This is an optimization exercise on Yosys and OpenROAD, whose aim is small area, not a production implementation.
Where RTL was checked, it was by simulation tests only, not by an equivalence proof against the original.
The series may have gaps, and a smaller design here may also do less where the tests do not look.
Only the layout flow was run in run 10; the RTL was not checked for function there.

$ cat config.mk
export PLATFORM = sky130hd
export DESIGN_NAME = data_shifter
export DESIGN_NICKNAME = data_shifter
export VERILOG_FILES = /design/flow/design.v
export SDC_FILE = /design/flow/constraint.sdc
export NUM_CORES = 4
export LEC_CHECK = 0
export CAP_MARGIN = 20
export CORE_MARGIN = 2
export CORE_UTILIZATION = 55
export PLACE_DENSITY = 0.7
export SLEW_MARGIN = 20
$ cat constraint.sdc
create_clock -name core_clock -period 6.0 [get_ports {mem_clk}]
set_input_delay 1.2000 -clock core_clock [delete_from_list [all_inputs] [get_ports {mem_clk}]]
set_output_delay 1.2000 -clock core_clock [all_outputs]
set_load 0.01 [all_outputs]
$ cat design.v
`timescale 1ns/1ps
module data_shifter
   (
   mem_clk,
   rst_n,
   mem_mr_xfer_valid,
   mem_mr_error,
   cont_wr_rd_req,
   mem_mr_xfer_wr_rd,
   mem_mr_xfer_btype,
   mem_mr_xfer_addr,
   mem_mr_xfer_len,
   mem_mr_wdata_valid,
   mem_mr_wdata,
   mem_mr_wlast,
   mem_mr_wstrb,
   mr8_bsize,
   xmittr_ack,
   mem_mr_xfer_ack,
   xmit_engn_wdata_ack,
   mem_mr_wdata_ack,
   spl_dpd_entry_valid,
   spl_dpd_exit_valid,
   spl_hs_entry_valid,
   spl_hs_exit_valid,
   spl_glbl_reset_valid,
   mem_spl_xfer_in_prgrs,
   mr_access_reg,
   mr_access,
   dpd_exit_cycle_cnt,
   hs_exit_cycle_cnt,
   mem_base_addr,
   mem_top_addr,
   cmd,
   mr8_btype,
   start_track,  
   wr_rd,        
   first_addr,   
   xfer_btype,
   xfer_mem_len,
   wr_tcem_pg_bndry_expired,
   wr_last_addr,
  mr8_rbx,
  prev_cmd,
  rd_done_reg,
  rd_pg_bndry_expired_sync,
  rd_last_addr,
  rd_cnt_sync,
  min_dqs_cnt_rch,
   rd_done,
   rd_stretch,
   dqs_timeout,
   almost_full_reg,
   pending_xfer,
   rcv_dq_fifo_flush_en,
   rcv_dq_fifo_flush_done,
   spl_instrn_dpd_exit_prgrs,
   spl_instrn_hs_exit_prgrs,
   spl_instrn_glbl_rst_prgrs,
   tcem_expired,
   tcph_expired,
   trc_expired,
   trst_expired,
   txhs_expired,
   txdpd_expired,
   sclk_en,
   ce_n_ip,
   dq_out_ip,
   dm_ip,
   dq_oe_ip,
   dm_oe_ip
   );
parameter AXI_DATA_WIDTH = 32;  
parameter FIFO_ADDR_WIDTH = 4;
localparam DQS_CNT_WIDTH = (AXI_DATA_WIDTH==32) ? 10: ((AXI_DATA_WIDTH==64) ? 11 : 12);
localparam INCR = 2'b01;
localparam WRAP = 2'b10;
input                      mem_clk;
input                      rst_n;
input                      mem_mr_xfer_valid;
input [1:0]                mem_mr_error;
input                      cont_wr_rd_req;
input                      mem_mr_xfer_wr_rd;
input [1:0]                mem_mr_xfer_btype;
input [31:0]               mem_mr_xfer_addr;
input [DQS_CNT_WIDTH-1:0]  mem_mr_xfer_len;
input                      mem_mr_wdata_valid;
input [31:0]               mem_mr_wdata;
input [3:0]                mem_mr_wstrb;
input                      mem_mr_wlast;
output [1:0]               mr8_bsize;
output                     xmittr_ack;
input                      mem_mr_xfer_ack;
output                     xmit_engn_wdata_ack;
input                      mem_mr_wdata_ack;
input                      spl_dpd_entry_valid;
input                      spl_dpd_exit_valid;
input                      spl_hs_entry_valid;
input                      spl_hs_exit_valid;
input                      spl_glbl_reset_valid;
output                     mem_spl_xfer_in_prgrs;
output                     mr_access_reg;
input                      mr_access;
input [3:0]                dpd_exit_cycle_cnt;
input [3:0]                hs_exit_cycle_cnt;
input [24:0]               mem_base_addr;
input [24:0]               mem_top_addr;
input   [7:0]              cmd;
output                     start_track;  
output                     wr_rd;        
output  [31:0]             first_addr;   
output [1:0]               xfer_btype;
output [DQS_CNT_WIDTH-1:0] xfer_mem_len;
input                      wr_tcem_pg_bndry_expired;
input   [31:0]             wr_last_addr;
output                     mr8_rbx;
output  [7:0]              prev_cmd;
output                     rd_done_reg;
input                      rd_pg_bndry_expired_sync;
input  [31:0]              rd_last_addr;
input                      rd_cnt_sync;
input                      min_dqs_cnt_rch;
input tcem_expired;
input                      rd_done;
input                      rd_stretch;
input                      dqs_timeout;
input                      almost_full_reg;
output                     pending_xfer;
output                     rcv_dq_fifo_flush_en;
input                      rcv_dq_fifo_flush_done;
output                     mr8_btype;
output                     spl_instrn_dpd_exit_prgrs;
output                     spl_instrn_hs_exit_prgrs;
output                     spl_instrn_glbl_rst_prgrs;
input                      tcph_expired;
input                      trc_expired;
input                      trst_expired;
input                      txhs_expired;
input                      txdpd_expired;
output                     sclk_en;
output                     ce_n_ip;
output   [15:0]            dq_out_ip;
output   [1:0]             dm_ip;
output                     dq_oe_ip;
output                     dm_oe_ip;
localparam [3:0] IDLE                   = 4'd0;
localparam [3:0] SEND_CMD               = 4'd1;
localparam [3:0] ADDR                   = 4'd2;
localparam [3:0] TX_LATENCY             = 4'd3;
localparam [3:0] TX_DATA                = 4'd4;
localparam [3:0] WAIT_TR_EXPIRY         = 4'd5;
localparam [3:0] HS_EXIT                = 4'd6;
localparam [3:0] DPD_EXIT               = 4'd7;
localparam [3:0] RD_DATA                = 4'd8;
localparam [3:0] RD_ERR_FINISH          = 4'd9;
localparam [3:0] WR_ERR_FINISH          = 4'd10;
localparam [3:0] WAIT_RCV_DQ_FIFO_FLUSH = 4'd11;
localparam [3:0] ADDR2                  = 4'd12;  
reg [3:0]               pres_state, next_state;
reg [1:0]               mr8_bsize, next_mr8_bsize;
reg                     xmittr_ack, next_xmittr_ack;
reg                     xmit_engn_wdata_ack_int, next_xmit_engn_wdata_ack_int;
reg                     mem_spl_xfer_in_prgrs, next_mem_spl_xfer_in_prgrs;
reg                     rcv_dq_fifo_flush_en, next_rcv_dq_fifo_flush_en;
reg                     mr8_btype, next_mr8_btype;
reg                     start_track, next_start_track;
reg                     wr_rd, next_wr_rd;
reg [31:0]              first_addr, next_first_addr;
reg [1:0]               xfer_btype, next_xfer_btype;
reg [DQS_CNT_WIDTH-1:0] xfer_mem_len, next_xfer_mem_len;
reg                     mr8_rbx, next_mr8_rbx;
reg                     sclk_en, next_sclk_en;
reg                     ce_n_ip, next_ce_n_ip;
reg [15:0]              dq_out_ip, next_dq_out_ip;
reg [1:0]               dm_ip, next_dm_ip;
reg                     dq_oe_ip, next_dq_oe_ip;
reg                     rd_done_reg, next_rd_done_reg;
reg [3:0]               cntr, next_cntr;
reg                     success_xfer, next_success_xfer;
reg [2:0]               wr_lat_m1, next_wr_lat_m1;  
reg [7:0]               prev_cmd, next_prev_cmd;
reg [1:0]               addr_cntr, next_addr_cntr;
reg                     tcem_expired_reg, next_tcem_expired_reg;
reg                     pending_xfer, next_pending_xfer;
reg                     reg_1, next_reg_1;
reg                     cnt, next_cnt;
reg [36:0]              wr_data_reg0, next_wr_data_reg0;
reg [36:0]              wr_data_reg1, next_wr_data_reg1;
reg [1:0]               wdata_avail_cnt, next_wdata_avail_cnt;
reg                     trc_expired_reg, next_trc_expired_reg;
reg                     tcph_expired_reg, next_tcph_expired_reg;
reg                     spl_instrn_glbl_rst_prgrs, next_spl_instrn_glbl_rst_prgrs;
reg                     min_one_wr_xfer_cmplt, next_min_one_wr_xfer_cmplt;
reg                     odd_wrap_wr_xfer, next_odd_wrap_wr_xfer;
reg                     odd_wrap_wr_rem, next_odd_wrap_wr_rem;
reg [8:0]               rem_wr_data, next_rem_wr_data;
reg                     mr_access_reg, next_mr_access_reg;
reg                     spl_dpd_exit_valid_reg, next_spl_dpd_exit_valid_reg;
reg                     spl_dpd_entry_valid_reg, next_spl_dpd_entry_valid_reg;
reg                     spl_hs_exit_valid_reg, next_spl_hs_exit_valid_reg;
reg                     spl_hs_entry_valid_reg, next_spl_hs_entry_valid_reg;
reg                     spl_glbl_reset_valid_reg, next_spl_glbl_reset_valid_reg;
reg                     pending_mr8_wr, next_pending_mr8_wr;
assign dm_oe_ip = dq_oe_ip & wr_rd;
assign spl_instrn_hs_exit_prgrs  = (pres_state == HS_EXIT);
assign spl_instrn_dpd_exit_prgrs = (pres_state == DPD_EXIT);
wire [31:0] first_addr_dur_rd_tcem_expiry = rd_last_addr + 32'd1;
wire [31:0] bndry_chk_addr = tcem_expired_reg ? first_addr_dur_rd_tcem_expiry : first_addr;
wire mem_boundary_cross = (bndry_chk_addr < {7'd0, mem_base_addr}) || (bndry_chk_addr > {7'd0, mem_top_addr});
wire [36:0] sel_data      = reg_1 ? wr_data_reg1 : wr_data_reg0;
wire        last_xfer     = sel_data[36];
wire        last_xfer_lsb = last_xfer && (&sel_data[35:34]);
wire        cont_wr_xfer_valid = cont_wr_rd_req & mem_mr_xfer_valid & (!(|mem_mr_error)) & mem_mr_xfer_wr_rd;
wire [36:0] wbeat = {mem_mr_wlast, ~mem_mr_wstrb, mem_mr_wdata};
assign xmit_engn_wdata_ack = wdata_avail_cnt==2 ? 1'b0 : xmit_engn_wdata_ack_int;
wire        wr_acc = mem_mr_wdata_valid && xmit_engn_wdata_ack;
wire [6:0] req_in_wrap_size = mem_mr_xfer_len << 1;
wire [6:0] ap_mem_wrap_size = 7'b10000 << mr8_bsize;
wire [5:1] wa = mem_mr_xfer_addr[5:1];
wire [5:1] wa_inc = wa + 5'd1;
reg  [5:0] wrap_lo;
always @ *
begin
   case(mr8_bsize)
   2'b00: wrap_lo = {wa[5:4], wa_inc[3:1], 1'b0};
   2'b01: wrap_lo = {wa[5], wa_inc[4:1], 1'b0};
   2'b10: wrap_lo = {wa_inc[5:1], 1'b0};
   default: wrap_lo = {wa[5:1], 1'b1};
   endcase
end
wire odd_wrap_wr = mem_mr_xfer_btype==WRAP && mem_mr_xfer_wr_rd && mem_mr_xfer_addr[0];
wire [31:0] idle_first_addr = {mem_mr_xfer_addr[31:6], (odd_wrap_wr && !mr_access) ? wrap_lo : {mem_mr_xfer_addr[5:1], 1'b0}};
always @ (posedge mem_clk or negedge rst_n)
begin
if(~rst_n)
begin
   pres_state                   <= IDLE;
   mr8_bsize                    <= 2'b01;
   xmittr_ack                   <= 1'b0;
   xmit_engn_wdata_ack_int      <= 1'b0;
   mem_spl_xfer_in_prgrs        <= 1'b0;
   mr8_btype                    <= 1'b1;
   rcv_dq_fifo_flush_en         <= 1'b0;
   start_track                  <= 1'b0;
   wr_rd                        <= 1'b0;
   first_addr                   <= 32'd0;
   xfer_btype                   <= 2'd0;
   xfer_mem_len                 <= {DQS_CNT_WIDTH{1'b0}};
   mr8_rbx                      <= 1'b0;
   sclk_en                      <= 1'b0;
   ce_n_ip                      <= 1'b1;
   dq_out_ip                    <= 16'd0;
   dm_ip                        <= 2'd0;
   dq_oe_ip                     <= 1'b0;
   rd_done_reg                  <= 1'b0;
   cntr                         <= 4'd0;
   success_xfer                 <= 1'b0;
   wr_lat_m1                    <= 3'd4;
   prev_cmd                     <= 8'd0;
   addr_cntr                    <= 2'd0;
   tcem_expired_reg             <= 1'b0;
   pending_xfer                 <= 1'b0;
   reg_1                        <= 1'b0;
   cnt                          <= 1'b0;
   wr_data_reg0                 <= 37'd0;
   wr_data_reg1                 <= 37'd0;
   wdata_avail_cnt              <= 2'd0;
   trc_expired_reg              <= 1'b0;
   tcph_expired_reg             <= 1'b0;
   spl_instrn_glbl_rst_prgrs    <= 1'b0;
   min_one_wr_xfer_cmplt        <= 1'b0;
   odd_wrap_wr_xfer             <= 1'b0;
   odd_wrap_wr_rem              <= 1'b0;
   rem_wr_data                  <= 9'd0;
   mr_access_reg                <= 1'b1;
   spl_dpd_exit_valid_reg       <= 1'b0;
   spl_dpd_entry_valid_reg      <= 1'b0;
   spl_hs_exit_valid_reg        <= 1'b0;
   spl_hs_entry_valid_reg       <= 1'b0;
   spl_glbl_reset_valid_reg     <= 1'b0;
   pending_mr8_wr               <= 1'b0;
end
else
begin
   pres_state                   <= next_state;
   mr8_bsize                    <= next_mr8_bsize;
   xmittr_ack                   <= next_xmittr_ack;
   xmit_engn_wdata_ack_int      <= next_xmit_engn_wdata_ack_int;
   mem_spl_xfer_in_prgrs        <= next_mem_spl_xfer_in_prgrs;
   mr8_btype                    <= next_mr8_btype;
   rcv_dq_fifo_flush_en         <= next_rcv_dq_fifo_flush_en;
   start_track                  <= next_start_track;
   wr_rd                        <= next_wr_rd;
   first_addr                   <= next_first_addr;
   xfer_btype                   <= next_xfer_btype;
   xfer_mem_len                 <= next_xfer_mem_len;
   mr8_rbx                      <= next_mr8_rbx;
   sclk_en                      <= next_sclk_en;
   ce_n_ip                      <= next_ce_n_ip;
   dq_out_ip                    <= next_dq_out_ip;
   dm_ip                        <= next_dm_ip;
   dq_oe_ip                     <= next_dq_oe_ip;
   rd_done_reg                  <= next_rd_done_reg;
   cntr                         <= next_cntr;
   success_xfer                 <= next_success_xfer;
   wr_lat_m1                    <= next_wr_lat_m1;
   prev_cmd                     <= next_prev_cmd;
   addr_cntr                    <= next_addr_cntr;
   tcem_expired_reg             <= next_tcem_expired_reg;
   pending_xfer                 <= next_pending_xfer;
   reg_1                        <= next_reg_1;
   cnt                          <= next_cnt;
   wr_data_reg0                 <= next_wr_data_reg0;
   wr_data_reg1                 <= next_wr_data_reg1;
   wdata_avail_cnt              <= next_wdata_avail_cnt;
   trc_expired_reg              <= next_trc_expired_reg;
   tcph_expired_reg             <= next_tcph_expired_reg;
   spl_instrn_glbl_rst_prgrs    <= next_spl_instrn_glbl_rst_prgrs;
   min_one_wr_xfer_cmplt        <= next_min_one_wr_xfer_cmplt;
   odd_wrap_wr_xfer             <= next_odd_wrap_wr_xfer;
   odd_wrap_wr_rem              <= next_odd_wrap_wr_rem;
   rem_wr_data                  <= next_rem_wr_data;
   mr_access_reg                <= next_mr_access_reg;
   spl_dpd_exit_valid_reg       <= next_spl_dpd_exit_valid_reg;
   spl_dpd_entry_valid_reg      <= next_spl_dpd_entry_valid_reg;
   spl_hs_exit_valid_reg        <= next_spl_hs_exit_valid_reg;
   spl_hs_entry_valid_reg       <= next_spl_hs_entry_valid_reg;
   spl_glbl_reset_valid_reg     <= next_spl_glbl_reset_valid_reg;
   pending_mr8_wr               <= next_pending_mr8_wr;
end
end
always @ *
begin
next_state                   = pres_state;
next_mr8_bsize               = mr8_bsize;
next_xmittr_ack              = 1'b0;
next_mem_spl_xfer_in_prgrs   = mem_spl_xfer_in_prgrs;
next_mr8_btype               = mr8_btype;
next_rcv_dq_fifo_flush_en    = 1'b0;
next_start_track             = wr_rd ? 1'b0 : start_track;
next_wr_rd                   = wr_rd;
next_first_addr              = first_addr;
next_mr8_rbx                 = mr8_rbx;
next_sclk_en                 = sclk_en;
next_ce_n_ip                 = ce_n_ip;
next_dq_out_ip               = dq_out_ip;
next_dm_ip                   = dm_ip;
next_dq_oe_ip                = dq_oe_ip;
next_rd_done_reg             = rd_done ? 1'b1 : rd_done_reg;
next_cntr                    = |cntr ? cntr - 4'd1 : cntr;
next_success_xfer            = success_xfer;
next_wr_lat_m1               = wr_lat_m1;
next_prev_cmd                = prev_cmd;
next_addr_cntr               = addr_cntr;
next_tcem_expired_reg        = tcem_expired_reg;
next_pending_xfer            = pending_xfer;
next_reg_1                   = reg_1;
next_cnt                     = cnt==0 && wr_acc ? 1'b1 : cnt;
next_wr_data_reg0            = cnt==0 && wr_acc ? wbeat : wr_data_reg0;
next_wr_data_reg1            = cnt==1 && wr_acc ? wbeat : wr_data_reg1;
next_wdata_avail_cnt         = wr_acc && success_xfer ? wdata_avail_cnt + 2'd1 : wdata_avail_cnt;
next_xmit_engn_wdata_ack_int = cnt==0 && success_xfer ? 1'b1 :
                               cnt==1 && success_xfer && (!reg_1) && mem_mr_wdata_valid ? 1'b0 : xmit_engn_wdata_ack_int && success_xfer;
next_trc_expired_reg           = trc_expired ? 1'b1 : trc_expired_reg;
next_tcph_expired_reg          = tcph_expired ? 1'b1 : tcph_expired_reg;
next_spl_instrn_glbl_rst_prgrs = spl_instrn_glbl_rst_prgrs;
next_min_one_wr_xfer_cmplt     = min_one_wr_xfer_cmplt;
next_xfer_btype                = mem_mr_xfer_ack ? mem_mr_xfer_btype : xfer_btype;
next_xfer_mem_len              = mem_mr_xfer_ack ? mem_mr_xfer_len : xfer_mem_len;
next_odd_wrap_wr_xfer          = odd_wrap_wr_xfer;
next_odd_wrap_wr_rem           = odd_wrap_wr_rem;
next_rem_wr_data               = rem_wr_data;
next_mr_access_reg             = mr_access_reg;
next_spl_dpd_exit_valid_reg    = spl_dpd_exit_valid ? 1'b1 : spl_dpd_exit_valid_reg;
next_spl_dpd_entry_valid_reg   = spl_dpd_entry_valid ? 1'b1 : spl_dpd_entry_valid_reg;
next_spl_hs_exit_valid_reg     = spl_hs_exit_valid ? 1'b1 : spl_hs_exit_valid_reg;
next_spl_hs_entry_valid_reg    = spl_hs_entry_valid ? 1'b1 : spl_hs_entry_valid_reg;
next_spl_glbl_reset_valid_reg  = spl_glbl_reset_valid ? 1'b1 : spl_glbl_reset_valid_reg;
next_pending_mr8_wr            = pending_mr8_wr;
case(pres_state)
IDLE:
begin
next_sclk_en           = 1'b0;
next_ce_n_ip           = 1'b1;
next_mem_spl_xfer_in_prgrs = 1'b0;
next_dq_oe_ip          = 1'b0;
next_trc_expired_reg   = 1'b0;
next_tcph_expired_reg  = 1'b0;
next_cntr              = (spl_dpd_exit_valid || spl_dpd_exit_valid_reg) ? dpd_exit_cycle_cnt : hs_exit_cycle_cnt;
   if(mem_mr_xfer_valid)
   begin
      if(|mem_mr_error)
      begin
         next_success_xfer = 1'b0;
         next_xmittr_ack   = 1'b1;
         next_state        = mem_mr_xfer_wr_rd ? WR_ERR_FINISH : RD_ERR_FINISH;
      end
      else
      begin
        if(mem_mr_xfer_btype==WRAP && (|(req_in_wrap_size^ap_mem_wrap_size)) && (!pending_mr8_wr))
         begin
         next_pending_mr8_wr = 1'b1;
         next_mr8_btype     = 1'b1;
         next_mr8_bsize     = (mem_mr_xfer_len[3] ? 2'b00 : mem_mr_xfer_len[4] ? 2'b01 : 2'b10);
         next_success_xfer  = 1'b0;
         next_mr_access_reg = 1'b1;
         next_start_track   = 1'b0;
         next_wr_rd         = 1'b1;
         next_first_addr    = {24'd0, 8'd8};  
         next_ce_n_ip       = 1'b0;
         next_state         = SEND_CMD;
         end
         else
         begin
         next_success_xfer  = 1'b1;
         next_xmittr_ack    = 1'b1;
         next_mr_access_reg = mr_access;
         next_start_track   = !mr_access && !mem_mr_xfer_wr_rd;
         next_wr_rd         = mem_mr_xfer_wr_rd;
         next_first_addr    = idle_first_addr;
         next_addr_cntr     = {mem_mr_xfer_addr[1],1'b0};
         next_odd_wrap_wr_xfer = odd_wrap_wr;
         next_ce_n_ip       = 1'b0;
         next_state         = SEND_CMD;
         end
      end
   end
   else if (spl_dpd_entry_valid || spl_hs_entry_valid || spl_glbl_reset_valid ||
            spl_dpd_entry_valid_reg || spl_hs_entry_valid_reg || spl_glbl_reset_valid_reg )
   begin
      next_mr_access_reg             = 1'b1;
      next_spl_dpd_entry_valid_reg   = 1'b0 ;
      next_spl_hs_entry_valid_reg    = 1'b0 ;
      next_spl_glbl_reset_valid_reg  = 1'b0 ;
      next_ce_n_ip                   = 1'b0;
      next_state                     = SEND_CMD;
      next_wr_rd                     = 1'b1;
      next_mem_spl_xfer_in_prgrs     = 1'b1;
      next_first_addr                = {24'd0, 8'd6};  
      next_wr_data_reg0              = spl_dpd_entry_valid || spl_dpd_entry_valid_reg ? {wr_data_reg0 [36:8],8'hC0} :
                                       spl_hs_entry_valid || spl_hs_entry_valid_reg ? {wr_data_reg0 [36:8],8'hF0} : wr_data_reg0;
      next_mr8_btype                 = spl_hs_entry_valid || spl_hs_entry_valid_reg ? mr8_btype  : 1'b1;
      next_mr8_bsize                 = spl_hs_entry_valid || spl_hs_entry_valid_reg ? mr8_bsize  : 2'b01;
      next_mr8_rbx                   = spl_hs_entry_valid || spl_hs_entry_valid_reg ? mr8_rbx    : 1'b0;
      next_wr_lat_m1                 = spl_hs_entry_valid || spl_hs_entry_valid_reg ? wr_lat_m1  : 3'd4;
      next_spl_instrn_glbl_rst_prgrs = spl_glbl_reset_valid || spl_glbl_reset_valid_reg ? 1'b1 : spl_instrn_glbl_rst_prgrs;
   end
   else if (spl_dpd_exit_valid || spl_dpd_exit_valid_reg)
   begin
      next_spl_dpd_exit_valid_reg    = 1'b0;
      next_ce_n_ip                   = 1'b0;
      next_state                     = DPD_EXIT;
      next_mem_spl_xfer_in_prgrs     = 1'b1;
   end
   else if(spl_hs_exit_valid || spl_hs_exit_valid_reg)
   begin
      next_spl_hs_exit_valid_reg    = 1'b0;
      next_ce_n_ip                  = 1'b0;
      next_state                    = HS_EXIT;
      next_mem_spl_xfer_in_prgrs    = 1'b1;
   end
end
SEND_CMD:
begin
   next_sclk_en     = 1'b1;
   next_dq_oe_ip    = 1'b1;
   next_dm_ip       = 2'b00;
   next_state       = ADDR;
   if(pending_xfer)
   begin
      next_pending_xfer = 1'b0;
      next_dq_out_ip   = (wr_rd ? {8'hA0,8'hA0} : {8'h20,8'h20});
      next_prev_cmd    = wr_rd ? 8'hA0 : 8'h20;
   end
   else
   begin
      next_dq_out_ip = pending_mr8_wr ? { 8'hC0, 8'hC0} : {cmd, cmd};
      next_prev_cmd  = cmd;
   end
end
ADDR:  
begin
   next_cntr       = {1'b0, wr_lat_m1};
   next_dq_out_ip  = {first_addr[23:16],first_addr[31:24]};
   next_dm_ip      = 2'b00;
   next_state      = ADDR2;
end
ADDR2:  
begin
   next_cntr        = {1'b0, wr_lat_m1};
   next_dq_out_ip   = {first_addr[7:0],first_addr[15:8]};
   next_dm_ip       = 2'b00;
   next_state       = mr_access_reg ? (wr_rd ? TX_DATA : RD_DATA) : (wr_rd ? TX_LATENCY : RD_DATA);
   next_start_track = mr_access_reg ? 1'b0 : start_track;
end
TX_LATENCY:
begin
   next_start_track = (cntr==4'd2);
   if(cntr==4'd0)
   begin
      if (|wdata_avail_cnt)
      begin
      next_min_one_wr_xfer_cmplt = 1'b1;
      next_sclk_en = odd_wrap_wr_xfer ? 1'b0 : 1'b1;
      next_rem_wr_data  = odd_wrap_wr_xfer ? (addr_cntr[1] ? {wr_data_reg0[35],wr_data_reg0[31:24]} :
                          {wr_data_reg0[33],wr_data_reg0[15:8]} ) : rem_wr_data;
      next_odd_wrap_wr_xfer = 1'b0;
      next_odd_wrap_wr_rem  = odd_wrap_wr_xfer ? 1'b1 : odd_wrap_wr_rem ;
         case(addr_cntr)
            2'b00:
            begin
               next_dq_out_ip       = sel_data[15:0];
               next_dm_ip           = sel_data[33:32];
               next_addr_cntr       = last_xfer_lsb & cont_wr_xfer_valid ? {mem_mr_xfer_addr[1],1'b0} : 2'd2;
               next_state           = last_xfer_lsb ? (cont_wr_xfer_valid ? TX_DATA : WAIT_TR_EXPIRY) : pres_state;
               next_xmittr_ack      = last_xfer_lsb ? cont_wr_xfer_valid : 1'b0;
               next_reg_1           = last_xfer_lsb ? 1'b0 : reg_1;
               next_cnt             = last_xfer_lsb ? 1'b0 : (cnt==0 && wr_acc) || cnt;
               next_wdata_avail_cnt = last_xfer_lsb ? 2'd0 : (wr_acc ? wdata_avail_cnt+2'd1 : wdata_avail_cnt);
               next_pending_xfer    = last_xfer_lsb ? cont_wr_xfer_valid : 1'b1;
            end
            2'b10:
            begin
               next_dq_out_ip       = sel_data[31:16];
               next_dm_ip           = sel_data[35:34];
               next_addr_cntr       = last_xfer & cont_wr_xfer_valid ? {mem_mr_xfer_addr[1],1'b0} : 2'd0;
               next_state           = last_xfer ? (cont_wr_xfer_valid ? TX_DATA : WAIT_TR_EXPIRY) : TX_DATA;
               next_xmittr_ack      = last_xfer ? cont_wr_xfer_valid : 1'b0;
               next_reg_1           = last_xfer ? 1'b0 : !reg_1;
               next_cnt             = last_xfer ? 1'b0 : (reg_1 ? ((cnt==0 && wr_acc) || cnt) : 1'b0);
               next_wdata_avail_cnt = last_xfer ? 2'd0 : (wr_acc ? wdata_avail_cnt : wdata_avail_cnt-2'd1);
               next_pending_xfer    = last_xfer ? cont_wr_xfer_valid : 1'b1;
            end
            default;
         endcase
      end
      else
      begin
         next_state        = TX_DATA;
         next_reg_1        = 1'b0;
         next_sclk_en      = 1'b0;
      end
   end
end
TX_DATA:
begin
   if(mem_spl_xfer_in_prgrs)  
   begin
      next_dq_out_ip     = wr_data_reg0[15:0];
      next_dm_ip         = 2'b10;
      next_state         = spl_instrn_glbl_rst_prgrs ? WAIT_TR_EXPIRY : IDLE;
   end
   else if(mr_access_reg)  
   begin
      if(|wdata_avail_cnt || pending_mr8_wr)
      begin
         next_pending_mr8_wr  = 1'b0;
         next_sclk_en         = 1'b1;
         next_addr_cntr       = 2'd0;
         next_state           = WAIT_TR_EXPIRY;
         next_reg_1           = 1'b0;
         next_cnt             = 1'b0;
         next_wdata_avail_cnt = 2'd0;
         next_dq_out_ip       = pending_mr8_wr ? {2{4'd0,mr8_rbx, mr8_btype, mr8_bsize}} :
                                |first_addr[1:0] ? wr_data_reg0[31:16] : {8'd0,wr_data_reg0[7:0]};
         next_dm_ip           = pending_mr8_wr ? 2'b00 : |first_addr[1:0] ? wr_data_reg0[35:34] : {1'b1,wr_data_reg0[32]};
         case(first_addr[3:0])
         4'd8:
         begin
            next_mr8_bsize  = pending_mr8_wr ? mr8_bsize: wr_data_reg0[1:0];
            next_mr8_btype  = pending_mr8_wr ? mr8_btype: wr_data_reg0[2];
            next_mr8_rbx    = pending_mr8_wr ? mr8_rbx  : wr_data_reg0[3];
         end
         4'd4:
         begin
            next_wr_lat_m1 = wr_data_reg0[7:5] ==3'd0 ? 3'd2 :
                             wr_data_reg0[7:5] ==3'd4 ? 3'd3 :
                             wr_data_reg0[7:5] ==3'd2 ? 3'd4 :
                             wr_data_reg0[7:5] ==3'd6 ? 3'd5 :
                             wr_data_reg0[7:5] ==3'd1 ? 3'd6 : 3'd4;
         end
         default;
         endcase
      end
      else
      begin
         next_sclk_en = 1'b0;
      end
   end
   else  
   begin
      if(wr_tcem_pg_bndry_expired && ((xfer_btype==WRAP && sclk_en) || xfer_btype==INCR))
      begin
         next_sclk_en    = 1'b0;
         next_first_addr = sclk_en ? wr_last_addr : wr_last_addr-32'd2;
         next_reg_1      = |wdata_avail_cnt ? reg_1 : 1'b0;
         next_state      = WAIT_TR_EXPIRY;
         next_pending_xfer  = min_one_wr_xfer_cmplt ? pending_xfer : 1'b1;
      end
      else if(|wdata_avail_cnt)
      begin
         next_sclk_en          = odd_wrap_wr_xfer ? 1'b0 : 1'b1;
         next_rem_wr_data      = odd_wrap_wr_xfer ? (addr_cntr[1] ? {wr_data_reg0[35],wr_data_reg0[31:24]} :
                                 {wr_data_reg0[33],wr_data_reg0[15:8]} ) : rem_wr_data;
         next_odd_wrap_wr_xfer = 1'b0;
         case(addr_cntr[1:0])
         2'b00:
         begin
         next_odd_wrap_wr_rem  = last_xfer_lsb ? 1'b0 : (odd_wrap_wr_xfer ? 1'b1 : odd_wrap_wr_rem);
         next_dq_out_ip    = last_xfer_lsb && odd_wrap_wr_rem ? {rem_wr_data[7:0],sel_data[7:0]} : sel_data[15:0];
         next_dm_ip        = last_xfer_lsb && odd_wrap_wr_rem ? {rem_wr_data[8],sel_data[32]} : sel_data[33:32];
         next_addr_cntr    = last_xfer_lsb & cont_wr_xfer_valid ? {mem_mr_xfer_addr[1],1'b0} : 2'd2;
         next_state        = last_xfer_lsb ? (cont_wr_xfer_valid ? pres_state : WAIT_TR_EXPIRY) : pres_state;
         next_xmittr_ack   = last_xfer_lsb ? cont_wr_xfer_valid : 1'b0;
         next_reg_1        = last_xfer_lsb ? 1'b0 : reg_1;
         next_cnt          = last_xfer_lsb ? 1'b0 : (cnt==0 && wr_acc) || cnt;
         next_wdata_avail_cnt = last_xfer_lsb ? 2'd0 : (wr_acc ? wdata_avail_cnt+2'd1 : wdata_avail_cnt);
         next_pending_xfer  = last_xfer_lsb ? cont_wr_xfer_valid : 1'b1;
         end
         2'b10:
         begin
         next_odd_wrap_wr_rem  = last_xfer ? 1'b0 : (odd_wrap_wr_xfer ? 1'b1 : odd_wrap_wr_rem);
         next_dq_out_ip    = last_xfer && odd_wrap_wr_rem ? {rem_wr_data[7:0],sel_data[23:16]} : sel_data[31:16];
         next_dm_ip        = last_xfer && odd_wrap_wr_rem ? {rem_wr_data[8],sel_data[34]} : sel_data[35:34];
         next_addr_cntr    = last_xfer & cont_wr_xfer_valid ? {mem_mr_xfer_addr[1],1'b0} : 2'd0;
         next_state        = last_xfer ? (cont_wr_xfer_valid ? pres_state : WAIT_TR_EXPIRY) : pres_state;
         next_xmittr_ack   = last_xfer ? cont_wr_xfer_valid : 1'b0;
         next_reg_1        = last_xfer ? 1'b0 : !reg_1;
         next_cnt          = last_xfer ? 1'b0 : (reg_1 ? ((cnt==0 && wr_acc) || cnt) : 1'b0);
         next_wdata_avail_cnt = last_xfer ? 2'd0 : (wr_acc ? wdata_avail_cnt : wdata_avail_cnt-2'd1);
         next_pending_xfer  = last_xfer ? cont_wr_xfer_valid : 1'b1;
         end
         default;
         endcase
      end
      else
      begin
         next_sclk_en = 1'b0;
         next_reg_1   = 1'b0;
      end
   end
end
HS_EXIT:
begin
   if(~|cntr)
   begin
      next_ce_n_ip               = 1'b1;
      next_mem_spl_xfer_in_prgrs = txhs_expired ? 1'b0 : mem_spl_xfer_in_prgrs;
      next_state                 = txhs_expired ? IDLE : pres_state;
   end
end
DPD_EXIT:
begin
   if(~|cntr)
   begin
      next_ce_n_ip               = 1'b1;
      next_mem_spl_xfer_in_prgrs = txdpd_expired ? 1'b0 : mem_spl_xfer_in_prgrs;
      next_state                 = txdpd_expired ? IDLE : pres_state;
   end
end
RD_DATA:
begin
next_dq_oe_ip = 1'b0;
next_cntr     = 4'd3;
   if(dqs_timeout)
   begin
      next_pending_xfer      = 1'b0;
      next_start_track       = 1'b0;
      next_rd_done_reg       = 1'b0;
      next_state             = WAIT_RCV_DQ_FIFO_FLUSH;
   end
   else if(rd_done || rd_done_reg)
   begin
      next_sclk_en           = 1'b1;
      next_state             = start_track ? pres_state : (rd_cnt_sync ? pres_state : (rd_pg_bndry_expired_sync ? pres_state : WAIT_RCV_DQ_FIFO_FLUSH)) ;
      next_start_track       = min_dqs_cnt_rch ? 1'b0 : start_track;
   end
   else if( tcem_expired || rd_pg_bndry_expired_sync)
   begin
      next_tcem_expired_reg       = tcem_expired ? 1'b1 : tcem_expired_reg;
      next_pending_xfer           = 1'b1;
      next_first_addr             = tcem_expired ? first_addr : first_addr_dur_rd_tcem_expiry;
      next_state                  = WAIT_TR_EXPIRY;
      next_start_track            = min_dqs_cnt_rch ? 1'b0 : start_track;
      next_sclk_en                = 1'b1;
   end
   else
   begin
      next_sclk_en              = !rd_stretch;
   end
end
WAIT_TR_EXPIRY:
begin
   next_sclk_en          = 1'b0;
   next_dq_oe_ip         = 1'b0;
   next_dm_ip            = 2'd0;
   next_ce_n_ip          = sclk_en ? ce_n_ip : 1'b1;
   next_cntr             = 4'd3;
   if(spl_instrn_glbl_rst_prgrs)  
   begin
      next_mem_spl_xfer_in_prgrs = trst_expired ? 1'b0 : mem_spl_xfer_in_prgrs;
      next_spl_instrn_glbl_rst_prgrs = trst_expired ? 1'b0 : spl_instrn_glbl_rst_prgrs;
      next_state            = trst_expired ? IDLE : pres_state;
   end
   else
   begin
      next_min_one_wr_xfer_cmplt = 1'b0;
      next_sclk_en       = wr_rd ? 1'b0 : (start_track ? sclk_en : (rd_cnt_sync ? 1'b1 : (rd_pg_bndry_expired_sync ? 1'b1 : 1'b0)));
      next_start_track   = min_dqs_cnt_rch ? 1'b0 : start_track;
      if(rd_done || rd_done_reg)
      begin
      next_pending_xfer  = 1'b0;
      next_state         = start_track ? pres_state : (rd_cnt_sync ? pres_state : (rd_pg_bndry_expired_sync ? pres_state : WAIT_RCV_DQ_FIFO_FLUSH)) ;
      next_rd_done_reg   = 1'b1;
      end
      else if((trc_expired || trc_expired_reg) && (tcph_expired || tcph_expired_reg) && (!almost_full_reg))
      begin
         next_trc_expired_reg  = 1'b0;
         next_tcph_expired_reg = 1'b0;
         next_tcem_expired_reg = 1'b0;
         next_first_addr       = mem_boundary_cross ? {7'd0,mem_base_addr} : wr_rd ? first_addr : first_addr_dur_rd_tcem_expiry;
         if(pending_xfer)
         begin
            next_state           = SEND_CMD;
            next_ce_n_ip         = 1'b0;
            next_start_track     = !wr_rd;
            next_xfer_btype      = 2'd1;
         end
         else
         begin
            next_success_xfer    = 1'b0;
            next_state           = IDLE;
            next_ce_n_ip         = 1'b1;
            next_cnt             = 1'b0;
            next_reg_1           = 1'b0;
            next_wdata_avail_cnt = 2'd0;
         end
      end
   end
end
RD_ERR_FINISH:
begin
 next_rd_done_reg = 1'b0;
 next_state = rd_done ? IDLE : pres_state;
end
WR_ERR_FINISH:
begin
 next_state = mem_mr_wdata_valid && mem_mr_wlast && mem_mr_wdata_ack ? IDLE : pres_state;
end
WAIT_RCV_DQ_FIFO_FLUSH:
begin
   next_sclk_en   = 1'b0;
   next_ce_n_ip   = sclk_en ? ce_n_ip : 1'b1;
   next_rd_done_reg = cntr==4'd1 ? 1'b0 : rd_done_reg;
   next_rcv_dq_fifo_flush_en = cntr==4'd1;
   next_state     = rcv_dq_fifo_flush_done ? WAIT_TR_EXPIRY : pres_state;
end
default: ;
endcase
end
endmodule
$ cat flow/run.sh
#!/bin/bash
# Standard ORFS layout (standard.sh, unchanged synthesis) with port buffers
# made from the smallest buffer cell instead of the resizer's default choice.
set -euo pipefail
bash standard.sh "BUFFER_PORTS_ARGS=-buffer_cell sky130_fd_sc_hd__buf_1" finish > orfs_flow.log 2>&1
$ cat standard.sh
#!/bin/bash
# synth_recipe.tcl (not shown) runs the flow's synth.tcl, then flattens the netlist and writes it again
# the make line also repeats each setting of config.mk as NAME=value (left out here)
make -C /OpenROAD-flow-scripts/flow DESIGN_CONFIG=/design/flow/config.mk WORK_HOME=/design/flow/orfs CLKGATE_MAP_FILE= SYNTH_SCRIPT=/design/flow/synth_recipe.tcl "${@:-finish}"
==> run_1/pdn.png <==
Pins as bars on the die edge. Tap cells in grey.
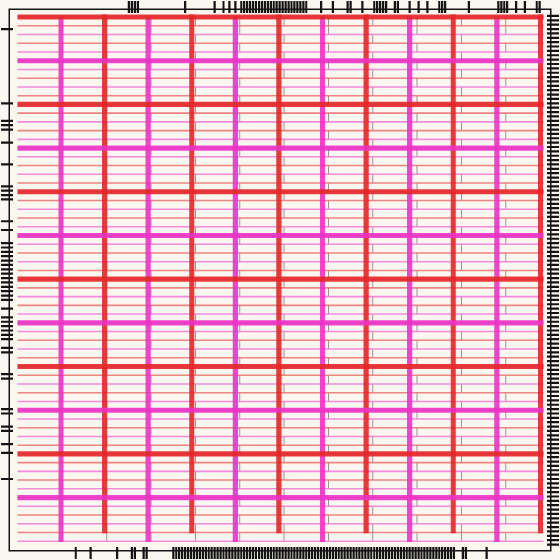
[VSS] magenta
[VDD] red
tap cells: 341
signal pins: 332
met1 rails: 61
met4 straps: 12
rows: 60

==> run_1/cell_classes.png <==
Bar = 50 µm.
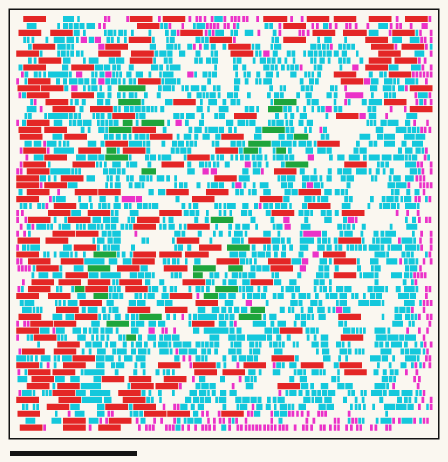
[other buffers and delay cells] magenta | cells: 364 | share of their area: 9.2%
[all other logic] cyan | cells: 1512 | share of their area: 57%
[clock drivers and dummy loads] green | cells: 32 | share of their area: 3.9%
[flip-flops] red | cells: 200 | share of their area: 30%
Seq/total area: 29.5%
Std-Cell Rows: 60

==> run_1/clock_map.png <==
Bar = 50 µm.
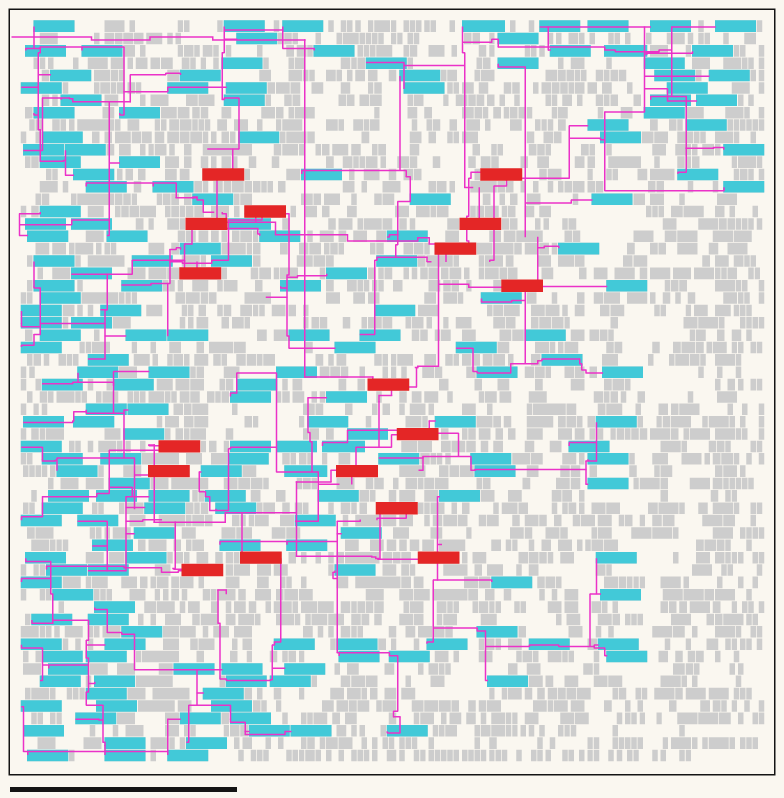
[cells driving clock nets] red | count: 17
[flip-flops] cyan | count: 200
[clock wires] magenta | length: 2890 µm
flops lie: all over the die
routed clock nets: 18
Clock Skew: 0.0195 ns
Clk Latency, worst-skew pair: 0.47 ns

==> results.txt, run 1 <==
outcome complete, no violations; HPWL Detailed 45.7 mm; Post-synth EDFFs 0; Worst slew margin 24.3%; gr ovfl total 0; total CTS buffers 17; vias per cell ~6.6; fin crit share 89.7%; Die Y 168 µm; clock slew at reported path FFs roughly 0.080 ns; Area Growth Syn to Fin 14.7%; first-pass GRT wire length 89.4 mm; Crit Reg-Reg Endpoint first_addr[23]; nets@finish around 2400; Top FF cell, synth dfrtp_1; hold path start dq_out_ip[7]; DIE WIDTH 168 µm; final hold vios 0; Core Box Area 0.0267 mm²; top cell type by total area after synthesis dfrtp_1; Syn. warnings 1; Die ar. approximately 0.028 mm²; Global Route Usage Sum 41.4%; Critical Path Start Type input pin; beginning of the critical path rd_last_addr[0]; Placer Congestion between 1 and 1.5; crit path DAT 5.72 ns; leading cell types in the layout, fill and taps excluded buf_1, nand2_1, nor2_1; Synth top cells by count nand2_1, nor2_1, dfrtp_1; initial antenna violation count 1; Max Cap Viol 0; most common cell in the netlist nand2_1; share of layout cells above drive strength 1 under 10%; setup TNS 0 ns; Setup WS pre-CTS 0.246 ns; most used cell, CP nor2_1; Crit path buffers/inverters 2; worst setup path endpoint first_addr[14]; critical path's largest stage delay 0.47 ns; routed wire length approximately 60 mm; count of clock tree sinks 200; final worst slack 0.616 ns; Root Buffer clkbuf_16; 1st-iter DRT viols 2042; end of the worst hold path dq_out_ip[7]; # Post-CTS Setup Buffers 0; Max clock buf depth 2; Post-Syn Area ~0.015 mm²; ant diodes 0; CTS tree done; WS Path Type input pin to flip-flop; vias in the first global route around 15000; Vias 16087; Achievable Freq 186 MHz; Antenna Nets Post-Route 0; top cells by area, synth dfrtp_1, nand2_1, nor2_1; top flop regs wr_data_reg0: 37 flops, wr_data_reg1: 37 flops, first_addr: 32 flops; final worst path period need 5.38 ns; worst min path class flip-flop to flip-flop; crit end category flip-flop; WHS Path Cells 1; mean area per synthesized cell approximately 8.1 µm²; DRC 0; commonest non-fill, non-tap cell in the layout buf_1; synthesized instance count 1820; CP delay by family, top simple AND/OR/NAND/NOR gates; CP Max Fanout 7; R2R depth 13; I/O pins roughly 330; largest net degree at the start of global routing 93; RR Startpoint tcem_expired_reg; share of the synthesized area in the top cell type 32.9%; CP required 6.34 ns; Slew Limit Fails 0; Synth cell types 82; Seq/Total Area, Yosys about 34%; CP cell instances buf_1, nand3_2, or3_1, nor2_1, nand3_1, nor3_1, xor2_1, nor2_1, nor2_1, ha_1, nand4_1, a21oi_1, o31ai_1, nand3_1, o221ai_1, nand3_1, nor2_1, buf_4, nor3_1, o32a_1; drt pass-1 iters 9; #FFs+latches synth 200; Post-Syn Nets 2119; H-tree depth 4; WP depth 20; # resized after CTS 0; slowest CP cell or3_1; DR WL/cell 24.2 µm; Worst Max-Slew Pin Slew 1.13 ns; asr flop ratio synth 100%; final setup vio count 0
-- run 1: routing by layer --
metal	up-vias	GRT usage (%)	part of all wire (%)
met5	-	0	0.024
met4	2	18.2	5.1
met3	200	9.52	12
met2	1131	62.5	42
met1	7579	57.3	40
li1	7175	-	-
-- run 1: metrics by stage --
step / area [µm²] / utilization (%) / cells / hold slack (ns)
after floorplan: 14800 / - / 1820 / 0.445
after global placement: 16300 / 61.1 / 2416 / 0.462
after detailed placement: 16300 / 61.2 / 2417 / 0.468
after CTS: 17000 / 63.6 / 2449 / 0.486
after global routing: 17000 / 63.6 / 2449 / 0.511
final: 17000 / 63.6 / 2449 / 0.481
-- run 1: area by class of cell --
type                       count  area [µm²]
clock buffer                  17         425
multi-input combinational   1440        9110
inverter                      72         270
tap                          341         427
timing repair buffer         364        1530
fill                        2457        9730
clock inverter                15         228
sequential                   200        5010
-- run 1: kinds of logic (layout without fill, tap and decap cells) --
logic type | Yosys count | in the layout | share of synthesized area, %
flops | 200 | 200 | 33.8
xor+xnor | 66 | 66 | 3.90
buf+inv | 180 | 468 | 4.87
fa+ha+maj | 57 | 57 | 4.81
mux | 107 | 107 | 8.51
compound gates | 498 | 498 | 21.8
simple gates | 712 | 712 | 22.2
## Run 2: what changed since run 1
==> flow/run.sh (replaced) <==
#!/bin/bash
# Layout flow: the standard ORFS flow (standard.sh) with two changes:
#  - synthesis is the standard flow's own script, except that the one technology-mapping
#    call to ABC uses the area-oriented ABC script flow/abc_area.script
#    (registers are not touched by ABC, so they are the standard synthesis's);
#  - port buffers use the smallest buffer cell.
# Each tool's output goes to a log file in the folder the flow runs in.
set -euo pipefail
W=$PWD
export MY_ABC_SCRIPT=$W/flow/abc_area.script
{
  cat <<'TCL'
proc abc {args} {
  set i [lsearch -exact $args -script]
  if { $i >= 0 } { lset args [expr {$i + 1}] $::env(MY_ABC_SCRIPT) }
  yosys abc {*}$args
}
TCL
  cat $W/synth_recipe.tcl
} > $W/area_synth.tcl
bash standard.sh "SYNTH_SCRIPT=$W/area_synth.tcl" "BUFFER_PORTS_ARGS=-buffer_cell sky130_fd_sc_hd__buf_1" finish > orfs_flow.log 2>&1
==> flow/abc_area.script (new file) <==
strash
&get -n
&deepsyn -T 90
&put
dch -f
amap
buffer -c
upsize -D 4800
dnsize -D 4800
topo
stime -c
--- a/config.mk
+++ b/config.mk
@@ -9,4 +9,6 @@
 export CORE_MARGIN = 2
-export CORE_UTILIZATION = 55
-export PLACE_DENSITY = 0.7
+export CORE_UTILIZATION = 60
+export CTS_BUF_LIST = sky130_fd_sc_hd__clkbuf_4 sky130_fd_sc_hd__clkbuf_8
+export GPL_TIMING_DRIVEN = 0
+export PLACE_DENSITY = 0.75
 export SLEW_MARGIN = 20
==> results.txt, run 2 <==
count of clock tree sinks 200 (unchanged); CTS Hold Bufs 0 (unchanged); Post-synth EDFFs 0 (unchanged); I/O pins 332 (unchanged); Global Route Usage Sum roughly two thirds; outcome aborted with a tool error (was complete, no violations); Syn. warnings 1 (unchanged); #FFs+latches synth 200 (unchanged); share of the synthesized area in the top cell type 38.3% (was 32.9%); grt met1 use 72.7%; Error [ERROR GRT-0232] Routing congestion too high. Check the congestion heatmap in the GUI.; Die Y 150 µm (was 168 µm); placed cells 2228 (was 2417); synthesized instance count 1615 (was 1820); DIE WIDTH 150 µm (was 168 µm); Max clock buf depth 2 (unchanged); Seq/Total Area, Yosys 39.3% (was 33.8%); Placer Congestion 1.06 (was 1.02); total CTS buffers 17 (unchanged); largest net degree at the start of global routing 34; Synth top cells by count inv_1, nor2_1, dfrtp_1 (was nand2_1, nor2_1, dfrtp_1); Post-Syn Area 0.0128 mm² (was 0.0148 mm²); # Post-CTS Setup Buffers 115 (was 0); most common cell in the netlist inv_1 (was nand2_1); Std-Cell Rows 53 (was 60); met3 Usage GRT 50.1%; HPWL Detailed 42.7 mm (was 45.7 mm); Root Buffer clkbuf_8 (was clkbuf_16); placed instance area 0.0149 mm² (was 0.0163 mm²); Top FF cell, synth dfrtp_1 (unchanged); Synth cell types 59 (was 82); Post-Syn Nets 1914 (was 2119); asr flop ratio synth 100% (unchanged); H-tree depth 4 (unchanged); Fail Step global routing (5_1_grt); # resized after CTS 107 (was 0); mean area per synthesized cell 7.90 µm² (was 8.14 µm²); top cell type by total area after synthesis dfrtp_1 (unchanged); M2 GR Usage 86.2%; Setup WS pre-CTS -2.31 ns (was 0.246 ns); top cells by area, synth dfrtp_1, inv_1, nor2_1 (was dfrtp_1, nand2_1, nor2_1); gr ovfl total 11; Port Buf Inserts 331 (unchanged); GRT busiest layer met2; initial core utilization 60.8% (was 55.4%)
-- run 2: changes by cell type after synthesis, sizes merged, moves of 52 or more --
| cell | change |
|---|---|
| o22ai | +73 |
| o21ai | -53 |
| inv | +191 |
| nand2 | -144 |
| mux2 | -52 |
-- run 2: worst min path at each step --
stage	start	endpoint	slack, ns	depth (start not counted)
after global placement	spl_hs_exit_valid_reg	spl_hs_exit_valid_reg	0.46	2
after floorplan	spl_hs_exit_valid_reg	spl_hs_exit_valid_reg	0.45	2
after detailed placement	dq_out_ip[6]	dq_out_ip[6]	0.47	2
after CTS	dq_out_ip[8]	dq_out_ip[8]	0.50	2
-- run 2: logic make-up after synthesis --
family                   count (synthesis)  share of synthesized area, %
buffers and inverters                  321                          9.62
AO/OA/AOI/OAI                          514                          27.1
flip-flops                             200                          39.3
adder cells (fa/ha/maj)                 57                          5.59
AND/OR/NAND/NOR                        523                          18.4
## Run 3: what changed since run 2
--- a/flow/run.sh
+++ b/flow/run.sh
@@ -1,3 +1,3 @@
 #!/bin/bash
-# Layout flow: the standard ORFS flow (standard.sh) with two changes:
+# Layout flow: the standard ORFS flow (standard.sh) with these changes:
 #  - synthesis is the standard flow's own script, except that the one technology-mapping
==> flow/abc_area.script (replaced) <==
strash
&get -n
&deepsyn -T 60
&st
&syn2
&if -g -K 6
&synch2
&nf
&st
&syn2
&if -g -K 6
&synch2
&nf
&put
buffer -c
upsize -D 3500
dnsize -D 3500
topo
stime -c
--- a/config.mk
+++ b/config.mk
@@ -9,6 +9,4 @@
 export CORE_MARGIN = 2
-export CORE_UTILIZATION = 60
-export CTS_BUF_LIST = sky130_fd_sc_hd__clkbuf_4 sky130_fd_sc_hd__clkbuf_8
-export GPL_TIMING_DRIVEN = 0
-export PLACE_DENSITY = 0.75
+export CORE_UTILIZATION = 55
+export PLACE_DENSITY = 0.7
 export SLEW_MARGIN = 20
==> run_3/metal_stack.png <==
Bar = 50 µm.
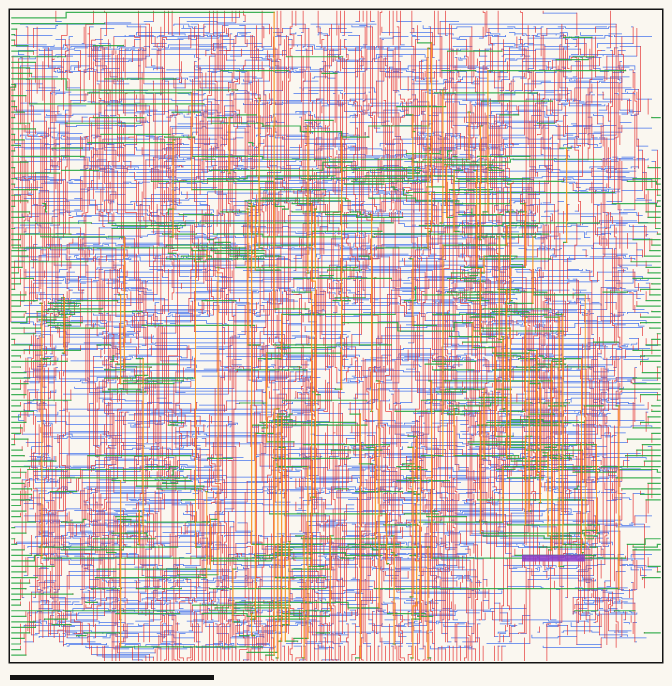
[met1] blue | wire length: 20.6 mm
[met4] orange | wire length: 2980 µm
[met5] purple | wire length: 13.8 µm
[met2] red | wire length: 24.6 mm
[met3] green | wire length: 5370 µm
Vias: 14538
DR WL/cell: 24.0 µm
routed wire length: 53.6 mm
Global Route Usage Sum: 41.3%

==> run_3/final_routing.png <==
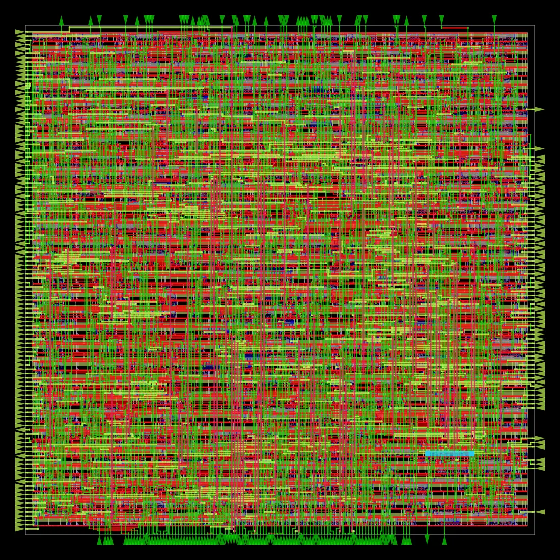
metal3 WL: 5.37 mm
M1 wire length: 20.6 mm
routed length on met2: 24.6 mm
highest metal used: met5

==> results.txt, run 3 <==
worst setup path endpoint first_addr[27]; CP required 6.31 ns; mean area per synthesized cell 8.41 µm² (was 7.90 µm²); worst reg-to-reg setup slack 1.43 ns; Logic inverters 77; ant diodes 1; R2R depth 9; clock slew at reported path FFs around 0.09 ns; Slew Limit Fails 0; CP cell instances buf_1, nand4_1, or4b_2, nor2_1, nand2_1, xor2_1, a21oi_1, ha_1, a211oi_1, o21ai_0, o211a_1, o31ai_1, a21oi_1, o41ai_1, nor4_1, o21ai_4, o21ai_0; Worst slew margin approximately 30%; critical path's largest stage delay approximately 0.74 ns; worst min path class flip-flop to flip-flop; crit path DAT approximately 5.7 ns; final hold vios 0; # resized after CTS 0 (was 107); slowest CP cell or4b_2; WP depth 17; final worst path period need roughly 5.4 ns; CTS Hold Bufs 0 (unchanged); vias in the first global route roughly 14000; largest family of logic cells by synthesized area simple AND/OR/NAND/NOR gates (was compound AO/OA/AOI/OAI gates); end of the worst hold path prev_cmd[7]; Final Cell Area about 0.016 mm²; drt pass-1 iters 8; storage element area ~0.0050 mm²; fin crit share about nine tenths; share of the synthesized area in the top cell type 36.4% (was 38.3%); outcome complete, no violations (was aborted with a tool error); Area Growth Syn to Fin 17.2%; Port Buf Inserts 331 (unchanged); Top FF cell, synth dfrtp_1 (unchanged); Worst Max-Slew Pin Slew 1.04 ns; Root Buffer clkbuf_16 (was clkbuf_8); Post-synth EDFFs 0 (unchanged); H-tree depth 4 (unchanged); commonest non-fill, non-tap cell in the layout buf_1; multi-input gate share of the layout cell area about half; most common cell in the netlist nand2_1 (was inv_1); Clk Latency, worst-skew pair between 0.4 and 0.5 ns; final setup vio count 0; gr ovfl total 0; count of clock tree sinks 200 (unchanged); DRC 0; Core Box Area 0.0241 mm²; WHS Path Cells 2; CTS tree done; beginning of the critical path rd_last_addr[6]; Clock Skew 0.0225 ns; Multi-input comb cells 1235; HPWL Detailed 41.0 mm (was 42.7 mm); DIE WIDTH 160 µm (was 150 µm); leading cell types in the layout, fill and taps excluded buf_1, nand2_1, dfrtp_1; asr flop ratio synth 100% (unchanged); Leading cell kind multi-input gates; WS Path Type input pin to flip-flop; vias per cell 6.52; top flop regs wr_data_reg0: 37 flops, wr_data_reg1: 37 flops, first_addr: 32 flops; largest net degree at the start of global routing 142; Seq/Total Area, Yosys 37.4% (was 39.3%); RSZ-0062 raised after global routing no; Die ar. 0.0256 mm²; top cells by area, synth dfrtp_1, nand2_1, ha_1 (was dfrtp_1, inv_1, nor2_1); 1st-iter DRT viols 1556; FF+latch count 200; multiplexer area fraction after synthesis 6.31% (was 0%); Synth top cells by count nand2_1, dfrtp_1, nor2_1 (was inv_1, nor2_1, dfrtp_1); Post-Syn Area 0.0134 mm² (was 0.0128 mm²); Syn. warnings 1 (unchanged); Die Y 160 µm (was 150 µm); CP delay by family, top compound AO/OA/AOI/OAI gates; Antenna Nets Post-Route 0; Crit Reg-Reg Endpoint rem_wr_data[1]; #FFs+latches synth 200 (unchanged); ClkCell Share about 4.2%; RR Startpoint pres_state[3]; Std-Cell Rows 57 (was 53); Critical Path Start Type input pin; I/O pins 332 (unchanged); Signal buf overhead 9.51%; CP Max Fanout 25; Crit path buffers/inverters 1; crit end category flip-flop; synthesized instance count 1593 (was 1615); Max Cap Viol 0; Max clock buf depth 2 (unchanged); first-pass GRT wire length 81.4 mm; nets@finish 2192; placed instance area 0.0150 mm² (was 0.0149 mm²); total CTS buffers 17 (unchanged); top cell type by total area after synthesis dfrtp_1 (unchanged); hold path start prev_cmd[7]; Post-Syn Nets 1892 (was 1914); # Post-CTS Setup Buffers 0 (was 115); Final Non-Filler Cells 2231; Seq/total area a little under a third; combined area of the multi-input logic cells around 0.0078 mm²; setup TNS 0 ns; share of layout cells above drive strength 1 7.35%; fillers 2157; Simple-Gate Fraction of Synth Area 21.1% (was 18.4%); clock buffer count 17; adder-cell share of the synthesized area 5.32% (was 5.59%); Compound-Gate Fraction of Synth Area 20.9% (was 27.1%); Synth Area in XOR/XNOR 4.51% (was 0%); initial core utilization 55.6% (was 60.8%); placed cells 2198 (was 2228); Non-CTS buffers 362; Synth cell types 68 (was 59); Tapcells 324; initial antenna violation count 2; Placer Congestion 1.00 (was 1.06); Achievable Freq 186 MHz
-- run 3: cell types whose count changed after synthesis, sizes merged, moves of 25 or more --
cell    before  now
o22ai       91    8
mux2i        0   26
xnor2        0   36
mux2         0   50
inv        262   77
a21oi      121   93
xor2         0   33
o221ai      31    3
a31oi        8   33
o22a        51    7
nand2       91  248
clkbuf      45   72
nor2       256  137
-- run 3: stage by stage --
stage / utilization (%) / hold WS, ns / setup WS (ns)
2_1_floorplan: - / 0.445 / 0.931
3_3_place_gp: 62.3 / 0.458 / 0.0915
3_5_place_dp: 62.3 / 0.467 / 0.261
4_1_cts: 65.1 / 0.489 / 0.704
5_1_grt: 65.1 / 0.498 / 0.249
6_report: 65.1 / 0.485 / 0.629
-- run 3: routing by layer --
metal | track usage, % | routed length, µm | part of all wire [%] | vias up
met5 | 0 | 13 | 0.024 | -
met4 | 20.1 | 2980 | 5.6 | 2
met3 | 8.62 | 5370 | 10 | 206
met2 | 67.0 | 24600 | 46 | 965
met1 | 52.8 | 20600 | 39 | 6968
li1 | - | - | - | 6397
==> run_3/cell_classes.png <==
Bar = 50 µm.
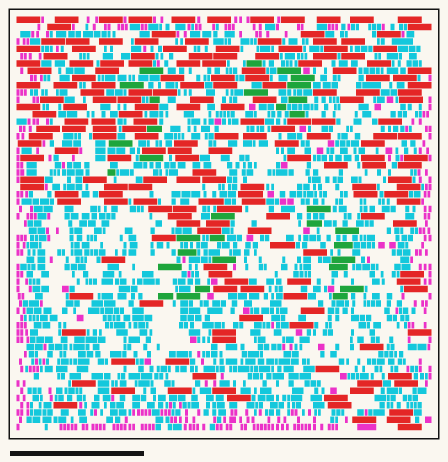

## Run 4: what changed since run 3
--- a/flow/run.sh
+++ b/flow/run.sh
@@ -5,3 +5,4 @@
 #    (registers are not touched by ABC, so they are the standard synthesis's);
-#  - port buffers use the smallest buffer cell.
+#  - port buffers use the smallest buffer cell;
+#  - clock tree synthesis inserts no dummy loads and uses larger sink clusters.
 # Each tool's output goes to a log file in the folder the flow runs in.
@@ -20,2 +21,4 @@
 } > $W/area_synth.tcl
-bash standard.sh "SYNTH_SCRIPT=$W/area_synth.tcl" "BUFFER_PORTS_ARGS=-buffer_cell sky130_fd_sc_hd__buf_1" finish > orfs_flow.log 2>&1
+bash standard.sh "SYNTH_SCRIPT=$W/area_synth.tcl" "BUFFER_PORTS_ARGS=-buffer_cell sky130_fd_sc_hd__buf_1" \
+  "CTS_ARGS=-sink_clustering_enable -repair_clock_nets -dont_use_dummy_load -sink_clustering_size 40 -sink_clustering_max_diameter 100" \
+  finish > orfs_flow.log 2>&1
==> run_4/cell_classes.png <==
Bar = 50 µm.
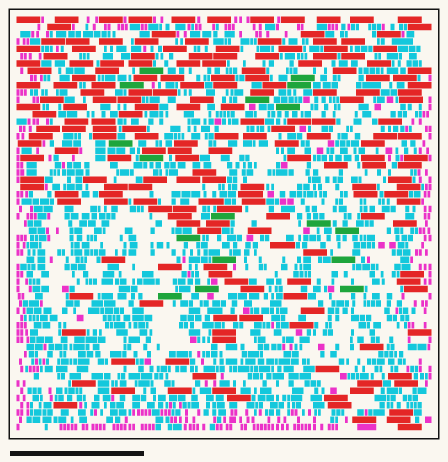
[flip-flops] red | cells: 200 | share of their area: 33%
[all other logic] cyan | cells: 1312 | share of their area: 54%
[other buffers and delay cells] magenta | cells: 362 | share of their area: 9.9%
[cells driving clock nets] green | cells: 17 | share of their area: 2.8%

==> results.txt, run 4 <==
outcome complete, no violations (unchanged); Final Non-Filler Cells 2216 (was 2231); Final Util 64.1% (was 65.1%); # Post-CTS Setup Buffers 0 (unchanged); HPWL Detailed 41.0 mm (unchanged); vias per cell 6.53 (was 6.52); beginning of the critical path rd_last_addr[6] (unchanged); critical path's largest stage delay 0.74 ns (about the same); fin crit share 89.1% (was 89.5%); # resized after CTS 0 (unchanged); DIE WIDTH 160 µm (unchanged); total CTS buffers 17 (unchanged); highest metal used met5 (unchanged); final hold vios 0 (unchanged); Simple-Gate Fraction of Synth Area 21.1% (unchanged); storage element area 0.00501 mm² (unchanged); Max Cap Viol 0 (unchanged); GRT busiest layer met2 (unchanged); DRC 0 (unchanged); CP Max Fanout 25 (unchanged); worst min path class flip-flop to flip-flop (unchanged); I/O pins 332 (unchanged); grt met1 use 52.9% (was 52.8%); R2R depth 9 (unchanged); Post-Syn Nets 1892 (unchanged); Setup WS pre-CTS 0.261 ns (unchanged); placed cells 2198 (unchanged); CTS Hold Bufs 0 (unchanged); Crit path buffers/inverters 1 (unchanged); Synth Area in XOR/XNOR 4.51% (unchanged); 1st-iter DRT viols 1658 (was 1556); initial antenna violation count 2 (unchanged); vias in the first global route 13962 (was 14059); M2 GR Usage 66.7% (was 67.0%); Post-Syn Area 0.0134 mm² (unchanged); met3 Usage GRT 8.83% (was 8.62%); CP cell instances buf_1, nand4_1, or4b_2, nor2_1, nand2_1, xor2_1, a21oi_1, ha_1, a211oi_1, o21ai_0, o211a_1, o31ai_1, a21oi_1, o41ai_1, nor4_1, o21ai_4, o21ai_0 (unchanged); top flop regs wr_data_reg0: 37 flops, wr_data_reg1: 37 flops, first_addr: 32 flops (unchanged); Worst Max-Slew Pin Slew 1.10 ns (was 1.04 ns); Core Box Area 0.0241 mm² (unchanged); crit end category flip-flop (unchanged); share of layout cells above drive strength 1 6.61% (was 7.35%); leading cell types in the layout, fill and taps excluded buf_1, nand2_1, dfrtp_1 (unchanged); Synth cell types 68 (unchanged); WHS Path Cells 2 (unchanged); Die ar. 0.0256 mm² (unchanged); Port Buf Inserts 331 (unchanged); RSZ-0062 raised after global routing no (unchanged); first-pass GRT wire length 81.0 mm (was 81.4 mm); gr ovfl total 0 (unchanged); share of the synthesized area in the top cell type 36.4% (unchanged); Vias 14475 (was 14538); Seq/Total Area, Yosys 37.4% (unchanged); Min Hold Slack 0.477 ns (was 0.485 ns); Clock Skew 0.0513 ns (was 0.0225 ns); Synth top cells by count nand2_1, dfrtp_1, nor2_1 (unchanged); Top FF cell, synth dfrtp_1 (unchanged); crit path DAT 5.64 ns (was 5.68 ns); fillers 2200 (was 2157); H-tree depth 4 (unchanged); routed wire length 53.4 mm (was 53.6 mm); Antenna Nets Post-Route 0 (unchanged); mean area per synthesized cell 8.41 µm² (unchanged); worst reg-to-reg setup slack 1.37 ns (was 1.43 ns); Crit Reg-Reg Endpoint rem_wr_data[1] (unchanged); multiplexer area fraction after synthesis 6.31% (unchanged); Die Y 160 µm (unchanged); Area Growth Syn to Fin 15.4% (was 17.2%); adder-cell share of the synthesized area 5.32% (unchanged); Std-Cell Rows 57 (unchanged); clock slew at reported path FFs 0.08 ns (was 0.09 ns); #FFs+latches synth 200 (unchanged); CP delay by family, top compound AO/OA/AOI/OAI gates (unchanged); end of the worst hold path prev_cmd[2] (was prev_cmd[7]); placed instance area 0.0150 mm² (unchanged); initial core utilization 55.6% (unchanged); Syn. warnings 1 (unchanged); most common cell in the netlist nand2_1 (unchanged); Critical Path Start Type input pin (unchanged); Achievable Freq 187 MHz (was 186 MHz)
==> run_4/clock_map.png <==
Bar = 50 µm.
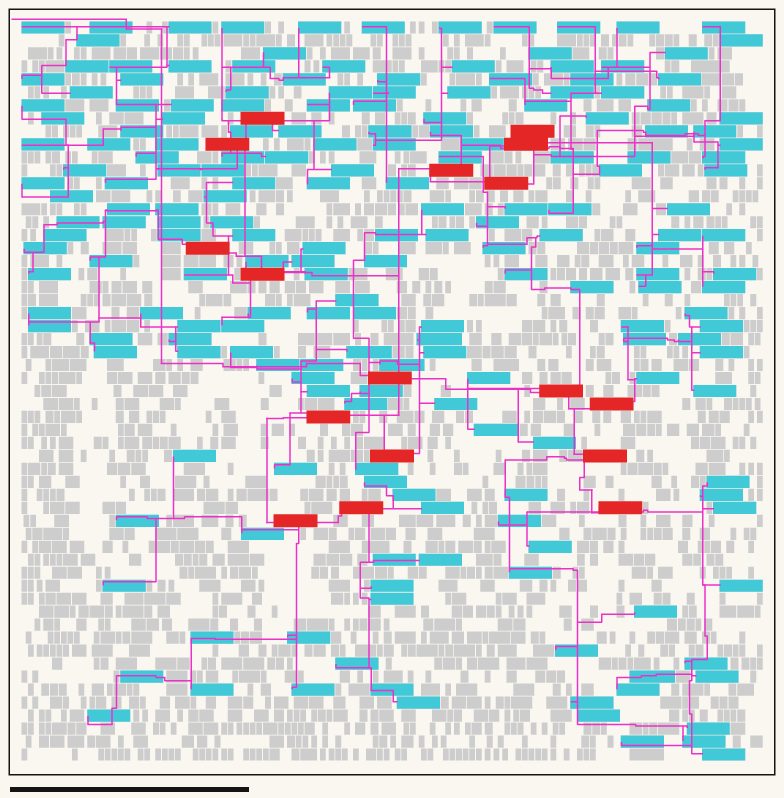

run 4: cell types whose count changed in the layout (fill, tap and decap cells not counted):
cell      change
inv_12        -7
inv_16        -4
inv_8         -2
clkinv_8      -1
inv_6         -1
run 4: area by class of cell:
type	instances	share of cell area (%)
inverter	77	1.87
clock buffer	17	2.75
timing repair buffer	362	9.66
tap	324	2.62
sequential	200	32.4
antenna	1	0.0162
multi-input combinational	1235	50.7
run 4: how the worst max path moves through the flow:
stage / slack (ns) / endpoint / cells past startpoint
CTS: 0.71 / first_addr[29] / 17
global route: 0.23 / first_addr[25] / 17
detailed placement: 0.26 / first_addr[27] / 17
finish: 0.65 / first_addr[27] / 17
global placement: 0.09 / first_addr[29] / 17
floorplan: 0.93 / first_addr[3] / 17
run 4: worst min-delay path, stage by stage, from the launching register on:
cell,delay (ns)
dfrtp_1,0.34
nand2_1,0.05
o21ai_0,0.06
run 4: logic make-up after synthesis:
group	count (synthesis)
AOI/OAI and AO/OA	418
xor gates and xnor gates	69
adders and majority gates	57
buffers and inverters	158
DFF	200
muxes	77
and+or+nand+nor	614
==> run_4/metal_stack.png <==
Bar = 50 µm.
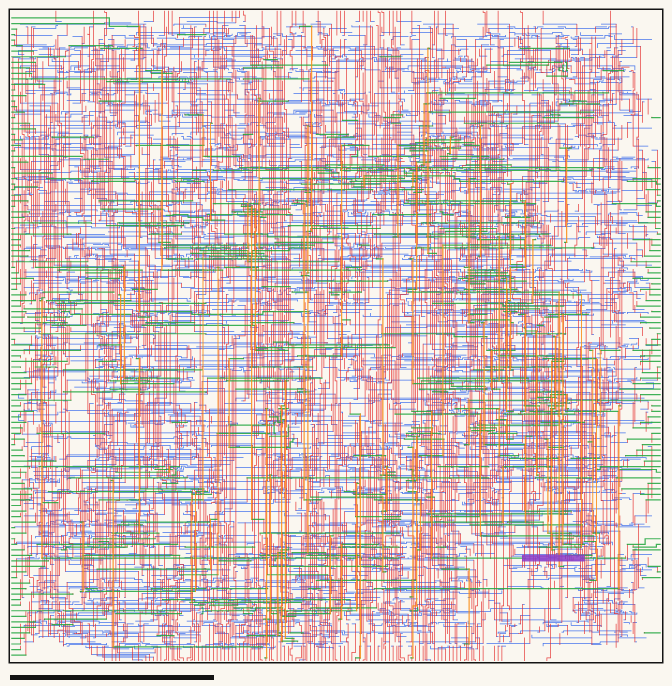

## Run 5: what changed since run 4
--- a/design.v
+++ b/design.v
@@ -208,3 +208,15 @@
 wire [31:0] bndry_chk_addr = tcem_expired_reg ? first_addr_dur_rd_tcem_expiry : first_addr;
-wire mem_boundary_cross = (bndry_chk_addr < {7'd0, mem_base_addr}) || (bndry_chk_addr > {7'd0, mem_top_addr});
+reg bc_lt, bc_gt;
+integer k;
+always @ *
+begin
+   bc_lt = 1'b0;
+   bc_gt = 1'b0;
+   for (k = 0; k < 25; k = k + 1)
+   begin
+      bc_lt = (~bndry_chk_addr[k] & mem_base_addr[k]) | (~bndry_chk_addr[k] & bc_lt) | (mem_base_addr[k] & bc_lt);
+      bc_gt = (bndry_chk_addr[k] & ~mem_top_addr[k]) | (bndry_chk_addr[k] & bc_gt) | (~mem_top_addr[k] & bc_gt);
+   end
+end
+wire mem_boundary_cross = (|bndry_chk_addr[31:25]) | bc_lt | bc_gt;
 wire [36:0] sel_data      = reg_1 ? wr_data_reg1 : wr_data_reg0;
--- a/flow/run.sh
+++ b/flow/run.sh
@@ -6,3 +6,3 @@
 #  - port buffers use the smallest buffer cell;
-#  - clock tree synthesis inserts no dummy loads and uses larger sink clusters.
+#  - clock tree synthesis inserts no dummy loads.
 # Each tool's output goes to a log file in the folder the flow runs in.
@@ -22,3 +22,3 @@
 bash standard.sh "SYNTH_SCRIPT=$W/area_synth.tcl" "BUFFER_PORTS_ARGS=-buffer_cell sky130_fd_sc_hd__buf_1" \
-  "CTS_ARGS=-sink_clustering_enable -repair_clock_nets -dont_use_dummy_load -sink_clustering_size 40 -sink_clustering_max_diameter 100" \
+  "CTS_ARGS=-sink_clustering_enable -repair_clock_nets -dont_use_dummy_load" \
   finish > orfs_flow.log 2>&1
==> flow/abc_area.script (replaced) <==
strash
&get -n
&deepsyn -T 180
&put
dch -f
map -D 3500
buffer -c
upsize -D 3500
dnsize -D 3500
topo
stime -c
--- a/config.mk
+++ b/config.mk
@@ -9,4 +9,4 @@
 export CORE_MARGIN = 2
-export CORE_UTILIZATION = 55
-export PLACE_DENSITY = 0.7
+export CORE_UTILIZATION = 62
+export PLACE_DENSITY = 0.75
 export SLEW_MARGIN = 20
==> run_5/metal_stack.png <==
Bar = 50 µm.
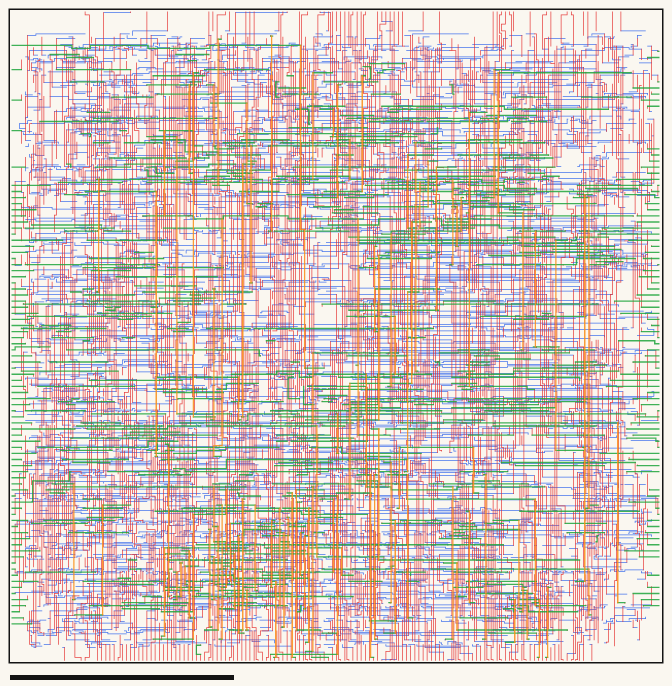
[met1] blue | wire length: 17700 µm
[met2] red | wire length: 21.5 mm
[met3] green | wire length: 6460 µm
[met4] orange | wire length: 2740 µm
Global Route Usage Sum: 44.3%
DR WL/cell: 21.5 µm

==> run_5/pdn.png <==
Pins as bars on the die edge. Tap cells in grey.
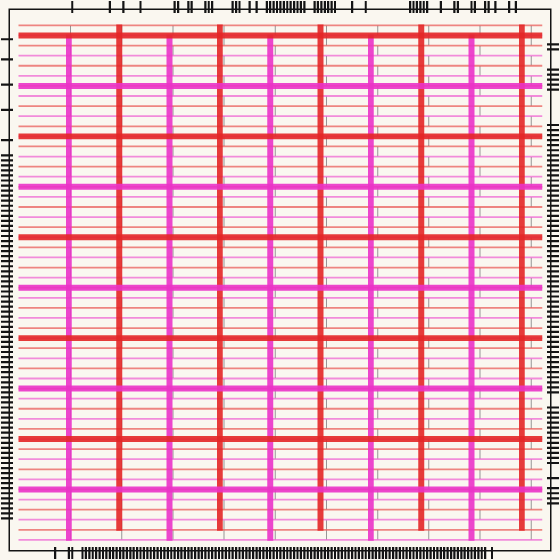
[VDD] red
[VSS] magenta
met4 straps: 10
met1 rails: 52
met5 straps: 10
tap cells: 265
Core Box Area: 0.0196 mm²
Die Y: 146 µm
DIE WIDTH: 146 µm

==> results.txt, run 5 <==
outcome complete, no violations (unchanged); clock buffer count 17 (unchanged); CP Max Fanout 6 (was 25); Max Cap Viol 0 (unchanged); Syn. warnings 1 (unchanged); Synth cell types 72 (was 68); end of the worst hold path wr_data_reg1[6] (was prev_cmd[2]); CP delay by family, top simple AND/OR/NAND/NOR gates (was compound AO/OA/AOI/OAI gates); HPWL Detailed 37.2 mm (was 41.0 mm); slowest CP cell a221oi_2 (was or4b_2); CTS Hold Bufs 0 (unchanged); Placer Congestion 1.01 (was 1.00); metal3 WL 6.46 mm (was 5.51 mm); commonest non-fill, non-tap cell in the layout buf_1 (unchanged); Port Buf Inserts 331 (unchanged); initial core utilization 63.4% (was 55.6%); multi-input gate share of the layout cell area 44.0% (was 50.7%); routed wire length 48.4 mm (was 53.4 mm); Crit path buffers/inverters 3 (was 1); Crit Reg-Reg Endpoint first_addr[0] (was rem_wr_data[1]); Post-Syn Area 0.0124 mm² (was 0.0134 mm²); worst reg-to-reg setup slack 0.93 ns (was 1.37 ns); share of the synthesized area in the top cell type 39.3% (was 36.4%); routed length on met2 21.5 mm (was 24.6 mm); Top FF cell, synth dfrtp_1 (unchanged); ClkCell Share 2.92% (was 2.75%); asr flop ratio synth 100% (unchanged); RR Startpoint tcem_expired_reg (was pres_state[3]); placed cells 2223 (was 2198); Seq/Total Area, Yosys 40.3% (was 37.4%); final hold vios 0 (unchanged); ant diodes 0 (was 1); worst setup path endpoint first_addr[0] (was first_addr[27]); H-tree depth 4 (unchanged); most common cell in the netlist nand2_1 (unchanged); 1st-iter DRT viols 2079 (was 1658); Slew Limit Fails 0 (unchanged); crit path DAT 5.98 ns (was 5.64 ns); Clock Skew 0.0429 ns (was 0.0513 ns); fillers 1562 (was 2200); Worst Max-Slew Pin Slew 1.18 ns (was 1.10 ns); beginning of the critical path rd_last_addr[2] (was rd_last_addr[6]); storage element area 0.00501 mm² (unchanged); Worst slew margin 20.4% (was 26.6%); worst min path class flip-flop to flip-flop (unchanged); R2R depth 26 (was 9); highest metal used met4 (was met5); Root Buffer clkbuf_16 (unchanged); #FFs+latches synth 200 (unchanged); synthesized instance count 1653 (was 1593); # Post-CTS Setup Buffers 0 (unchanged); crit end category flip-flop (unchanged); CP required 6.34 ns (was 6.30 ns); Post-Syn Nets 1903 (was 1892); Tapcells 265 (was 324); Setup WS pre-CTS -0.0752 ns (was 0.261 ns); CTS tree done (unchanged); largest net degree at the start of global routing 174 (was 142); Achievable Freq 177 MHz (was 187 MHz); WS Path Type input pin to flip-flop (unchanged); Post-synth EDFFs 0 (unchanged); M1 wire length 17.7 mm (was 20.6 mm); WP depth 29 (was 17); top cells by area, synth dfrtp_1, nand2_1, inv_1 (was dfrtp_1, nand2_1, ha_1); final setup vio count 0 (unchanged); hold path start wr_data_reg1[6] (was prev_cmd[2]); Multi-input comb cells 1170 (was 1235); Seq/total area 34.4% (was 32.4%); final worst slack 0.356 ns (was 0.654 ns); Area Growth Syn to Fin 17.1% (was 15.4%); Clk Latency, worst-skew pair 0.46 ns (about the same); leading cell types in the layout, fill and taps excluded buf_1, nand2_1, inv_1 (was buf_1, nand2_1, dfrtp_1); Antenna Nets Post-Route 0 (unchanged); top cell type by total area after synthesis dfrtp_1 (unchanged); Synth top cells by count nand2_1, inv_1, nor2_1 (was nand2_1, dfrtp_1, nor2_1); gr ovfl total 0 (unchanged); combined area of the multi-input logic cells 0.00641 mm² (was 0.00783 mm²); Critical Path Start Type input pin (unchanged); Logic inverters 232 (was 77); Std-Cell Rows 51 (was 57); clock slew at reported path FFs 0.06 ns (was 0.08 ns); placed instance area 0.0140 mm² (was 0.0150 mm²); # resized after CTS 0 (unchanged); FF+latch count 200 (unchanged); fin crit share 94.1% (was 89.1%); critical path's largest stage delay 0.33 ns (was 0.74 ns); vias in the first global route 13491 (was 13962); top flop regs wr_data_reg0: 37 flops, wr_data_reg1: 37 flops, first_addr: 32 flops (unchanged); initial antenna violation count 0 (was 2); total CTS buffers 17 (unchanged); Signal buf overhead 10.3% (was 9.66%); count of clock tree sinks 200 (unchanged); Max clock buf depth 2 (unchanged); DRC 0 (unchanged); share of layout cells above drive strength 1 5.50% (was 6.61%); Final Non-Filler Cells 2246 (was 2216); WHS Path Cells 2 (unchanged); Vias 14492 (was 14475); Leading cell kind multi-input gates (unchanged); vias per cell 6.45 (was 6.53); Die ar. 0.0212 mm² (was 0.0256 mm²); Final Cell Area 0.0146 mm² (was 0.0155 mm²); first-pass GRT wire length 73.4 mm (was 81.0 mm); final worst path period need 5.64 ns (was 5.35 ns); I/O pins 332 (unchanged); setup TNS 0 ns (unchanged); drt pass-1 iters 8 (was 9); mean area per synthesized cell 7.52 µm² (was 8.41 µm²); Non-CTS buffers 362 (unchanged); nets@finish 2233 (was 2192)
-- run 5: cell count changes after synthesis, moves of 33 or more --
cell and delta:
clkbuf_1 -38, a21oi_1 -33, a22oi_1 +62, ha_1 -49, o21ai_0 +72, inv_1 +152
mux2_2 -41, nand2_1 +43, nor2_1 +79
-- run 5: kinds of logic (layout without fill, tap and decap cells) --
| kind of cell | count (synthesis) | after routing | synth area share [%] |
|---|---|---|---|
| mux | 10 | 10 | 0.896 |
| buf+inv | 283 | 611 | 8.86 |
| flops | 200 | 200 | 40.3 |
| simple gates | 646 | 646 | 22.0 |
| compound gates | 470 | 470 | 24.6 |
| fa+ha+maj | 9 | 9 | 0.886 |
| xor+xnor | 35 | 35 | 2.47 |
-- run 5: stage by stage --
stage | utilization, % | hold WS, ns
floorplan | - | 0.436
global placement | 71.4 | 0.466
detailed placement | 71.4 | 0.474
CTS | 73.6 | 0.491
global route | 74.3 | 0.511
finish | 74.3 | 0.490
-- run 5: layer usage --
metal | global-route usage, % | up-vias
met2 | 69.4 | 1228
met5 | 0 | -
met3 | 9.18 | 227
met1 | 59.4 | 6689
met4 | 20.9 | 0
li1 | - | 6348
==> run_5/clock_map.png <==
Bar = 50 µm.
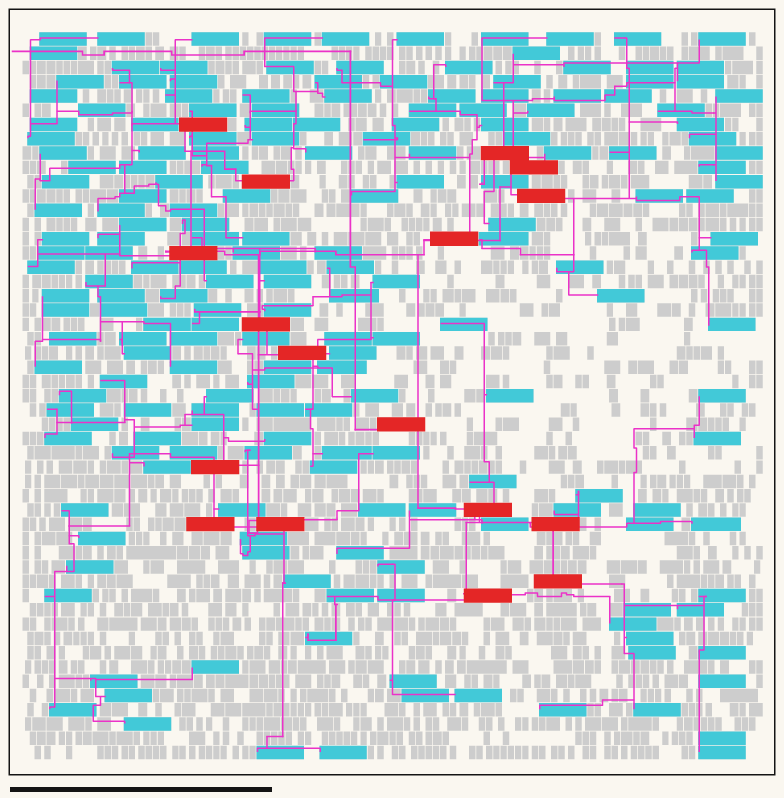

## Run 6: what changed since run 5
--- a/config.mk
+++ b/config.mk
@@ -9,4 +9,5 @@
 export CORE_MARGIN = 2
-export CORE_UTILIZATION = 62
-export PLACE_DENSITY = 0.75
+export CORE_UTILIZATION = 55
+export GPL_TIMING_DRIVEN = 0
+export PLACE_DENSITY = 0.7
 export SLEW_MARGIN = 20
==> run_6/clock_map.png <==
Bar = 50 µm.
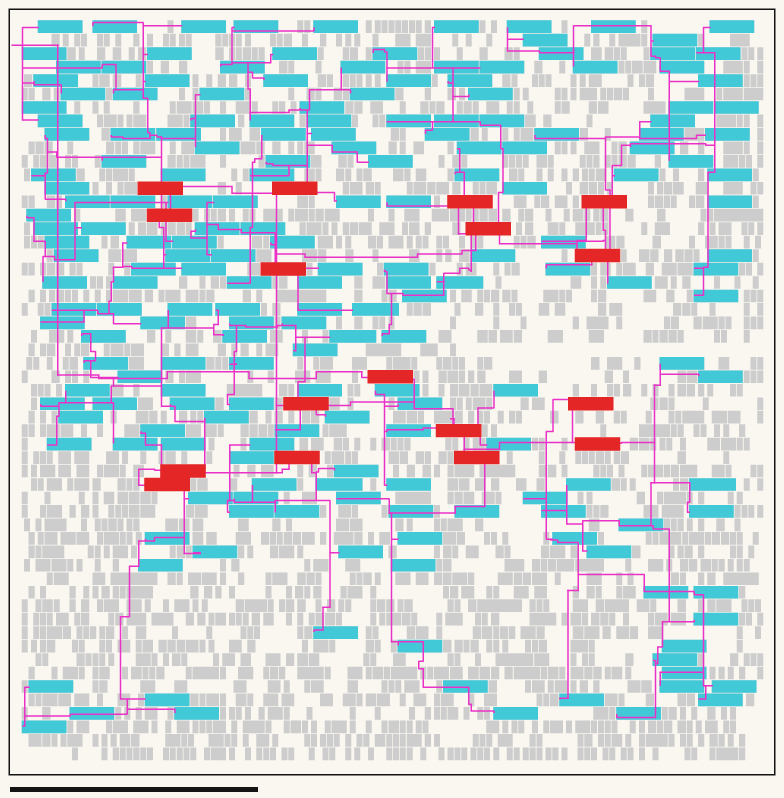
Clk Latency, worst-skew pair: 0.46 ns

==> run_6/cell_classes.png <==
Bar = 50 µm.
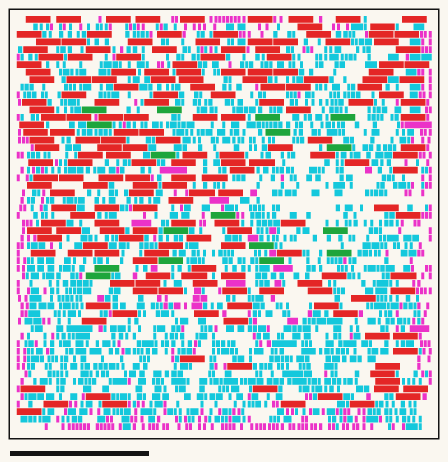
[all other logic] cyan | cells: 1402 | share of their area: 50%
[flip-flops] red | cells: 200 | share of their area: 35%
[other buffers and delay cells] magenta | cells: 394 | share of their area: 12%
[cells driving clock nets] green | cells: 17 | share of their area: 3.0%

==> results.txt, run 6 <==
ant diodes 0 (unchanged); Vias 14402 (was 14492); placed instance area 0.0142 mm² (was 0.0140 mm²); final worst slack 0.266 ns (was 0.356 ns); Multi-input comb cells 1170 (unchanged); Non-CTS buffers 394 (was 362); combined area of the multi-input logic cells 0.00638 mm² (was 0.00641 mm²); asr flop ratio synth 100% (unchanged); total CTS buffers 17 (unchanged); M1 wire length 20.2 mm (was 17.7 mm); Worst slew margin 42.3% (was 20.4%); I/O pins 332 (unchanged); slowest CP cell a221oi_2 (unchanged); Compound-Gate Fraction of Synth Area 24.6% (unchanged); drt pass-1 iters 6 (was 8); most common cell in the netlist nand2_1 (unchanged); WS Path Type input pin to flip-flop (unchanged); leading cell types in the layout, fill and taps excluded buf_1, nand2_1, inv_1 (unchanged); setup TNS 0 ns (unchanged); routed wire length 50.0 mm (was 48.4 mm); Seq/total area 34.0% (was 34.4%); final hold vios 0 (unchanged); #FFs+latches synth 200 (unchanged); Post-Syn Nets 1903 (unchanged); highest metal used met4 (unchanged); M2 GR Usage 64.9% (was 69.4%); Synth top cells by count nand2_1, inv_1, nor2_1 (unchanged); Syn. warnings 1 (unchanged); Min Hold Slack 0.475 ns (was 0.490 ns); top cells by area, synth dfrtp_1, nand2_1, inv_1 (unchanged); Synth Area in XOR/XNOR 2.47% (unchanged); outcome complete, no violations (unchanged); CP delay by family, top simple AND/OR/NAND/NOR gates (unchanged); top flop regs wr_data_reg0: 37 flops, wr_data_reg1: 37 flops, first_addr: 32 flops (unchanged); ClkCell Share 2.89% (was 2.92%); count of clock tree sinks 200 (unchanged); Simple-Gate Fraction of Synth Area 22.0% (unchanged); Final Cell Area 0.0147 mm² (was 0.0146 mm²); critical path's largest stage delay 0.36 ns (was 0.33 ns); largest family of logic cells by synthesized area compound AO/OA/AOI/OAI gates (unchanged); Crit Reg-Reg Endpoint dq_out_ip[12] (was first_addr[0]); Synth cell types 72 (unchanged); Core Box Area 0.0224 mm² (was 0.0196 mm²); commonest non-fill, non-tap cell in the layout buf_1 (unchanged); share of layout cells above drive strength 1 5.22% (was 5.50%); Crit path buffers/inverters 3 (unchanged); Die ar. 0.0238 mm² (was 0.0212 mm²); Seq/Total Area, Yosys 40.3% (unchanged); Top FF cell, synth dfrtp_1 (unchanged); worst reg-to-reg setup slack 0.48 ns (was 0.93 ns); final worst path period need 5.73 ns (was 5.64 ns); initial core utilization 55.4% (was 63.4%); initial antenna violation count 0 (unchanged); crit end category flip-flop (unchanged); Slew Limit Fails 0 (unchanged); clock slew at reported path FFs 0.06 ns (about the same); Logic inverters 232 (unchanged); FF+latch count 200 (unchanged); GRT busiest layer met2 (unchanged)
run 6: cell count changes in the layout (fill, tap and decap cells not counted), sizes merged:
cell,delta
buf,-7
clkbuf,+39
clkinv,+1
inv,-1
run 6: worst max path at each step:
stage	from	end	slack, ns	depth (start not counted)
after floorplan	rd_last_addr[0]	mr8_bsize[1]	1.10	29
after global placement	rst_n	wr_data_reg0[27]	-6.08	1
after detailed placement	rd_last_addr[1]	first_addr[15]	-0.42	30
after CTS	rd_last_addr[1]	first_addr[0]	0.02	30
after global routing	rd_last_addr[0]	first_addr[0]	-0.04	29
final	rd_last_addr[0]	first_addr[15]	0.27	30
run 6: worst reg2reg max path: stages, from the launching register on:
cell and delay [ns]:
dfrtp_1 0.46, nor2_1 0.24, nand2_1 0.21, nor2_1 0.68, clkinv_1 0.63, nor3_1 0.57, nor2_1 0.27, a21oi_1 0.34
inv_1 0.13, nor2_1 0.30, nor4_2 0.16, a21oi_1 0.38, inv_1 0.21, a2111oi_0 0.66, a21oi_1 0.16
run 6: timing repair:
action	CTS	global route
hold buffers	0	0
pin swaps	0	2
gates resized for setup	1	28
endpoints found under the setup margin	3	42
setup buffers	1	5
endpoints found under the hold margin	0	0
==> run_6/metal_stack.png <==
Bar = 50 µm.
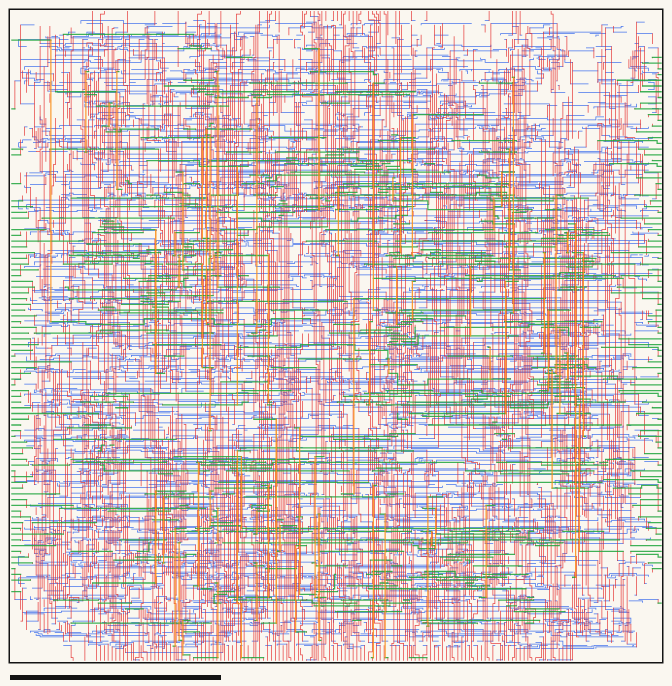

## Run 7: what changed since run 6
--- a/config.mk
+++ b/config.mk
@@ -10,3 +10,2 @@
 export CORE_UTILIZATION = 55
-export GPL_TIMING_DRIVEN = 0
 export PLACE_DENSITY = 0.7
==> run_7/metal_stack.png <==
Bar = 50 µm.
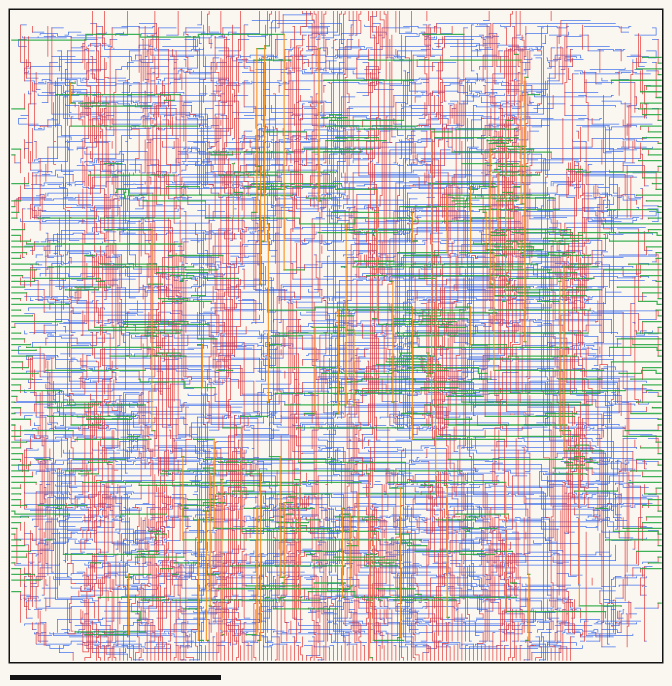
[met1] blue | wire length: 19700 µm
[met3] green | wire length: 4790 µm
[met2] red | wire length: 21.1 mm
[met4] orange | wire length: 1650 µm

==> run_7/cell_classes.png <==
Bar = 50 µm.
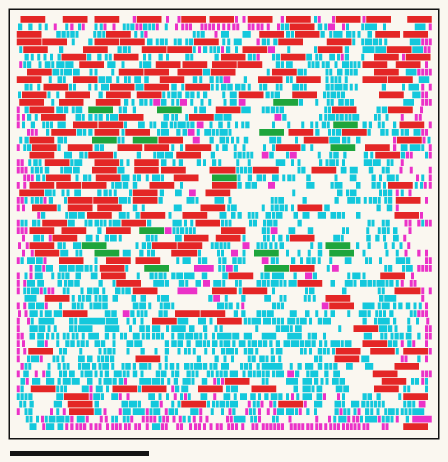
Core Box Area: 0.0224 mm²
Seq/total area: 34.5%
Final Util: 64.8%
Std-Cell Rows: 55
Final Cell Area: 0.0145 mm²

==> results.txt, run 7 <==
clock slew at reported path FFs 0.06 ns (about the same); Crit Reg-Reg Endpoint first_addr[31] (was dq_out_ip[12]); multiplexer area fraction after synthesis 0.896% (unchanged); drt pass-1 iters 6 (unchanged); final setup vio count 0 (unchanged); metal3 WL 4.79 mm (was 5.71 mm); R2R depth 23 (was 14); synthesized instance count 1653 (unchanged); WP depth 28 (was 30); initial antenna violation count 0 (unchanged); leading cell types in the layout, fill and taps excluded buf_1, nand2_1, inv_1 (unchanged); CTS Hold Bufs 0 (unchanged); top flop regs wr_data_reg0: 37 flops, wr_data_reg1: 37 flops, first_addr: 32 flops (unchanged); vias in the first global route 12954 (was 13230); Synth Area in XOR/XNOR 2.47% (unchanged); 1st-iter DRT viols 1606 (was 1831); I/O pins 332 (unchanged); worst reg-to-reg setup slack 1.09 ns (was 0.48 ns); most common cell in the netlist nand2_1 (unchanged); final hold vios 0 (unchanged); fin crit share 92.5% (was 95.6%); Simple-Gate Fraction of Synth Area 22.0% (unchanged); DIE WIDTH 154 µm (unchanged); GRT busiest layer met2 (unchanged); Final Non-Filler Cells 2265 (was 2298); WS Path Type input pin to flip-flop (unchanged); worst min path class flip-flop to flip-flop (unchanged); HPWL Detailed 36.9 mm (was 39.4 mm); H-tree depth 4 (unchanged); adder-cell share of the synthesized area 0.886% (unchanged); #FFs+latches synth 200 (unchanged); Global Route Usage Sum 39.0% (was 41.2%); crit path DAT 5.87 ns (was 6.01 ns); Synth cell types 72 (unchanged); crit end category flip-flop (unchanged); Worst Max-Slew Pin Slew 1.09 ns (was 0.844 ns); Setup WS pre-CTS -0.0688 ns (was -0.422 ns); Slew Limit Fails 0 (unchanged); largest net degree at the start of global routing 178 (was 34); initial core utilization 55.4% (unchanged); Die ar. 0.0238 mm² (unchanged); vias per cell 6.13 (was 6.27); final worst path period need 5.55 ns (was 5.73 ns); top cells by area, synth dfrtp_1, nand2_1, inv_1 (unchanged); routed length on met2 21.1 mm (was 22.2 mm); Seq/Total Area, Yosys 40.3% (unchanged); outcome complete, no violations (unchanged); top cell type by total area after synthesis dfrtp_1 (unchanged); Clk Latency, worst-skew pair 0.45 ns (was 0.46 ns); M2 GR Usage 60.8% (was 64.9%); Placer Congestion 1.01 (was 1.03); routed wire length 47.2 mm (was 50.0 mm); CP required 6.32 ns (was 6.28 ns); RSZ-0062 raised after global routing no; Post-Syn Area 0.0124 mm² (unchanged); Post-Syn Nets 1903 (unchanged); setup TNS 0 ns (unchanged); grt met1 use 54.4% (was 57.4%); first-pass GRT wire length 72.3 mm (was 75.2 mm); Die Y 154 µm (unchanged); Syn. warnings 1 (unchanged); Top FF cell, synth dfrtp_1 (unchanged); Synth top cells by count nand2_1, inv_1, nor2_1 (unchanged); Root Buffer clkbuf_16 (unchanged); critical path's largest stage delay 0.30 ns (was 0.36 ns); Min Hold Slack 0.487 ns (was 0.475 ns); Crit path buffers/inverters 2 (was 3); largest family of logic cells by synthesized area compound AO/OA/AOI/OAI gates (unchanged); RR Startpoint sclk_en (was pres_state[3]); Area Growth Syn to Fin 17.0% (was 18.6%); highest metal used met4 (unchanged); CP Max Fanout 28 (was 10); commonest non-fill, non-tap cell in the layout buf_1 (unchanged); CP delay by family, top compound AO/OA/AOI/OAI gates (was simple AND/OR/NAND/NOR gates); Worst slew margin 27.6% (was 42.3%); M1 wire length 19.7 mm (was 20.2 mm); slowest CP cell o2111ai_4 (was a221oi_2); hold path start wr_data_reg1[5] (was wr_lat_m1[0]); count of clock tree sinks 200 (unchanged)
run 7: cell counts after synthesis:
No cell type changed its count.
run 7: area by class of cell:
cell class                      count  area [µm²]
Fill cell                        2096        7890
Multi-Input combinational cell   1170        6360
Sequential cell                   200        5010
Timing Repair Buffer              361        1510
Inverter                          232         878
Clock buffer                       17         425
Tap cell                          285         357
run 7: worst min path at each step:
stage / slack [ns] / to / cells past startpoint
2_1_floorplan: 0.44 / wr_lat_m1[0] / 2
3_3_place_gp: 0.47 / wr_data_reg0[22] / 2
3_5_place_dp: 0.47 / wr_data_reg1[17] / 2
4_1_cts: 0.49 / wr_data_reg0[17] / 2
5_1_grt: 0.51 / wr_data_reg0[17] / 2
6_report: 0.49 / wr_data_reg1[5] / 2
run 7: cells by family (layout without fill, tap and decap cells):
logic type / after synthesis / in the layout
compound gates: 470 / 470
fa+ha+maj: 9 / 9
mux: 10 / 10
flops: 200 / 200
buf+inv: 283 / 610
simple gates: 646 / 646
xor+xnor: 35 / 35
run 7: repair_timing:
item	in CTS	in global routing
setup buffers	0	2
endpoints found under the setup margin	0	22
hold endpoints to repair	0	0
gates resized for setup	0	9
==> run_7/final_ir_drop.png <==
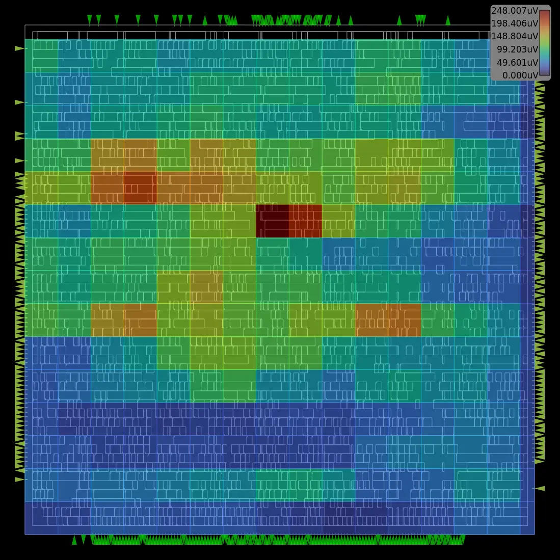

## Run 8: what changed since run 7
==> flow/abc_area.script (replaced) <==
strash
&get -n
&deepsyn -T 300
&put
dch -f
map -D 3500
buffer -c
dnsize -D 3500
topo
stime -c
==> run_8/final_ir_drop.png <==
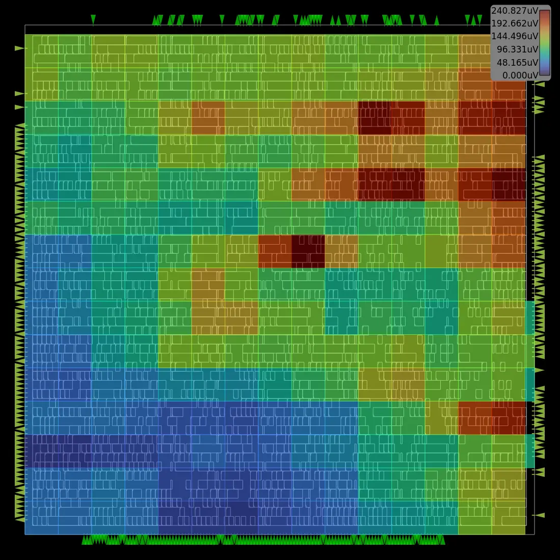

==> results.txt, run 8 <==
Die ar. 0.0234 mm² (was 0.0238 mm²); Post-Syn Area 0.0122 mm² (was 0.0124 mm²); worst min path class flip-flop to flip-flop (unchanged); clock slew at reported path FFs 0.06 ns (about the same); CP Max Fanout 28 (unchanged); Compound-Gate Fraction of Synth Area 25.2% (was 24.6%); highest metal used met5 (was met4); setup TNS 0 ns (unchanged); metal3 WL 5.92 mm (was 4.79 mm); most common cell in the netlist nand2_1 (unchanged); FF+latch count 200 (unchanged); Std-Cell Rows 54 (was 55); final hold vios 0 (unchanged); Root Buffer clkbuf_16 (unchanged); Crit path buffers/inverters 6 (was 2); largest net degree at the start of global routing 157 (was 178); total CTS buffers 17 (unchanged); outcome complete, no violations (unchanged); Post-synth EDFFs 0 (unchanged); Multi-input comb cells 1142 (was 1170); Antenna Nets Post-Route 0 (unchanged); first-pass GRT wire length 76.3 mm (was 72.3 mm); initial core utilization 56.0% (was 55.4%); drt pass-1 iters 6 (unchanged); Final Cell Area 0.0148 mm² (was 0.0145 mm²); placed cells 2269 (was 2246); Final Util 68.1% (was 64.8%); CP delay by family, top simple AND/OR/NAND/NOR gates (was compound AO/OA/AOI/OAI gates); Max clock buf depth 2 (unchanged); Clk Latency, worst-skew pair 0.45 ns (about the same); placed instance area 0.0142 mm² (was 0.0141 mm²); largest family of logic cells by synthesized area compound AO/OA/AOI/OAI gates (unchanged); Clock Skew 0.0366 ns (was 0.0466 ns); nets@finish 2260 (was 2232); share of layout cells above drive strength 1 7.62% (was 5.05%); Seq/total area 33.8% (was 34.5%); Setup WS pre-CTS -0.316 ns (was -0.0688 ns); DIE WIDTH 153 µm (was 154 µm); Non-CTS buffers 400 (was 361); 1st-iter DRT viols 1627 (was 1606); Achievable Freq 176 MHz (was 180 MHz); multiplexer area fraction after synthesis 0.832% (was 0.896%); share of the synthesized area in the top cell type 40.0% (was 39.3%); grt met1 use 52.7% (was 54.4%); asr flop ratio synth 100% (unchanged); Final Non-Filler Cells 2288 (was 2265); Area Growth Syn to Fin 21.5% (was 17.0%); Max Cap Viol 0 (unchanged); CTS tree done (unchanged); routed wire length 50.3 mm (was 47.2 mm); critical path's largest stage delay 0.31 ns (was 0.30 ns); crit end category flip-flop (unchanged); Core Box Area 0.0218 mm² (was 0.0224 mm²); leading cell types in the layout, fill and taps excluded buf_1, nand2_1, inv_1 (unchanged); Worst Max-Slew Pin Slew 1.01 ns (was 1.09 ns); crit path DAT 5.97 ns (was 5.87 ns); Logic inverters 249 (was 232); slowest CP cell or2_2 (was o2111ai_4); Die Y 153 µm (was 154 µm)
==> run_8/final_routing.png <==
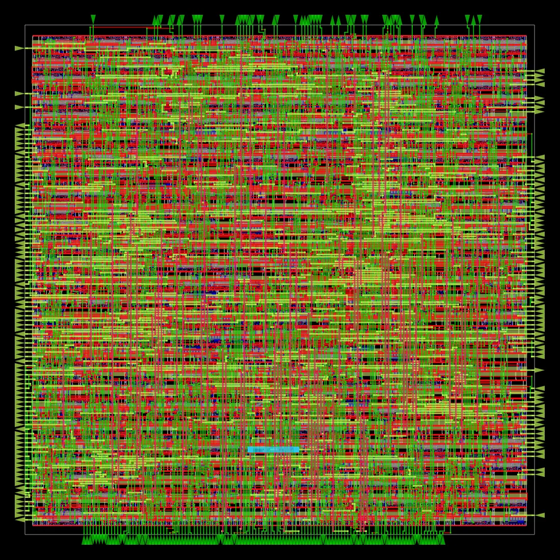
M1 wire length: 18.3 mm
DR WL/cell: 22.0 µm
Global Route Usage Sum: 42.0%
routed length on met2: 23.0 mm
Vias: 14214

-- run 8: changes by cell type after synthesis, sizes merged, moves of 7 or more --
cell | before | now
nand3 | 55 | 36
inv | 230 | 248
a21oi | 60 | 75
buf | 17 | 2
nand4 | 21 | 9
o21ai | 174 | 162
clkbuf | 34 | 45
o211ai | 6 | 16
a41oi | 7 | 14
nor2 | 220 | 213
-- run 8: cell families (layout without fill, tap and decap cells) --
| group | Yosys count | in the layout |
|---|---|---|
| and+or+nand+nor | 610 | 610 |
| AOI/OAI and AO/OA | 479 | 479 |
| buffers and inverters | 296 | 666 |
| DFF | 200 | 200 |
| xor gates and xnor gates | 36 | 36 |
| muxes | 9 | 9 |
| adders and majority gates | 8 | 8 |
-- run 8: path summary, 6_finish.rpt --
path                                    end  slack [ns]  cells past startpoint
max reg2reg                  first_addr[27]        0.45                     26
min                             prev_cmd[7]        0.48                      2
min reg2reg                     prev_cmd[7]        0.48                      2
min in group asynchronous  tcph_expired_reg        0.80                      1
max                          first_addr[27]        0.32                     33
max in group asynchronous    first_addr[31]        3.85                      2
-- run 8: what timing repair did --
action / in CTS / in global routing
gates resized for setup: 0 / 51
buffers inserted: 0 / 2
endpoints found under the setup margin: 0 / 43
==> run_8/cell_classes.png <==
Bar = 50 µm.
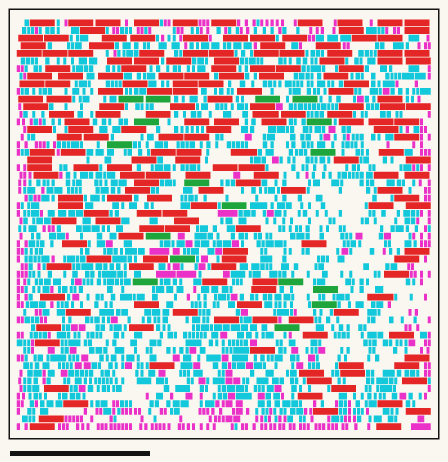

## Run 9: what changed since run 8
==> flow/abc_area.script (replaced) <==
strash
&get -n
&deepsyn -T 300
&put
dch -f
map -D 3500
buffer -c
upsize -D 3500
dnsize -D 3500
topo
stime -c
==> run_9/cell_classes.png <==
Bar = 50 µm.
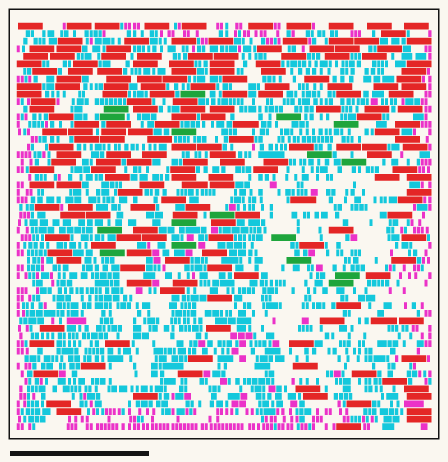
[flip-flops] red | cells: 200 | share of their area: 35%
[other buffers and delay cells] magenta | cells: 367 | share of their area: 11%
[all other logic] cyan | cells: 1391 | share of their area: 51%
[cells driving clock nets] green | cells: 17 | share of their area: 3.0%

==> run_9/clock_map.png <==
Bar = 50 µm.
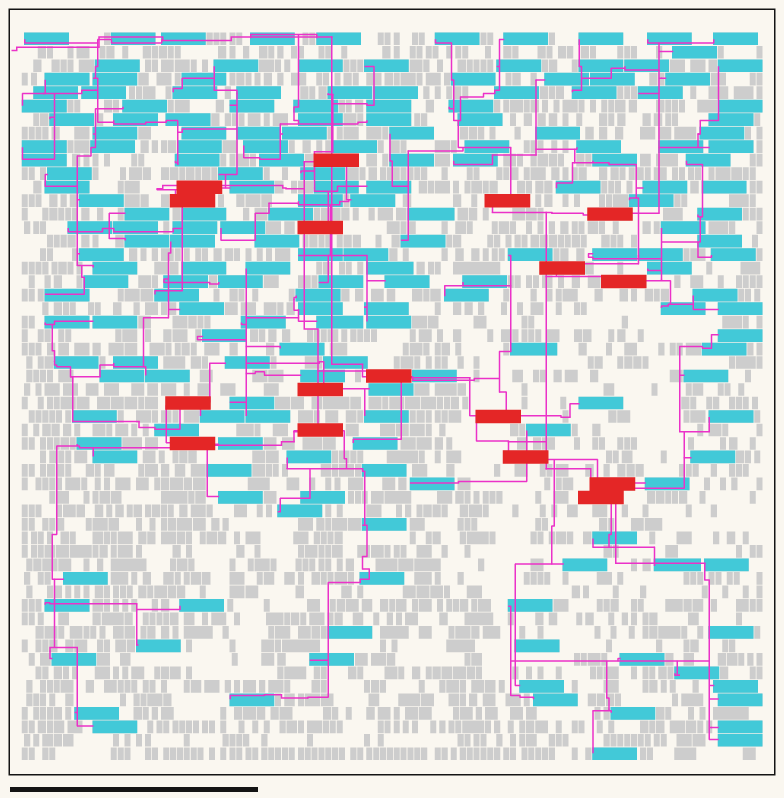
[clock wires] magenta | length: 2500 µm
[flip-flops] cyan | count: 200
[cells driving clock nets] red | count: 17
flops lie: all over the die
Clk Latency, worst-skew pair: 0.45 ns

==> results.txt, run 9 <==
Syn. warnings 1 (unchanged); M1 wire length 18.7 mm (was 18.3 mm); # resized after CTS 0 (unchanged); metal3 WL 5.43 mm (was 5.92 mm); Min Hold Slack 0.483 ns (was 0.484 ns); GRT busiest layer met2 (unchanged); total CTS buffers 17 (unchanged); Final Cell Area 0.0145 mm² (was 0.0148 mm²); Synth cell types 66 (was 48); routed wire length 49.8 mm (was 50.3 mm); Final Non-Filler Cells 2256 (was 2288); final setup vio count 0 (unchanged); 1st-iter DRT viols 1605 (was 1627); most used cell, CP a21oi_1 (was nand2_1); setup TNS 0 ns (unchanged); Root Buffer clkbuf_16 (unchanged); combined area of the multi-input logic cells 0.00628 mm² (was 0.00626 mm²); Vias 13977 (was 14214); most common cell in the netlist nand2_1 (unchanged); Std-Cell Rows 54 (unchanged); beginning of the critical path rd_last_addr[0] (was rd_last_addr[1]); M2 GR Usage 66.7% (was 67.3%); nets@finish 2227 (was 2260); share of layout cells above drive strength 1 5.77% (was 7.62%); #FFs+latches synth 200 (unchanged); worst min path class flip-flop to flip-flop (unchanged); R2R depth 27 (was 26); DR WL/cell 22.1 µm (was 22.0 µm); routed length on met2 22.7 mm (was 23.0 mm); synthesized instance count 1638 (unchanged); top flop regs wr_data_reg0: 37 flops, wr_data_reg1: 37 flops, first_addr: 32 flops (unchanged); slowest CP cell or2_1 (was or2_2); placed instance area 0.0141 mm² (was 0.0142 mm²); count of clock tree sinks 200 (unchanged); fillers 1936 (was 1970); worst reg-to-reg setup slack 0.96 ns (was 0.45 ns); Port Buf Inserts 331 (unchanged); Final Util 66.2% (was 68.1%); Seq/Total Area, Yosys 40.5% (was 41.1%); crit path DAT 5.93 ns (was 5.97 ns); Area Growth Syn to Fin 17.5% (was 21.5%); clock slew at reported path FFs 0.06 ns (about the same); Post-Syn Nets 1888 (unchanged); final worst path period need 5.64 ns (was 5.68 ns); Worst Max-Slew Pin Slew 0.934 ns (was 1.01 ns); crit end category flip-flop (unchanged); Die Y 154 µm (was 153 µm); first-pass GRT wire length 75.1 mm (was 76.3 mm); Global Route Usage Sum 41.4% (was 42.0%); DRC 0 (unchanged); drt pass-1 iters 5 (was 6); top cell type by total area after synthesis dfrtp_1 (unchanged); Max Cap Viol 0 (unchanged); critical path's largest stage delay 0.31 ns (about the same); Clock Skew 0.0323 ns (was 0.0366 ns); H-tree depth 4 (unchanged); leading cell types in the layout, fill and taps excluded buf_1, nand2_1, inv_1 (unchanged); asr flop ratio synth 100% (unchanged); outcome complete, no violations (unchanged); Synth top cells by count nand2_1, inv_1, nor2_1 (unchanged); top cells by area, synth dfrtp_1, nand2_1, inv_1 (unchanged); fin crit share 93.9% (was 94.6%); Post-synth EDFFs 0 (unchanged); grt met1 use 52.9% (was 52.7%); WS Path Type input pin to flip-flop (unchanged); vias in the first global route 13174 (was 13820); HPWL Detailed 39.3 mm (was 39.2 mm); share of the synthesized area in the top cell type 39.4% (was 40.0%); highest metal used met4 (was met5); Worst slew margin 36.1% (was 32.4%); vias per cell 6.20 (was 6.21); I/O pins 332 (unchanged); Top FF cell, synth dfrtp_1 (unchanged); final hold vios 0 (unchanged); placed cells 2237 (was 2269); Crit Reg-Reg Endpoint first_addr[11] (was first_addr[27]); CP required 6.29 ns (about the same); RR Startpoint tcem_expired_reg (unchanged); commonest non-fill, non-tap cell in the layout buf_1 (unchanged); largest net degree at the start of global routing 149 (was 157); Core Box Area 0.0220 mm² (was 0.0218 mm²); Achievable Freq 177 MHz (was 176 MHz); Die ar. 0.0237 mm² (was 0.0234 mm²); gr ovfl total 0 (unchanged); RSZ-0062 raised after global routing yes; Placer Congestion 1.03 (about the same); Antenna Nets Post-Route 0 (unchanged); worst setup path endpoint first_addr[11] (was first_addr[27]); Critical Path Start Type input pin (unchanged); # Post-CTS Setup Buffers 0 (unchanged); Post-Syn Area 0.0124 mm² (was 0.0122 mm²); mean area per synthesized cell 7.56 µm² (was 7.44 µm²); final worst slack 0.364 ns (was 0.323 ns); CP Max Fanout 14 (was 28); Max clock buf depth 2 (unchanged); met3 Usage GRT 8.99% (was 10.0%); Setup WS pre-CTS 0.0191 ns (was -0.316 ns); DIE WIDTH 154 µm (was 153 µm); Slew Limit Fails 0 (unchanged); CTS tree done (unchanged); initial core utilization 56.4% (was 56.0%); initial antenna violation count 1 (unchanged); CTS Hold Bufs 0 (unchanged); storage element area 0.00501 mm² (unchanged)
## run 9: worst min path at each step
stage / from / to / cells past startpoint
finish: prev_cmd[7] / prev_cmd[7] / 2
global route: wr_data_reg0[16] / wr_data_reg0[16] / 2
CTS: prev_cmd[7] / prev_cmd[7] / 2
detailed placement: prev_cmd[7] / prev_cmd[7] / 2
global placement: prev_cmd[7] / prev_cmd[7] / 2
floorplan: wdata_avail_cnt[0] / wdata_avail_cnt[0] / 2
## run 9: final cells by class
type	count	share of cell area [%]
multi-input cells	1142	43.1
inverters	249	6.46
diodes	1	0.0172
flip-flops and latches	200	34.4
well taps	280	2.41
repair buffers	367	10.6
clock buffers	17	2.92
## run 9: cell families after synthesis
kind of cell / after synthesis / share of synthesized area, %
AO/OA/AOI/OAI: 479 / 25.2
buffers and inverters: 296 / 9.18
XOR/XNOR: 36 / 2.55
AND/OR/NAND/NOR: 610 / 21.0
flip-flops: 200 / 40.5
multiplexers: 9 / 0.819
adder cells (fa/ha/maj): 8 / 0.809
## run 9: worst max-delay path: cells and delay by family
family	cells	cell delay (ns)
compound gates	11	1.69
buf+inv	6	0.86
simple gates	14	2.18
==> run_9/final_ir_drop.png <==
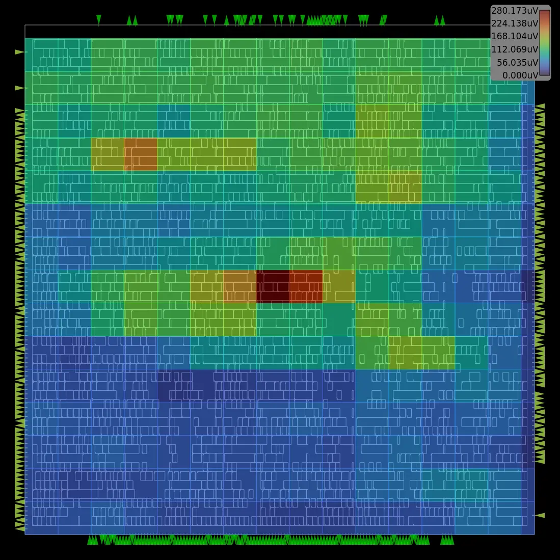

--- run 10: outline of the changes from run 9 ---
design.v: 773 -> 869 lines; modules unchanged: 0
  data_shifter: edited, 772 -> 868 lines
==> run.sh (new file) <==
#!/bin/bash
# synth_recipe.tcl (not shown) runs the flow's synth.tcl, then flattens the netlist and writes it again
# the make line also repeats each setting of config.mk as NAME=value (left out here)
make -C /OpenROAD-flow-scripts/flow DESIGN_CONFIG=/design/flow/config.mk WORK_HOME=/design/flow/orfs CLKGATE_MAP_FILE= SYNTH_SCRIPT=/design/flow/synth_recipe.tcl finish
--- a/config.mk
+++ b/config.mk
@@ -8,5 +8,5 @@
 export CAP_MARGIN = 20
 export CORE_MARGIN = 2
-export CORE_UTILIZATION = 55
-export PLACE_DENSITY = 0.7
+export CORE_UTILIZATION = 40
+export PLACE_DENSITY = 0.6
 export SLEW_MARGIN = 20
removed: flow/run.sh
removed: flow/abc_area.script
removed: standard.sh
==> run_10/final_ir_drop.png <==
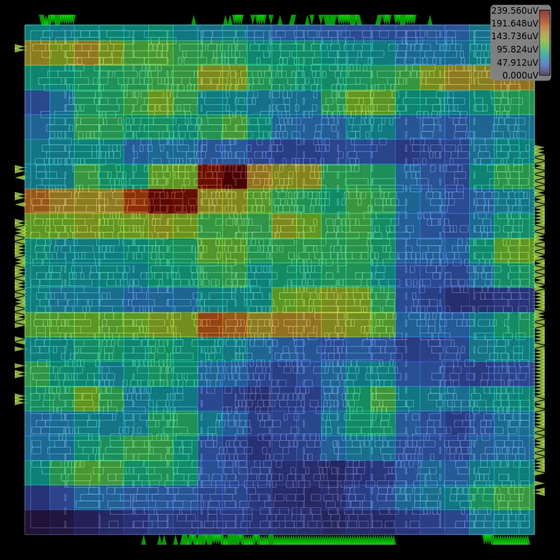

==> results.txt, run 10 <==
clock slew at reported path FFs 0.06 ns (about the same); end of the worst hold path wr_data_reg1[32] (was prev_cmd[7]); GRT busiest layer met2 (unchanged); Simple-Gate Fraction of Synth Area 20.6% (was 21.0%); H-tree depth 1 (was 4); CP required 6.41 ns (was 6.29 ns); placed instance area 0.0206 mm² (was 0.0141 mm²); outcome complete, no violations (unchanged); worst setup path endpoint first_addr[31] (was first_addr[11]); 1st-iter DRT viols 1806 (was 1605); Top FF cell, synth dfrtp_1 (unchanged); top cells by area, synth dfrtp_1, ha_1, nand2_1 (was dfrtp_1, nand2_1, inv_1); #FFs+latches synth 207 (was 200); largest net degree at the start of global routing 116 (was 149); mean area per synthesized cell 8.26 µm² (was 7.56 µm²); commonest non-fill, non-tap cell in the layout clkdlybuf4s50_1 (was buf_1); slowest CP cell or4_1 (was or2_1); gr ovfl total 0 (unchanged); Die ar. 0.0426 mm² (was 0.0237 mm²); R2R depth 7 (was 27); Synth Area in XOR/XNOR 4.28% (was 2.55%); metal3 WL 5.42 mm (was 5.43 mm); Slew Limit Fails 0 (unchanged); Compound-Gate Fraction of Synth Area 21.2% (was 25.2%); Root Buffer clkbuf_16 (unchanged); first-pass GRT wire length 107 mm (was 75.1 mm); routed wire length 73.0 mm (was 49.8 mm); # Post-CTS Setup Buffers 0 (unchanged); Global Route Usage Sum 33.8% (was 41.4%); top cell type by total area after synthesis dfrtp_1 (unchanged); final worst path period need 5.48 ns (was 5.64 ns); Port Buf Inserts 331 (unchanged); beginning of the critical path rd_last_addr[1] (was rd_last_addr[0]); Worst slew margin 25.9% (was 36.1%); vias per cell 6.06 (was 6.20); share of the synthesized area in the top cell type 30.7% (was 39.4%); CP cell instances clkdlybuf4s50_1, nand3_1, or4_1, nor2_1, and4_1, and3_1, xor2_1, ha_1, nand3_1, nor4_1, buf_4, a21oi_1, a211oi_1, o21ai_0, a2111oi_4, buf_4, o21ai_2, o21a_2, buf_4, nor2_1, a21oi_1; Crit Reg-Reg Endpoint dq_out_ip[9] (was first_addr[11]); I/O pins 332 (unchanged); DIE WIDTH 206 µm (was 154 µm); CTS tree done (unchanged); largest family of logic cells by synthesized area compound AO/OA/AOI/OAI gates (unchanged); setup TNS 0 ns (unchanged); crit end category flip-flop (unchanged); nets@finish 2668 (was 2227); fin crit share 91.3% (was 93.9%); drt pass-1 iters 6 (was 5); Std-Cell Rows 74 (was 54); met3 Usage GRT 3.82% (was 8.99%); Worst Max-Slew Pin Slew 1.11 ns (was 0.934 ns); HPWL Detailed 58.3 mm (was 39.3 mm); RSZ-0062 raised after global routing no (was yes); WP depth 21 (was 31); Synth top cells by count nand2_1, nor2_1, dfrtp_1 (was nand2_1, inv_1, nor2_1); Seq/Total Area, Yosys 31.7% (was 40.5%); Post-Syn Area 0.0164 mm² (was 0.0124 mm²); top flop regs wr_data_reg0: 37 flops, wr_data_reg1: 37 flops, first_addr: 32 flops (unchanged); WHS Path Cells 2 (unchanged); Die Y 206 µm (was 154 µm); Critical Path Start Type input pin (unchanged); CTS Hold Bufs 0 (unchanged); share of layout cells above drive strength 1 9.13% (was 5.77%); Vias 17393 (was 13977); Placer Congestion 0.954 (was 1.03); Syn. warnings 1 (unchanged); total CTS buffers 24 (was 17); Core Box Area 0.0406 mm² (was 0.0220 mm²); vias in the first global route 16827 (was 13174); # resized after CTS 0 (unchanged); most used cell, CP buf_4 (was a21oi_1); adder-cell share of the synthesized area 8.41% (was 0.808%); hold path start wr_data_reg1[32] (was prev_cmd[7]); Antenna Nets Post-Route 0 (unchanged); synthesized instance count 1983 (was 1638); Area Growth Syn to Fin 31.0% (was 17.5%); crit path DAT 5.89 ns (was 5.93 ns); CP Max Fanout 20 (was 14); critical path's largest stage delay 0.60 ns (was 0.31 ns); Max clock buf depth 3 (was 2); Post-Syn Nets 2335 (was 1888); M2 GR Usage 55.4% (was 66.7%); grt met1 use 45.2% (was 52.9%); initial core utilization 40.3% (was 56.4%); leading cell types in the layout, fill and taps excluded clkdlybuf4s50_1, nand2_1, nor2_1 (was buf_1, nand2_1, inv_1); RR Startpoint pres_state[1] (was tcem_expired_reg); Synth cell types 80 (was 66); DR WL/cell 25.5 µm (was 22.1 µm); initial antenna violation count 3 (was 1); final hold vios 0 (unchanged); final setup vio count 0 (unchanged); WS Path Type input pin to flip-flop (unchanged); asr flop ratio synth 100% (unchanged); Max Cap Viol 0 (unchanged); M1 wire length 30.6 mm (was 18.7 mm); most common cell in the netlist nand2_1 (unchanged); CP delay by family, top simple AND/OR/NAND/NOR gates (unchanged); count of clock tree sinks 207 (was 200); routed length on met2 33.6 mm (was 22.7 mm); highest metal used met5 (was met4); Achievable Freq 183 MHz (was 177 MHz); multiplexer area fraction after synthesis 9.31% (was 0.819%); DRC 0 (unchanged); worst min path class flip-flop to flip-flop (unchanged); Final Cell Area 0.0215 mm² (was 0.0145 mm²); worst reg-to-reg setup slack 1.89 ns (was 0.96 ns); Crit path buffers/inverters 4 (was 6); Post-synth EDFFs 0 (unchanged)
==> run_10/clock_map.png <==
Bar = 50 µm.
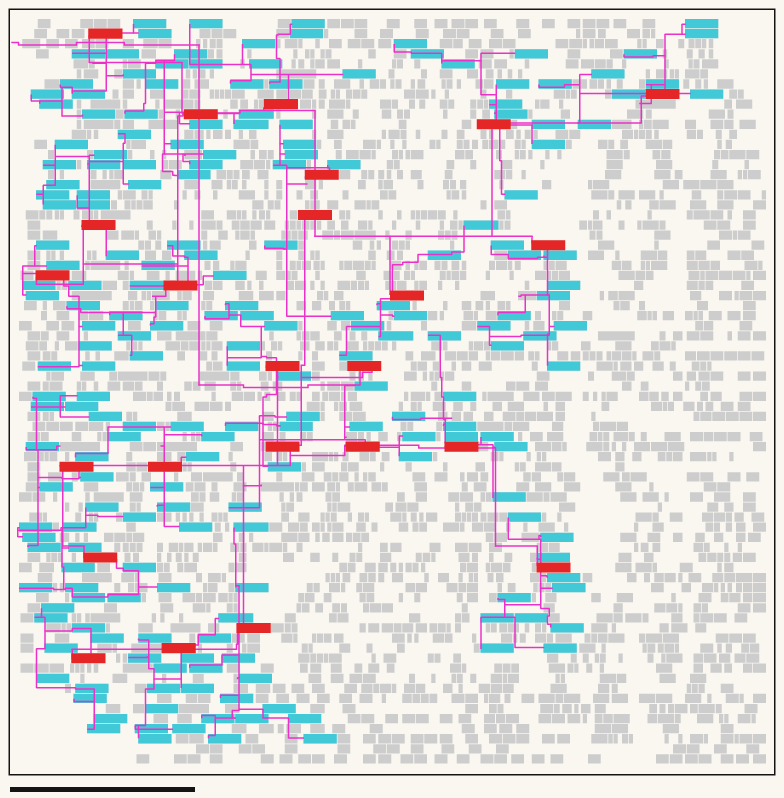
[clock wires] magenta | length: 3070 µm
[flip-flops] cyan | count: 207
[cells driving clock nets] red | count: 24
routed clock nets: 25
flops lie: all over the die
Clk Latency, worst-skew pair: 0.54 ns
Clock Skew: 0.0187 ns

[run 10: cell type report]
| cell class | instances | area (µm²) |
|---|---|---|
| Clock buffer | 31 | 688 |
| Multi-Input combinational cell | 1586 | 10500 |
| Sequential cell | 207 | 5190 |
| Fill cell | 3867 | 19200 |
| Antenna cell | 2 | 5.00 |
| Inverter | 94 | 353 |
| Tap cell | 532 | 666 |
| Timing Repair Buffer | 403 | 3880 |
| Clock inverter | 13 | 204 |
[run 10: through the flow]
step                hold WS [ns]  cells  utilization [%]  setup WS (ns)
floorplan                  0.445   1983                -           1.10
global placement           0.461   2822             50.6          0.100
detailed placement         0.473   2822             50.6         0.0198
CTS                        0.487   2866             52.8          0.559
global route               0.516   2868             52.8          0.166
finish                     0.482   2868             52.8          0.523

re-timing with driven ports:
The flow's constraints put no driver on any port. The routed layouts listed below were extracted and timed again, unchanged, in two steps. Step 1 (the two cells are an assumption about what drives the block):
set clk [get_ports {mem_clk}]
set_driving_cell -lib_cell sky130_fd_sc_hd__clkbuf_16 $clk
set_driving_cell -lib_cell sky130_fd_sc_hd__buf_2 [delete_from_list [all_inputs] $clk]
Step 2, shift: input delay + t, output delay - t, t = (earliest + latest rising clock arrival at the registers) / 2. This alone moves slack from input paths to output paths. Three values: no drivers, after step 1, after step 2; two values: the first two.
run	t, ns	setup WS [ns]	worst setup path after step 2
run 1	0.508	0.616 / 0.606 / 0.099	input to register
run 3	0.503	0.629 / 0.652 / 0.149	input to register
run 4	0.488	0.654 / 0.680 / 0.192	input to register
run 5	0.490	0.356 / 0.381 / -0.109	input to register
run 6	0.486	0.266 / 0.267 / -0.219	input to register
run 7	0.475	0.447 / 0.466 / -0.009	input to register
run 8	0.480	0.323 / 0.348 / -0.132	input to register
run 9	0.483	0.364 / 0.386 / -0.096	input to register
run 10	0.591	0.523 / 0.554 / -0.037	input to register
Met with ideal ports but missed after step 2: setup timing in 6 of these runs. The setup slack of run 10, which loses most, moves by +0.031 ns with the drivers and by -0.560 ns with both steps.
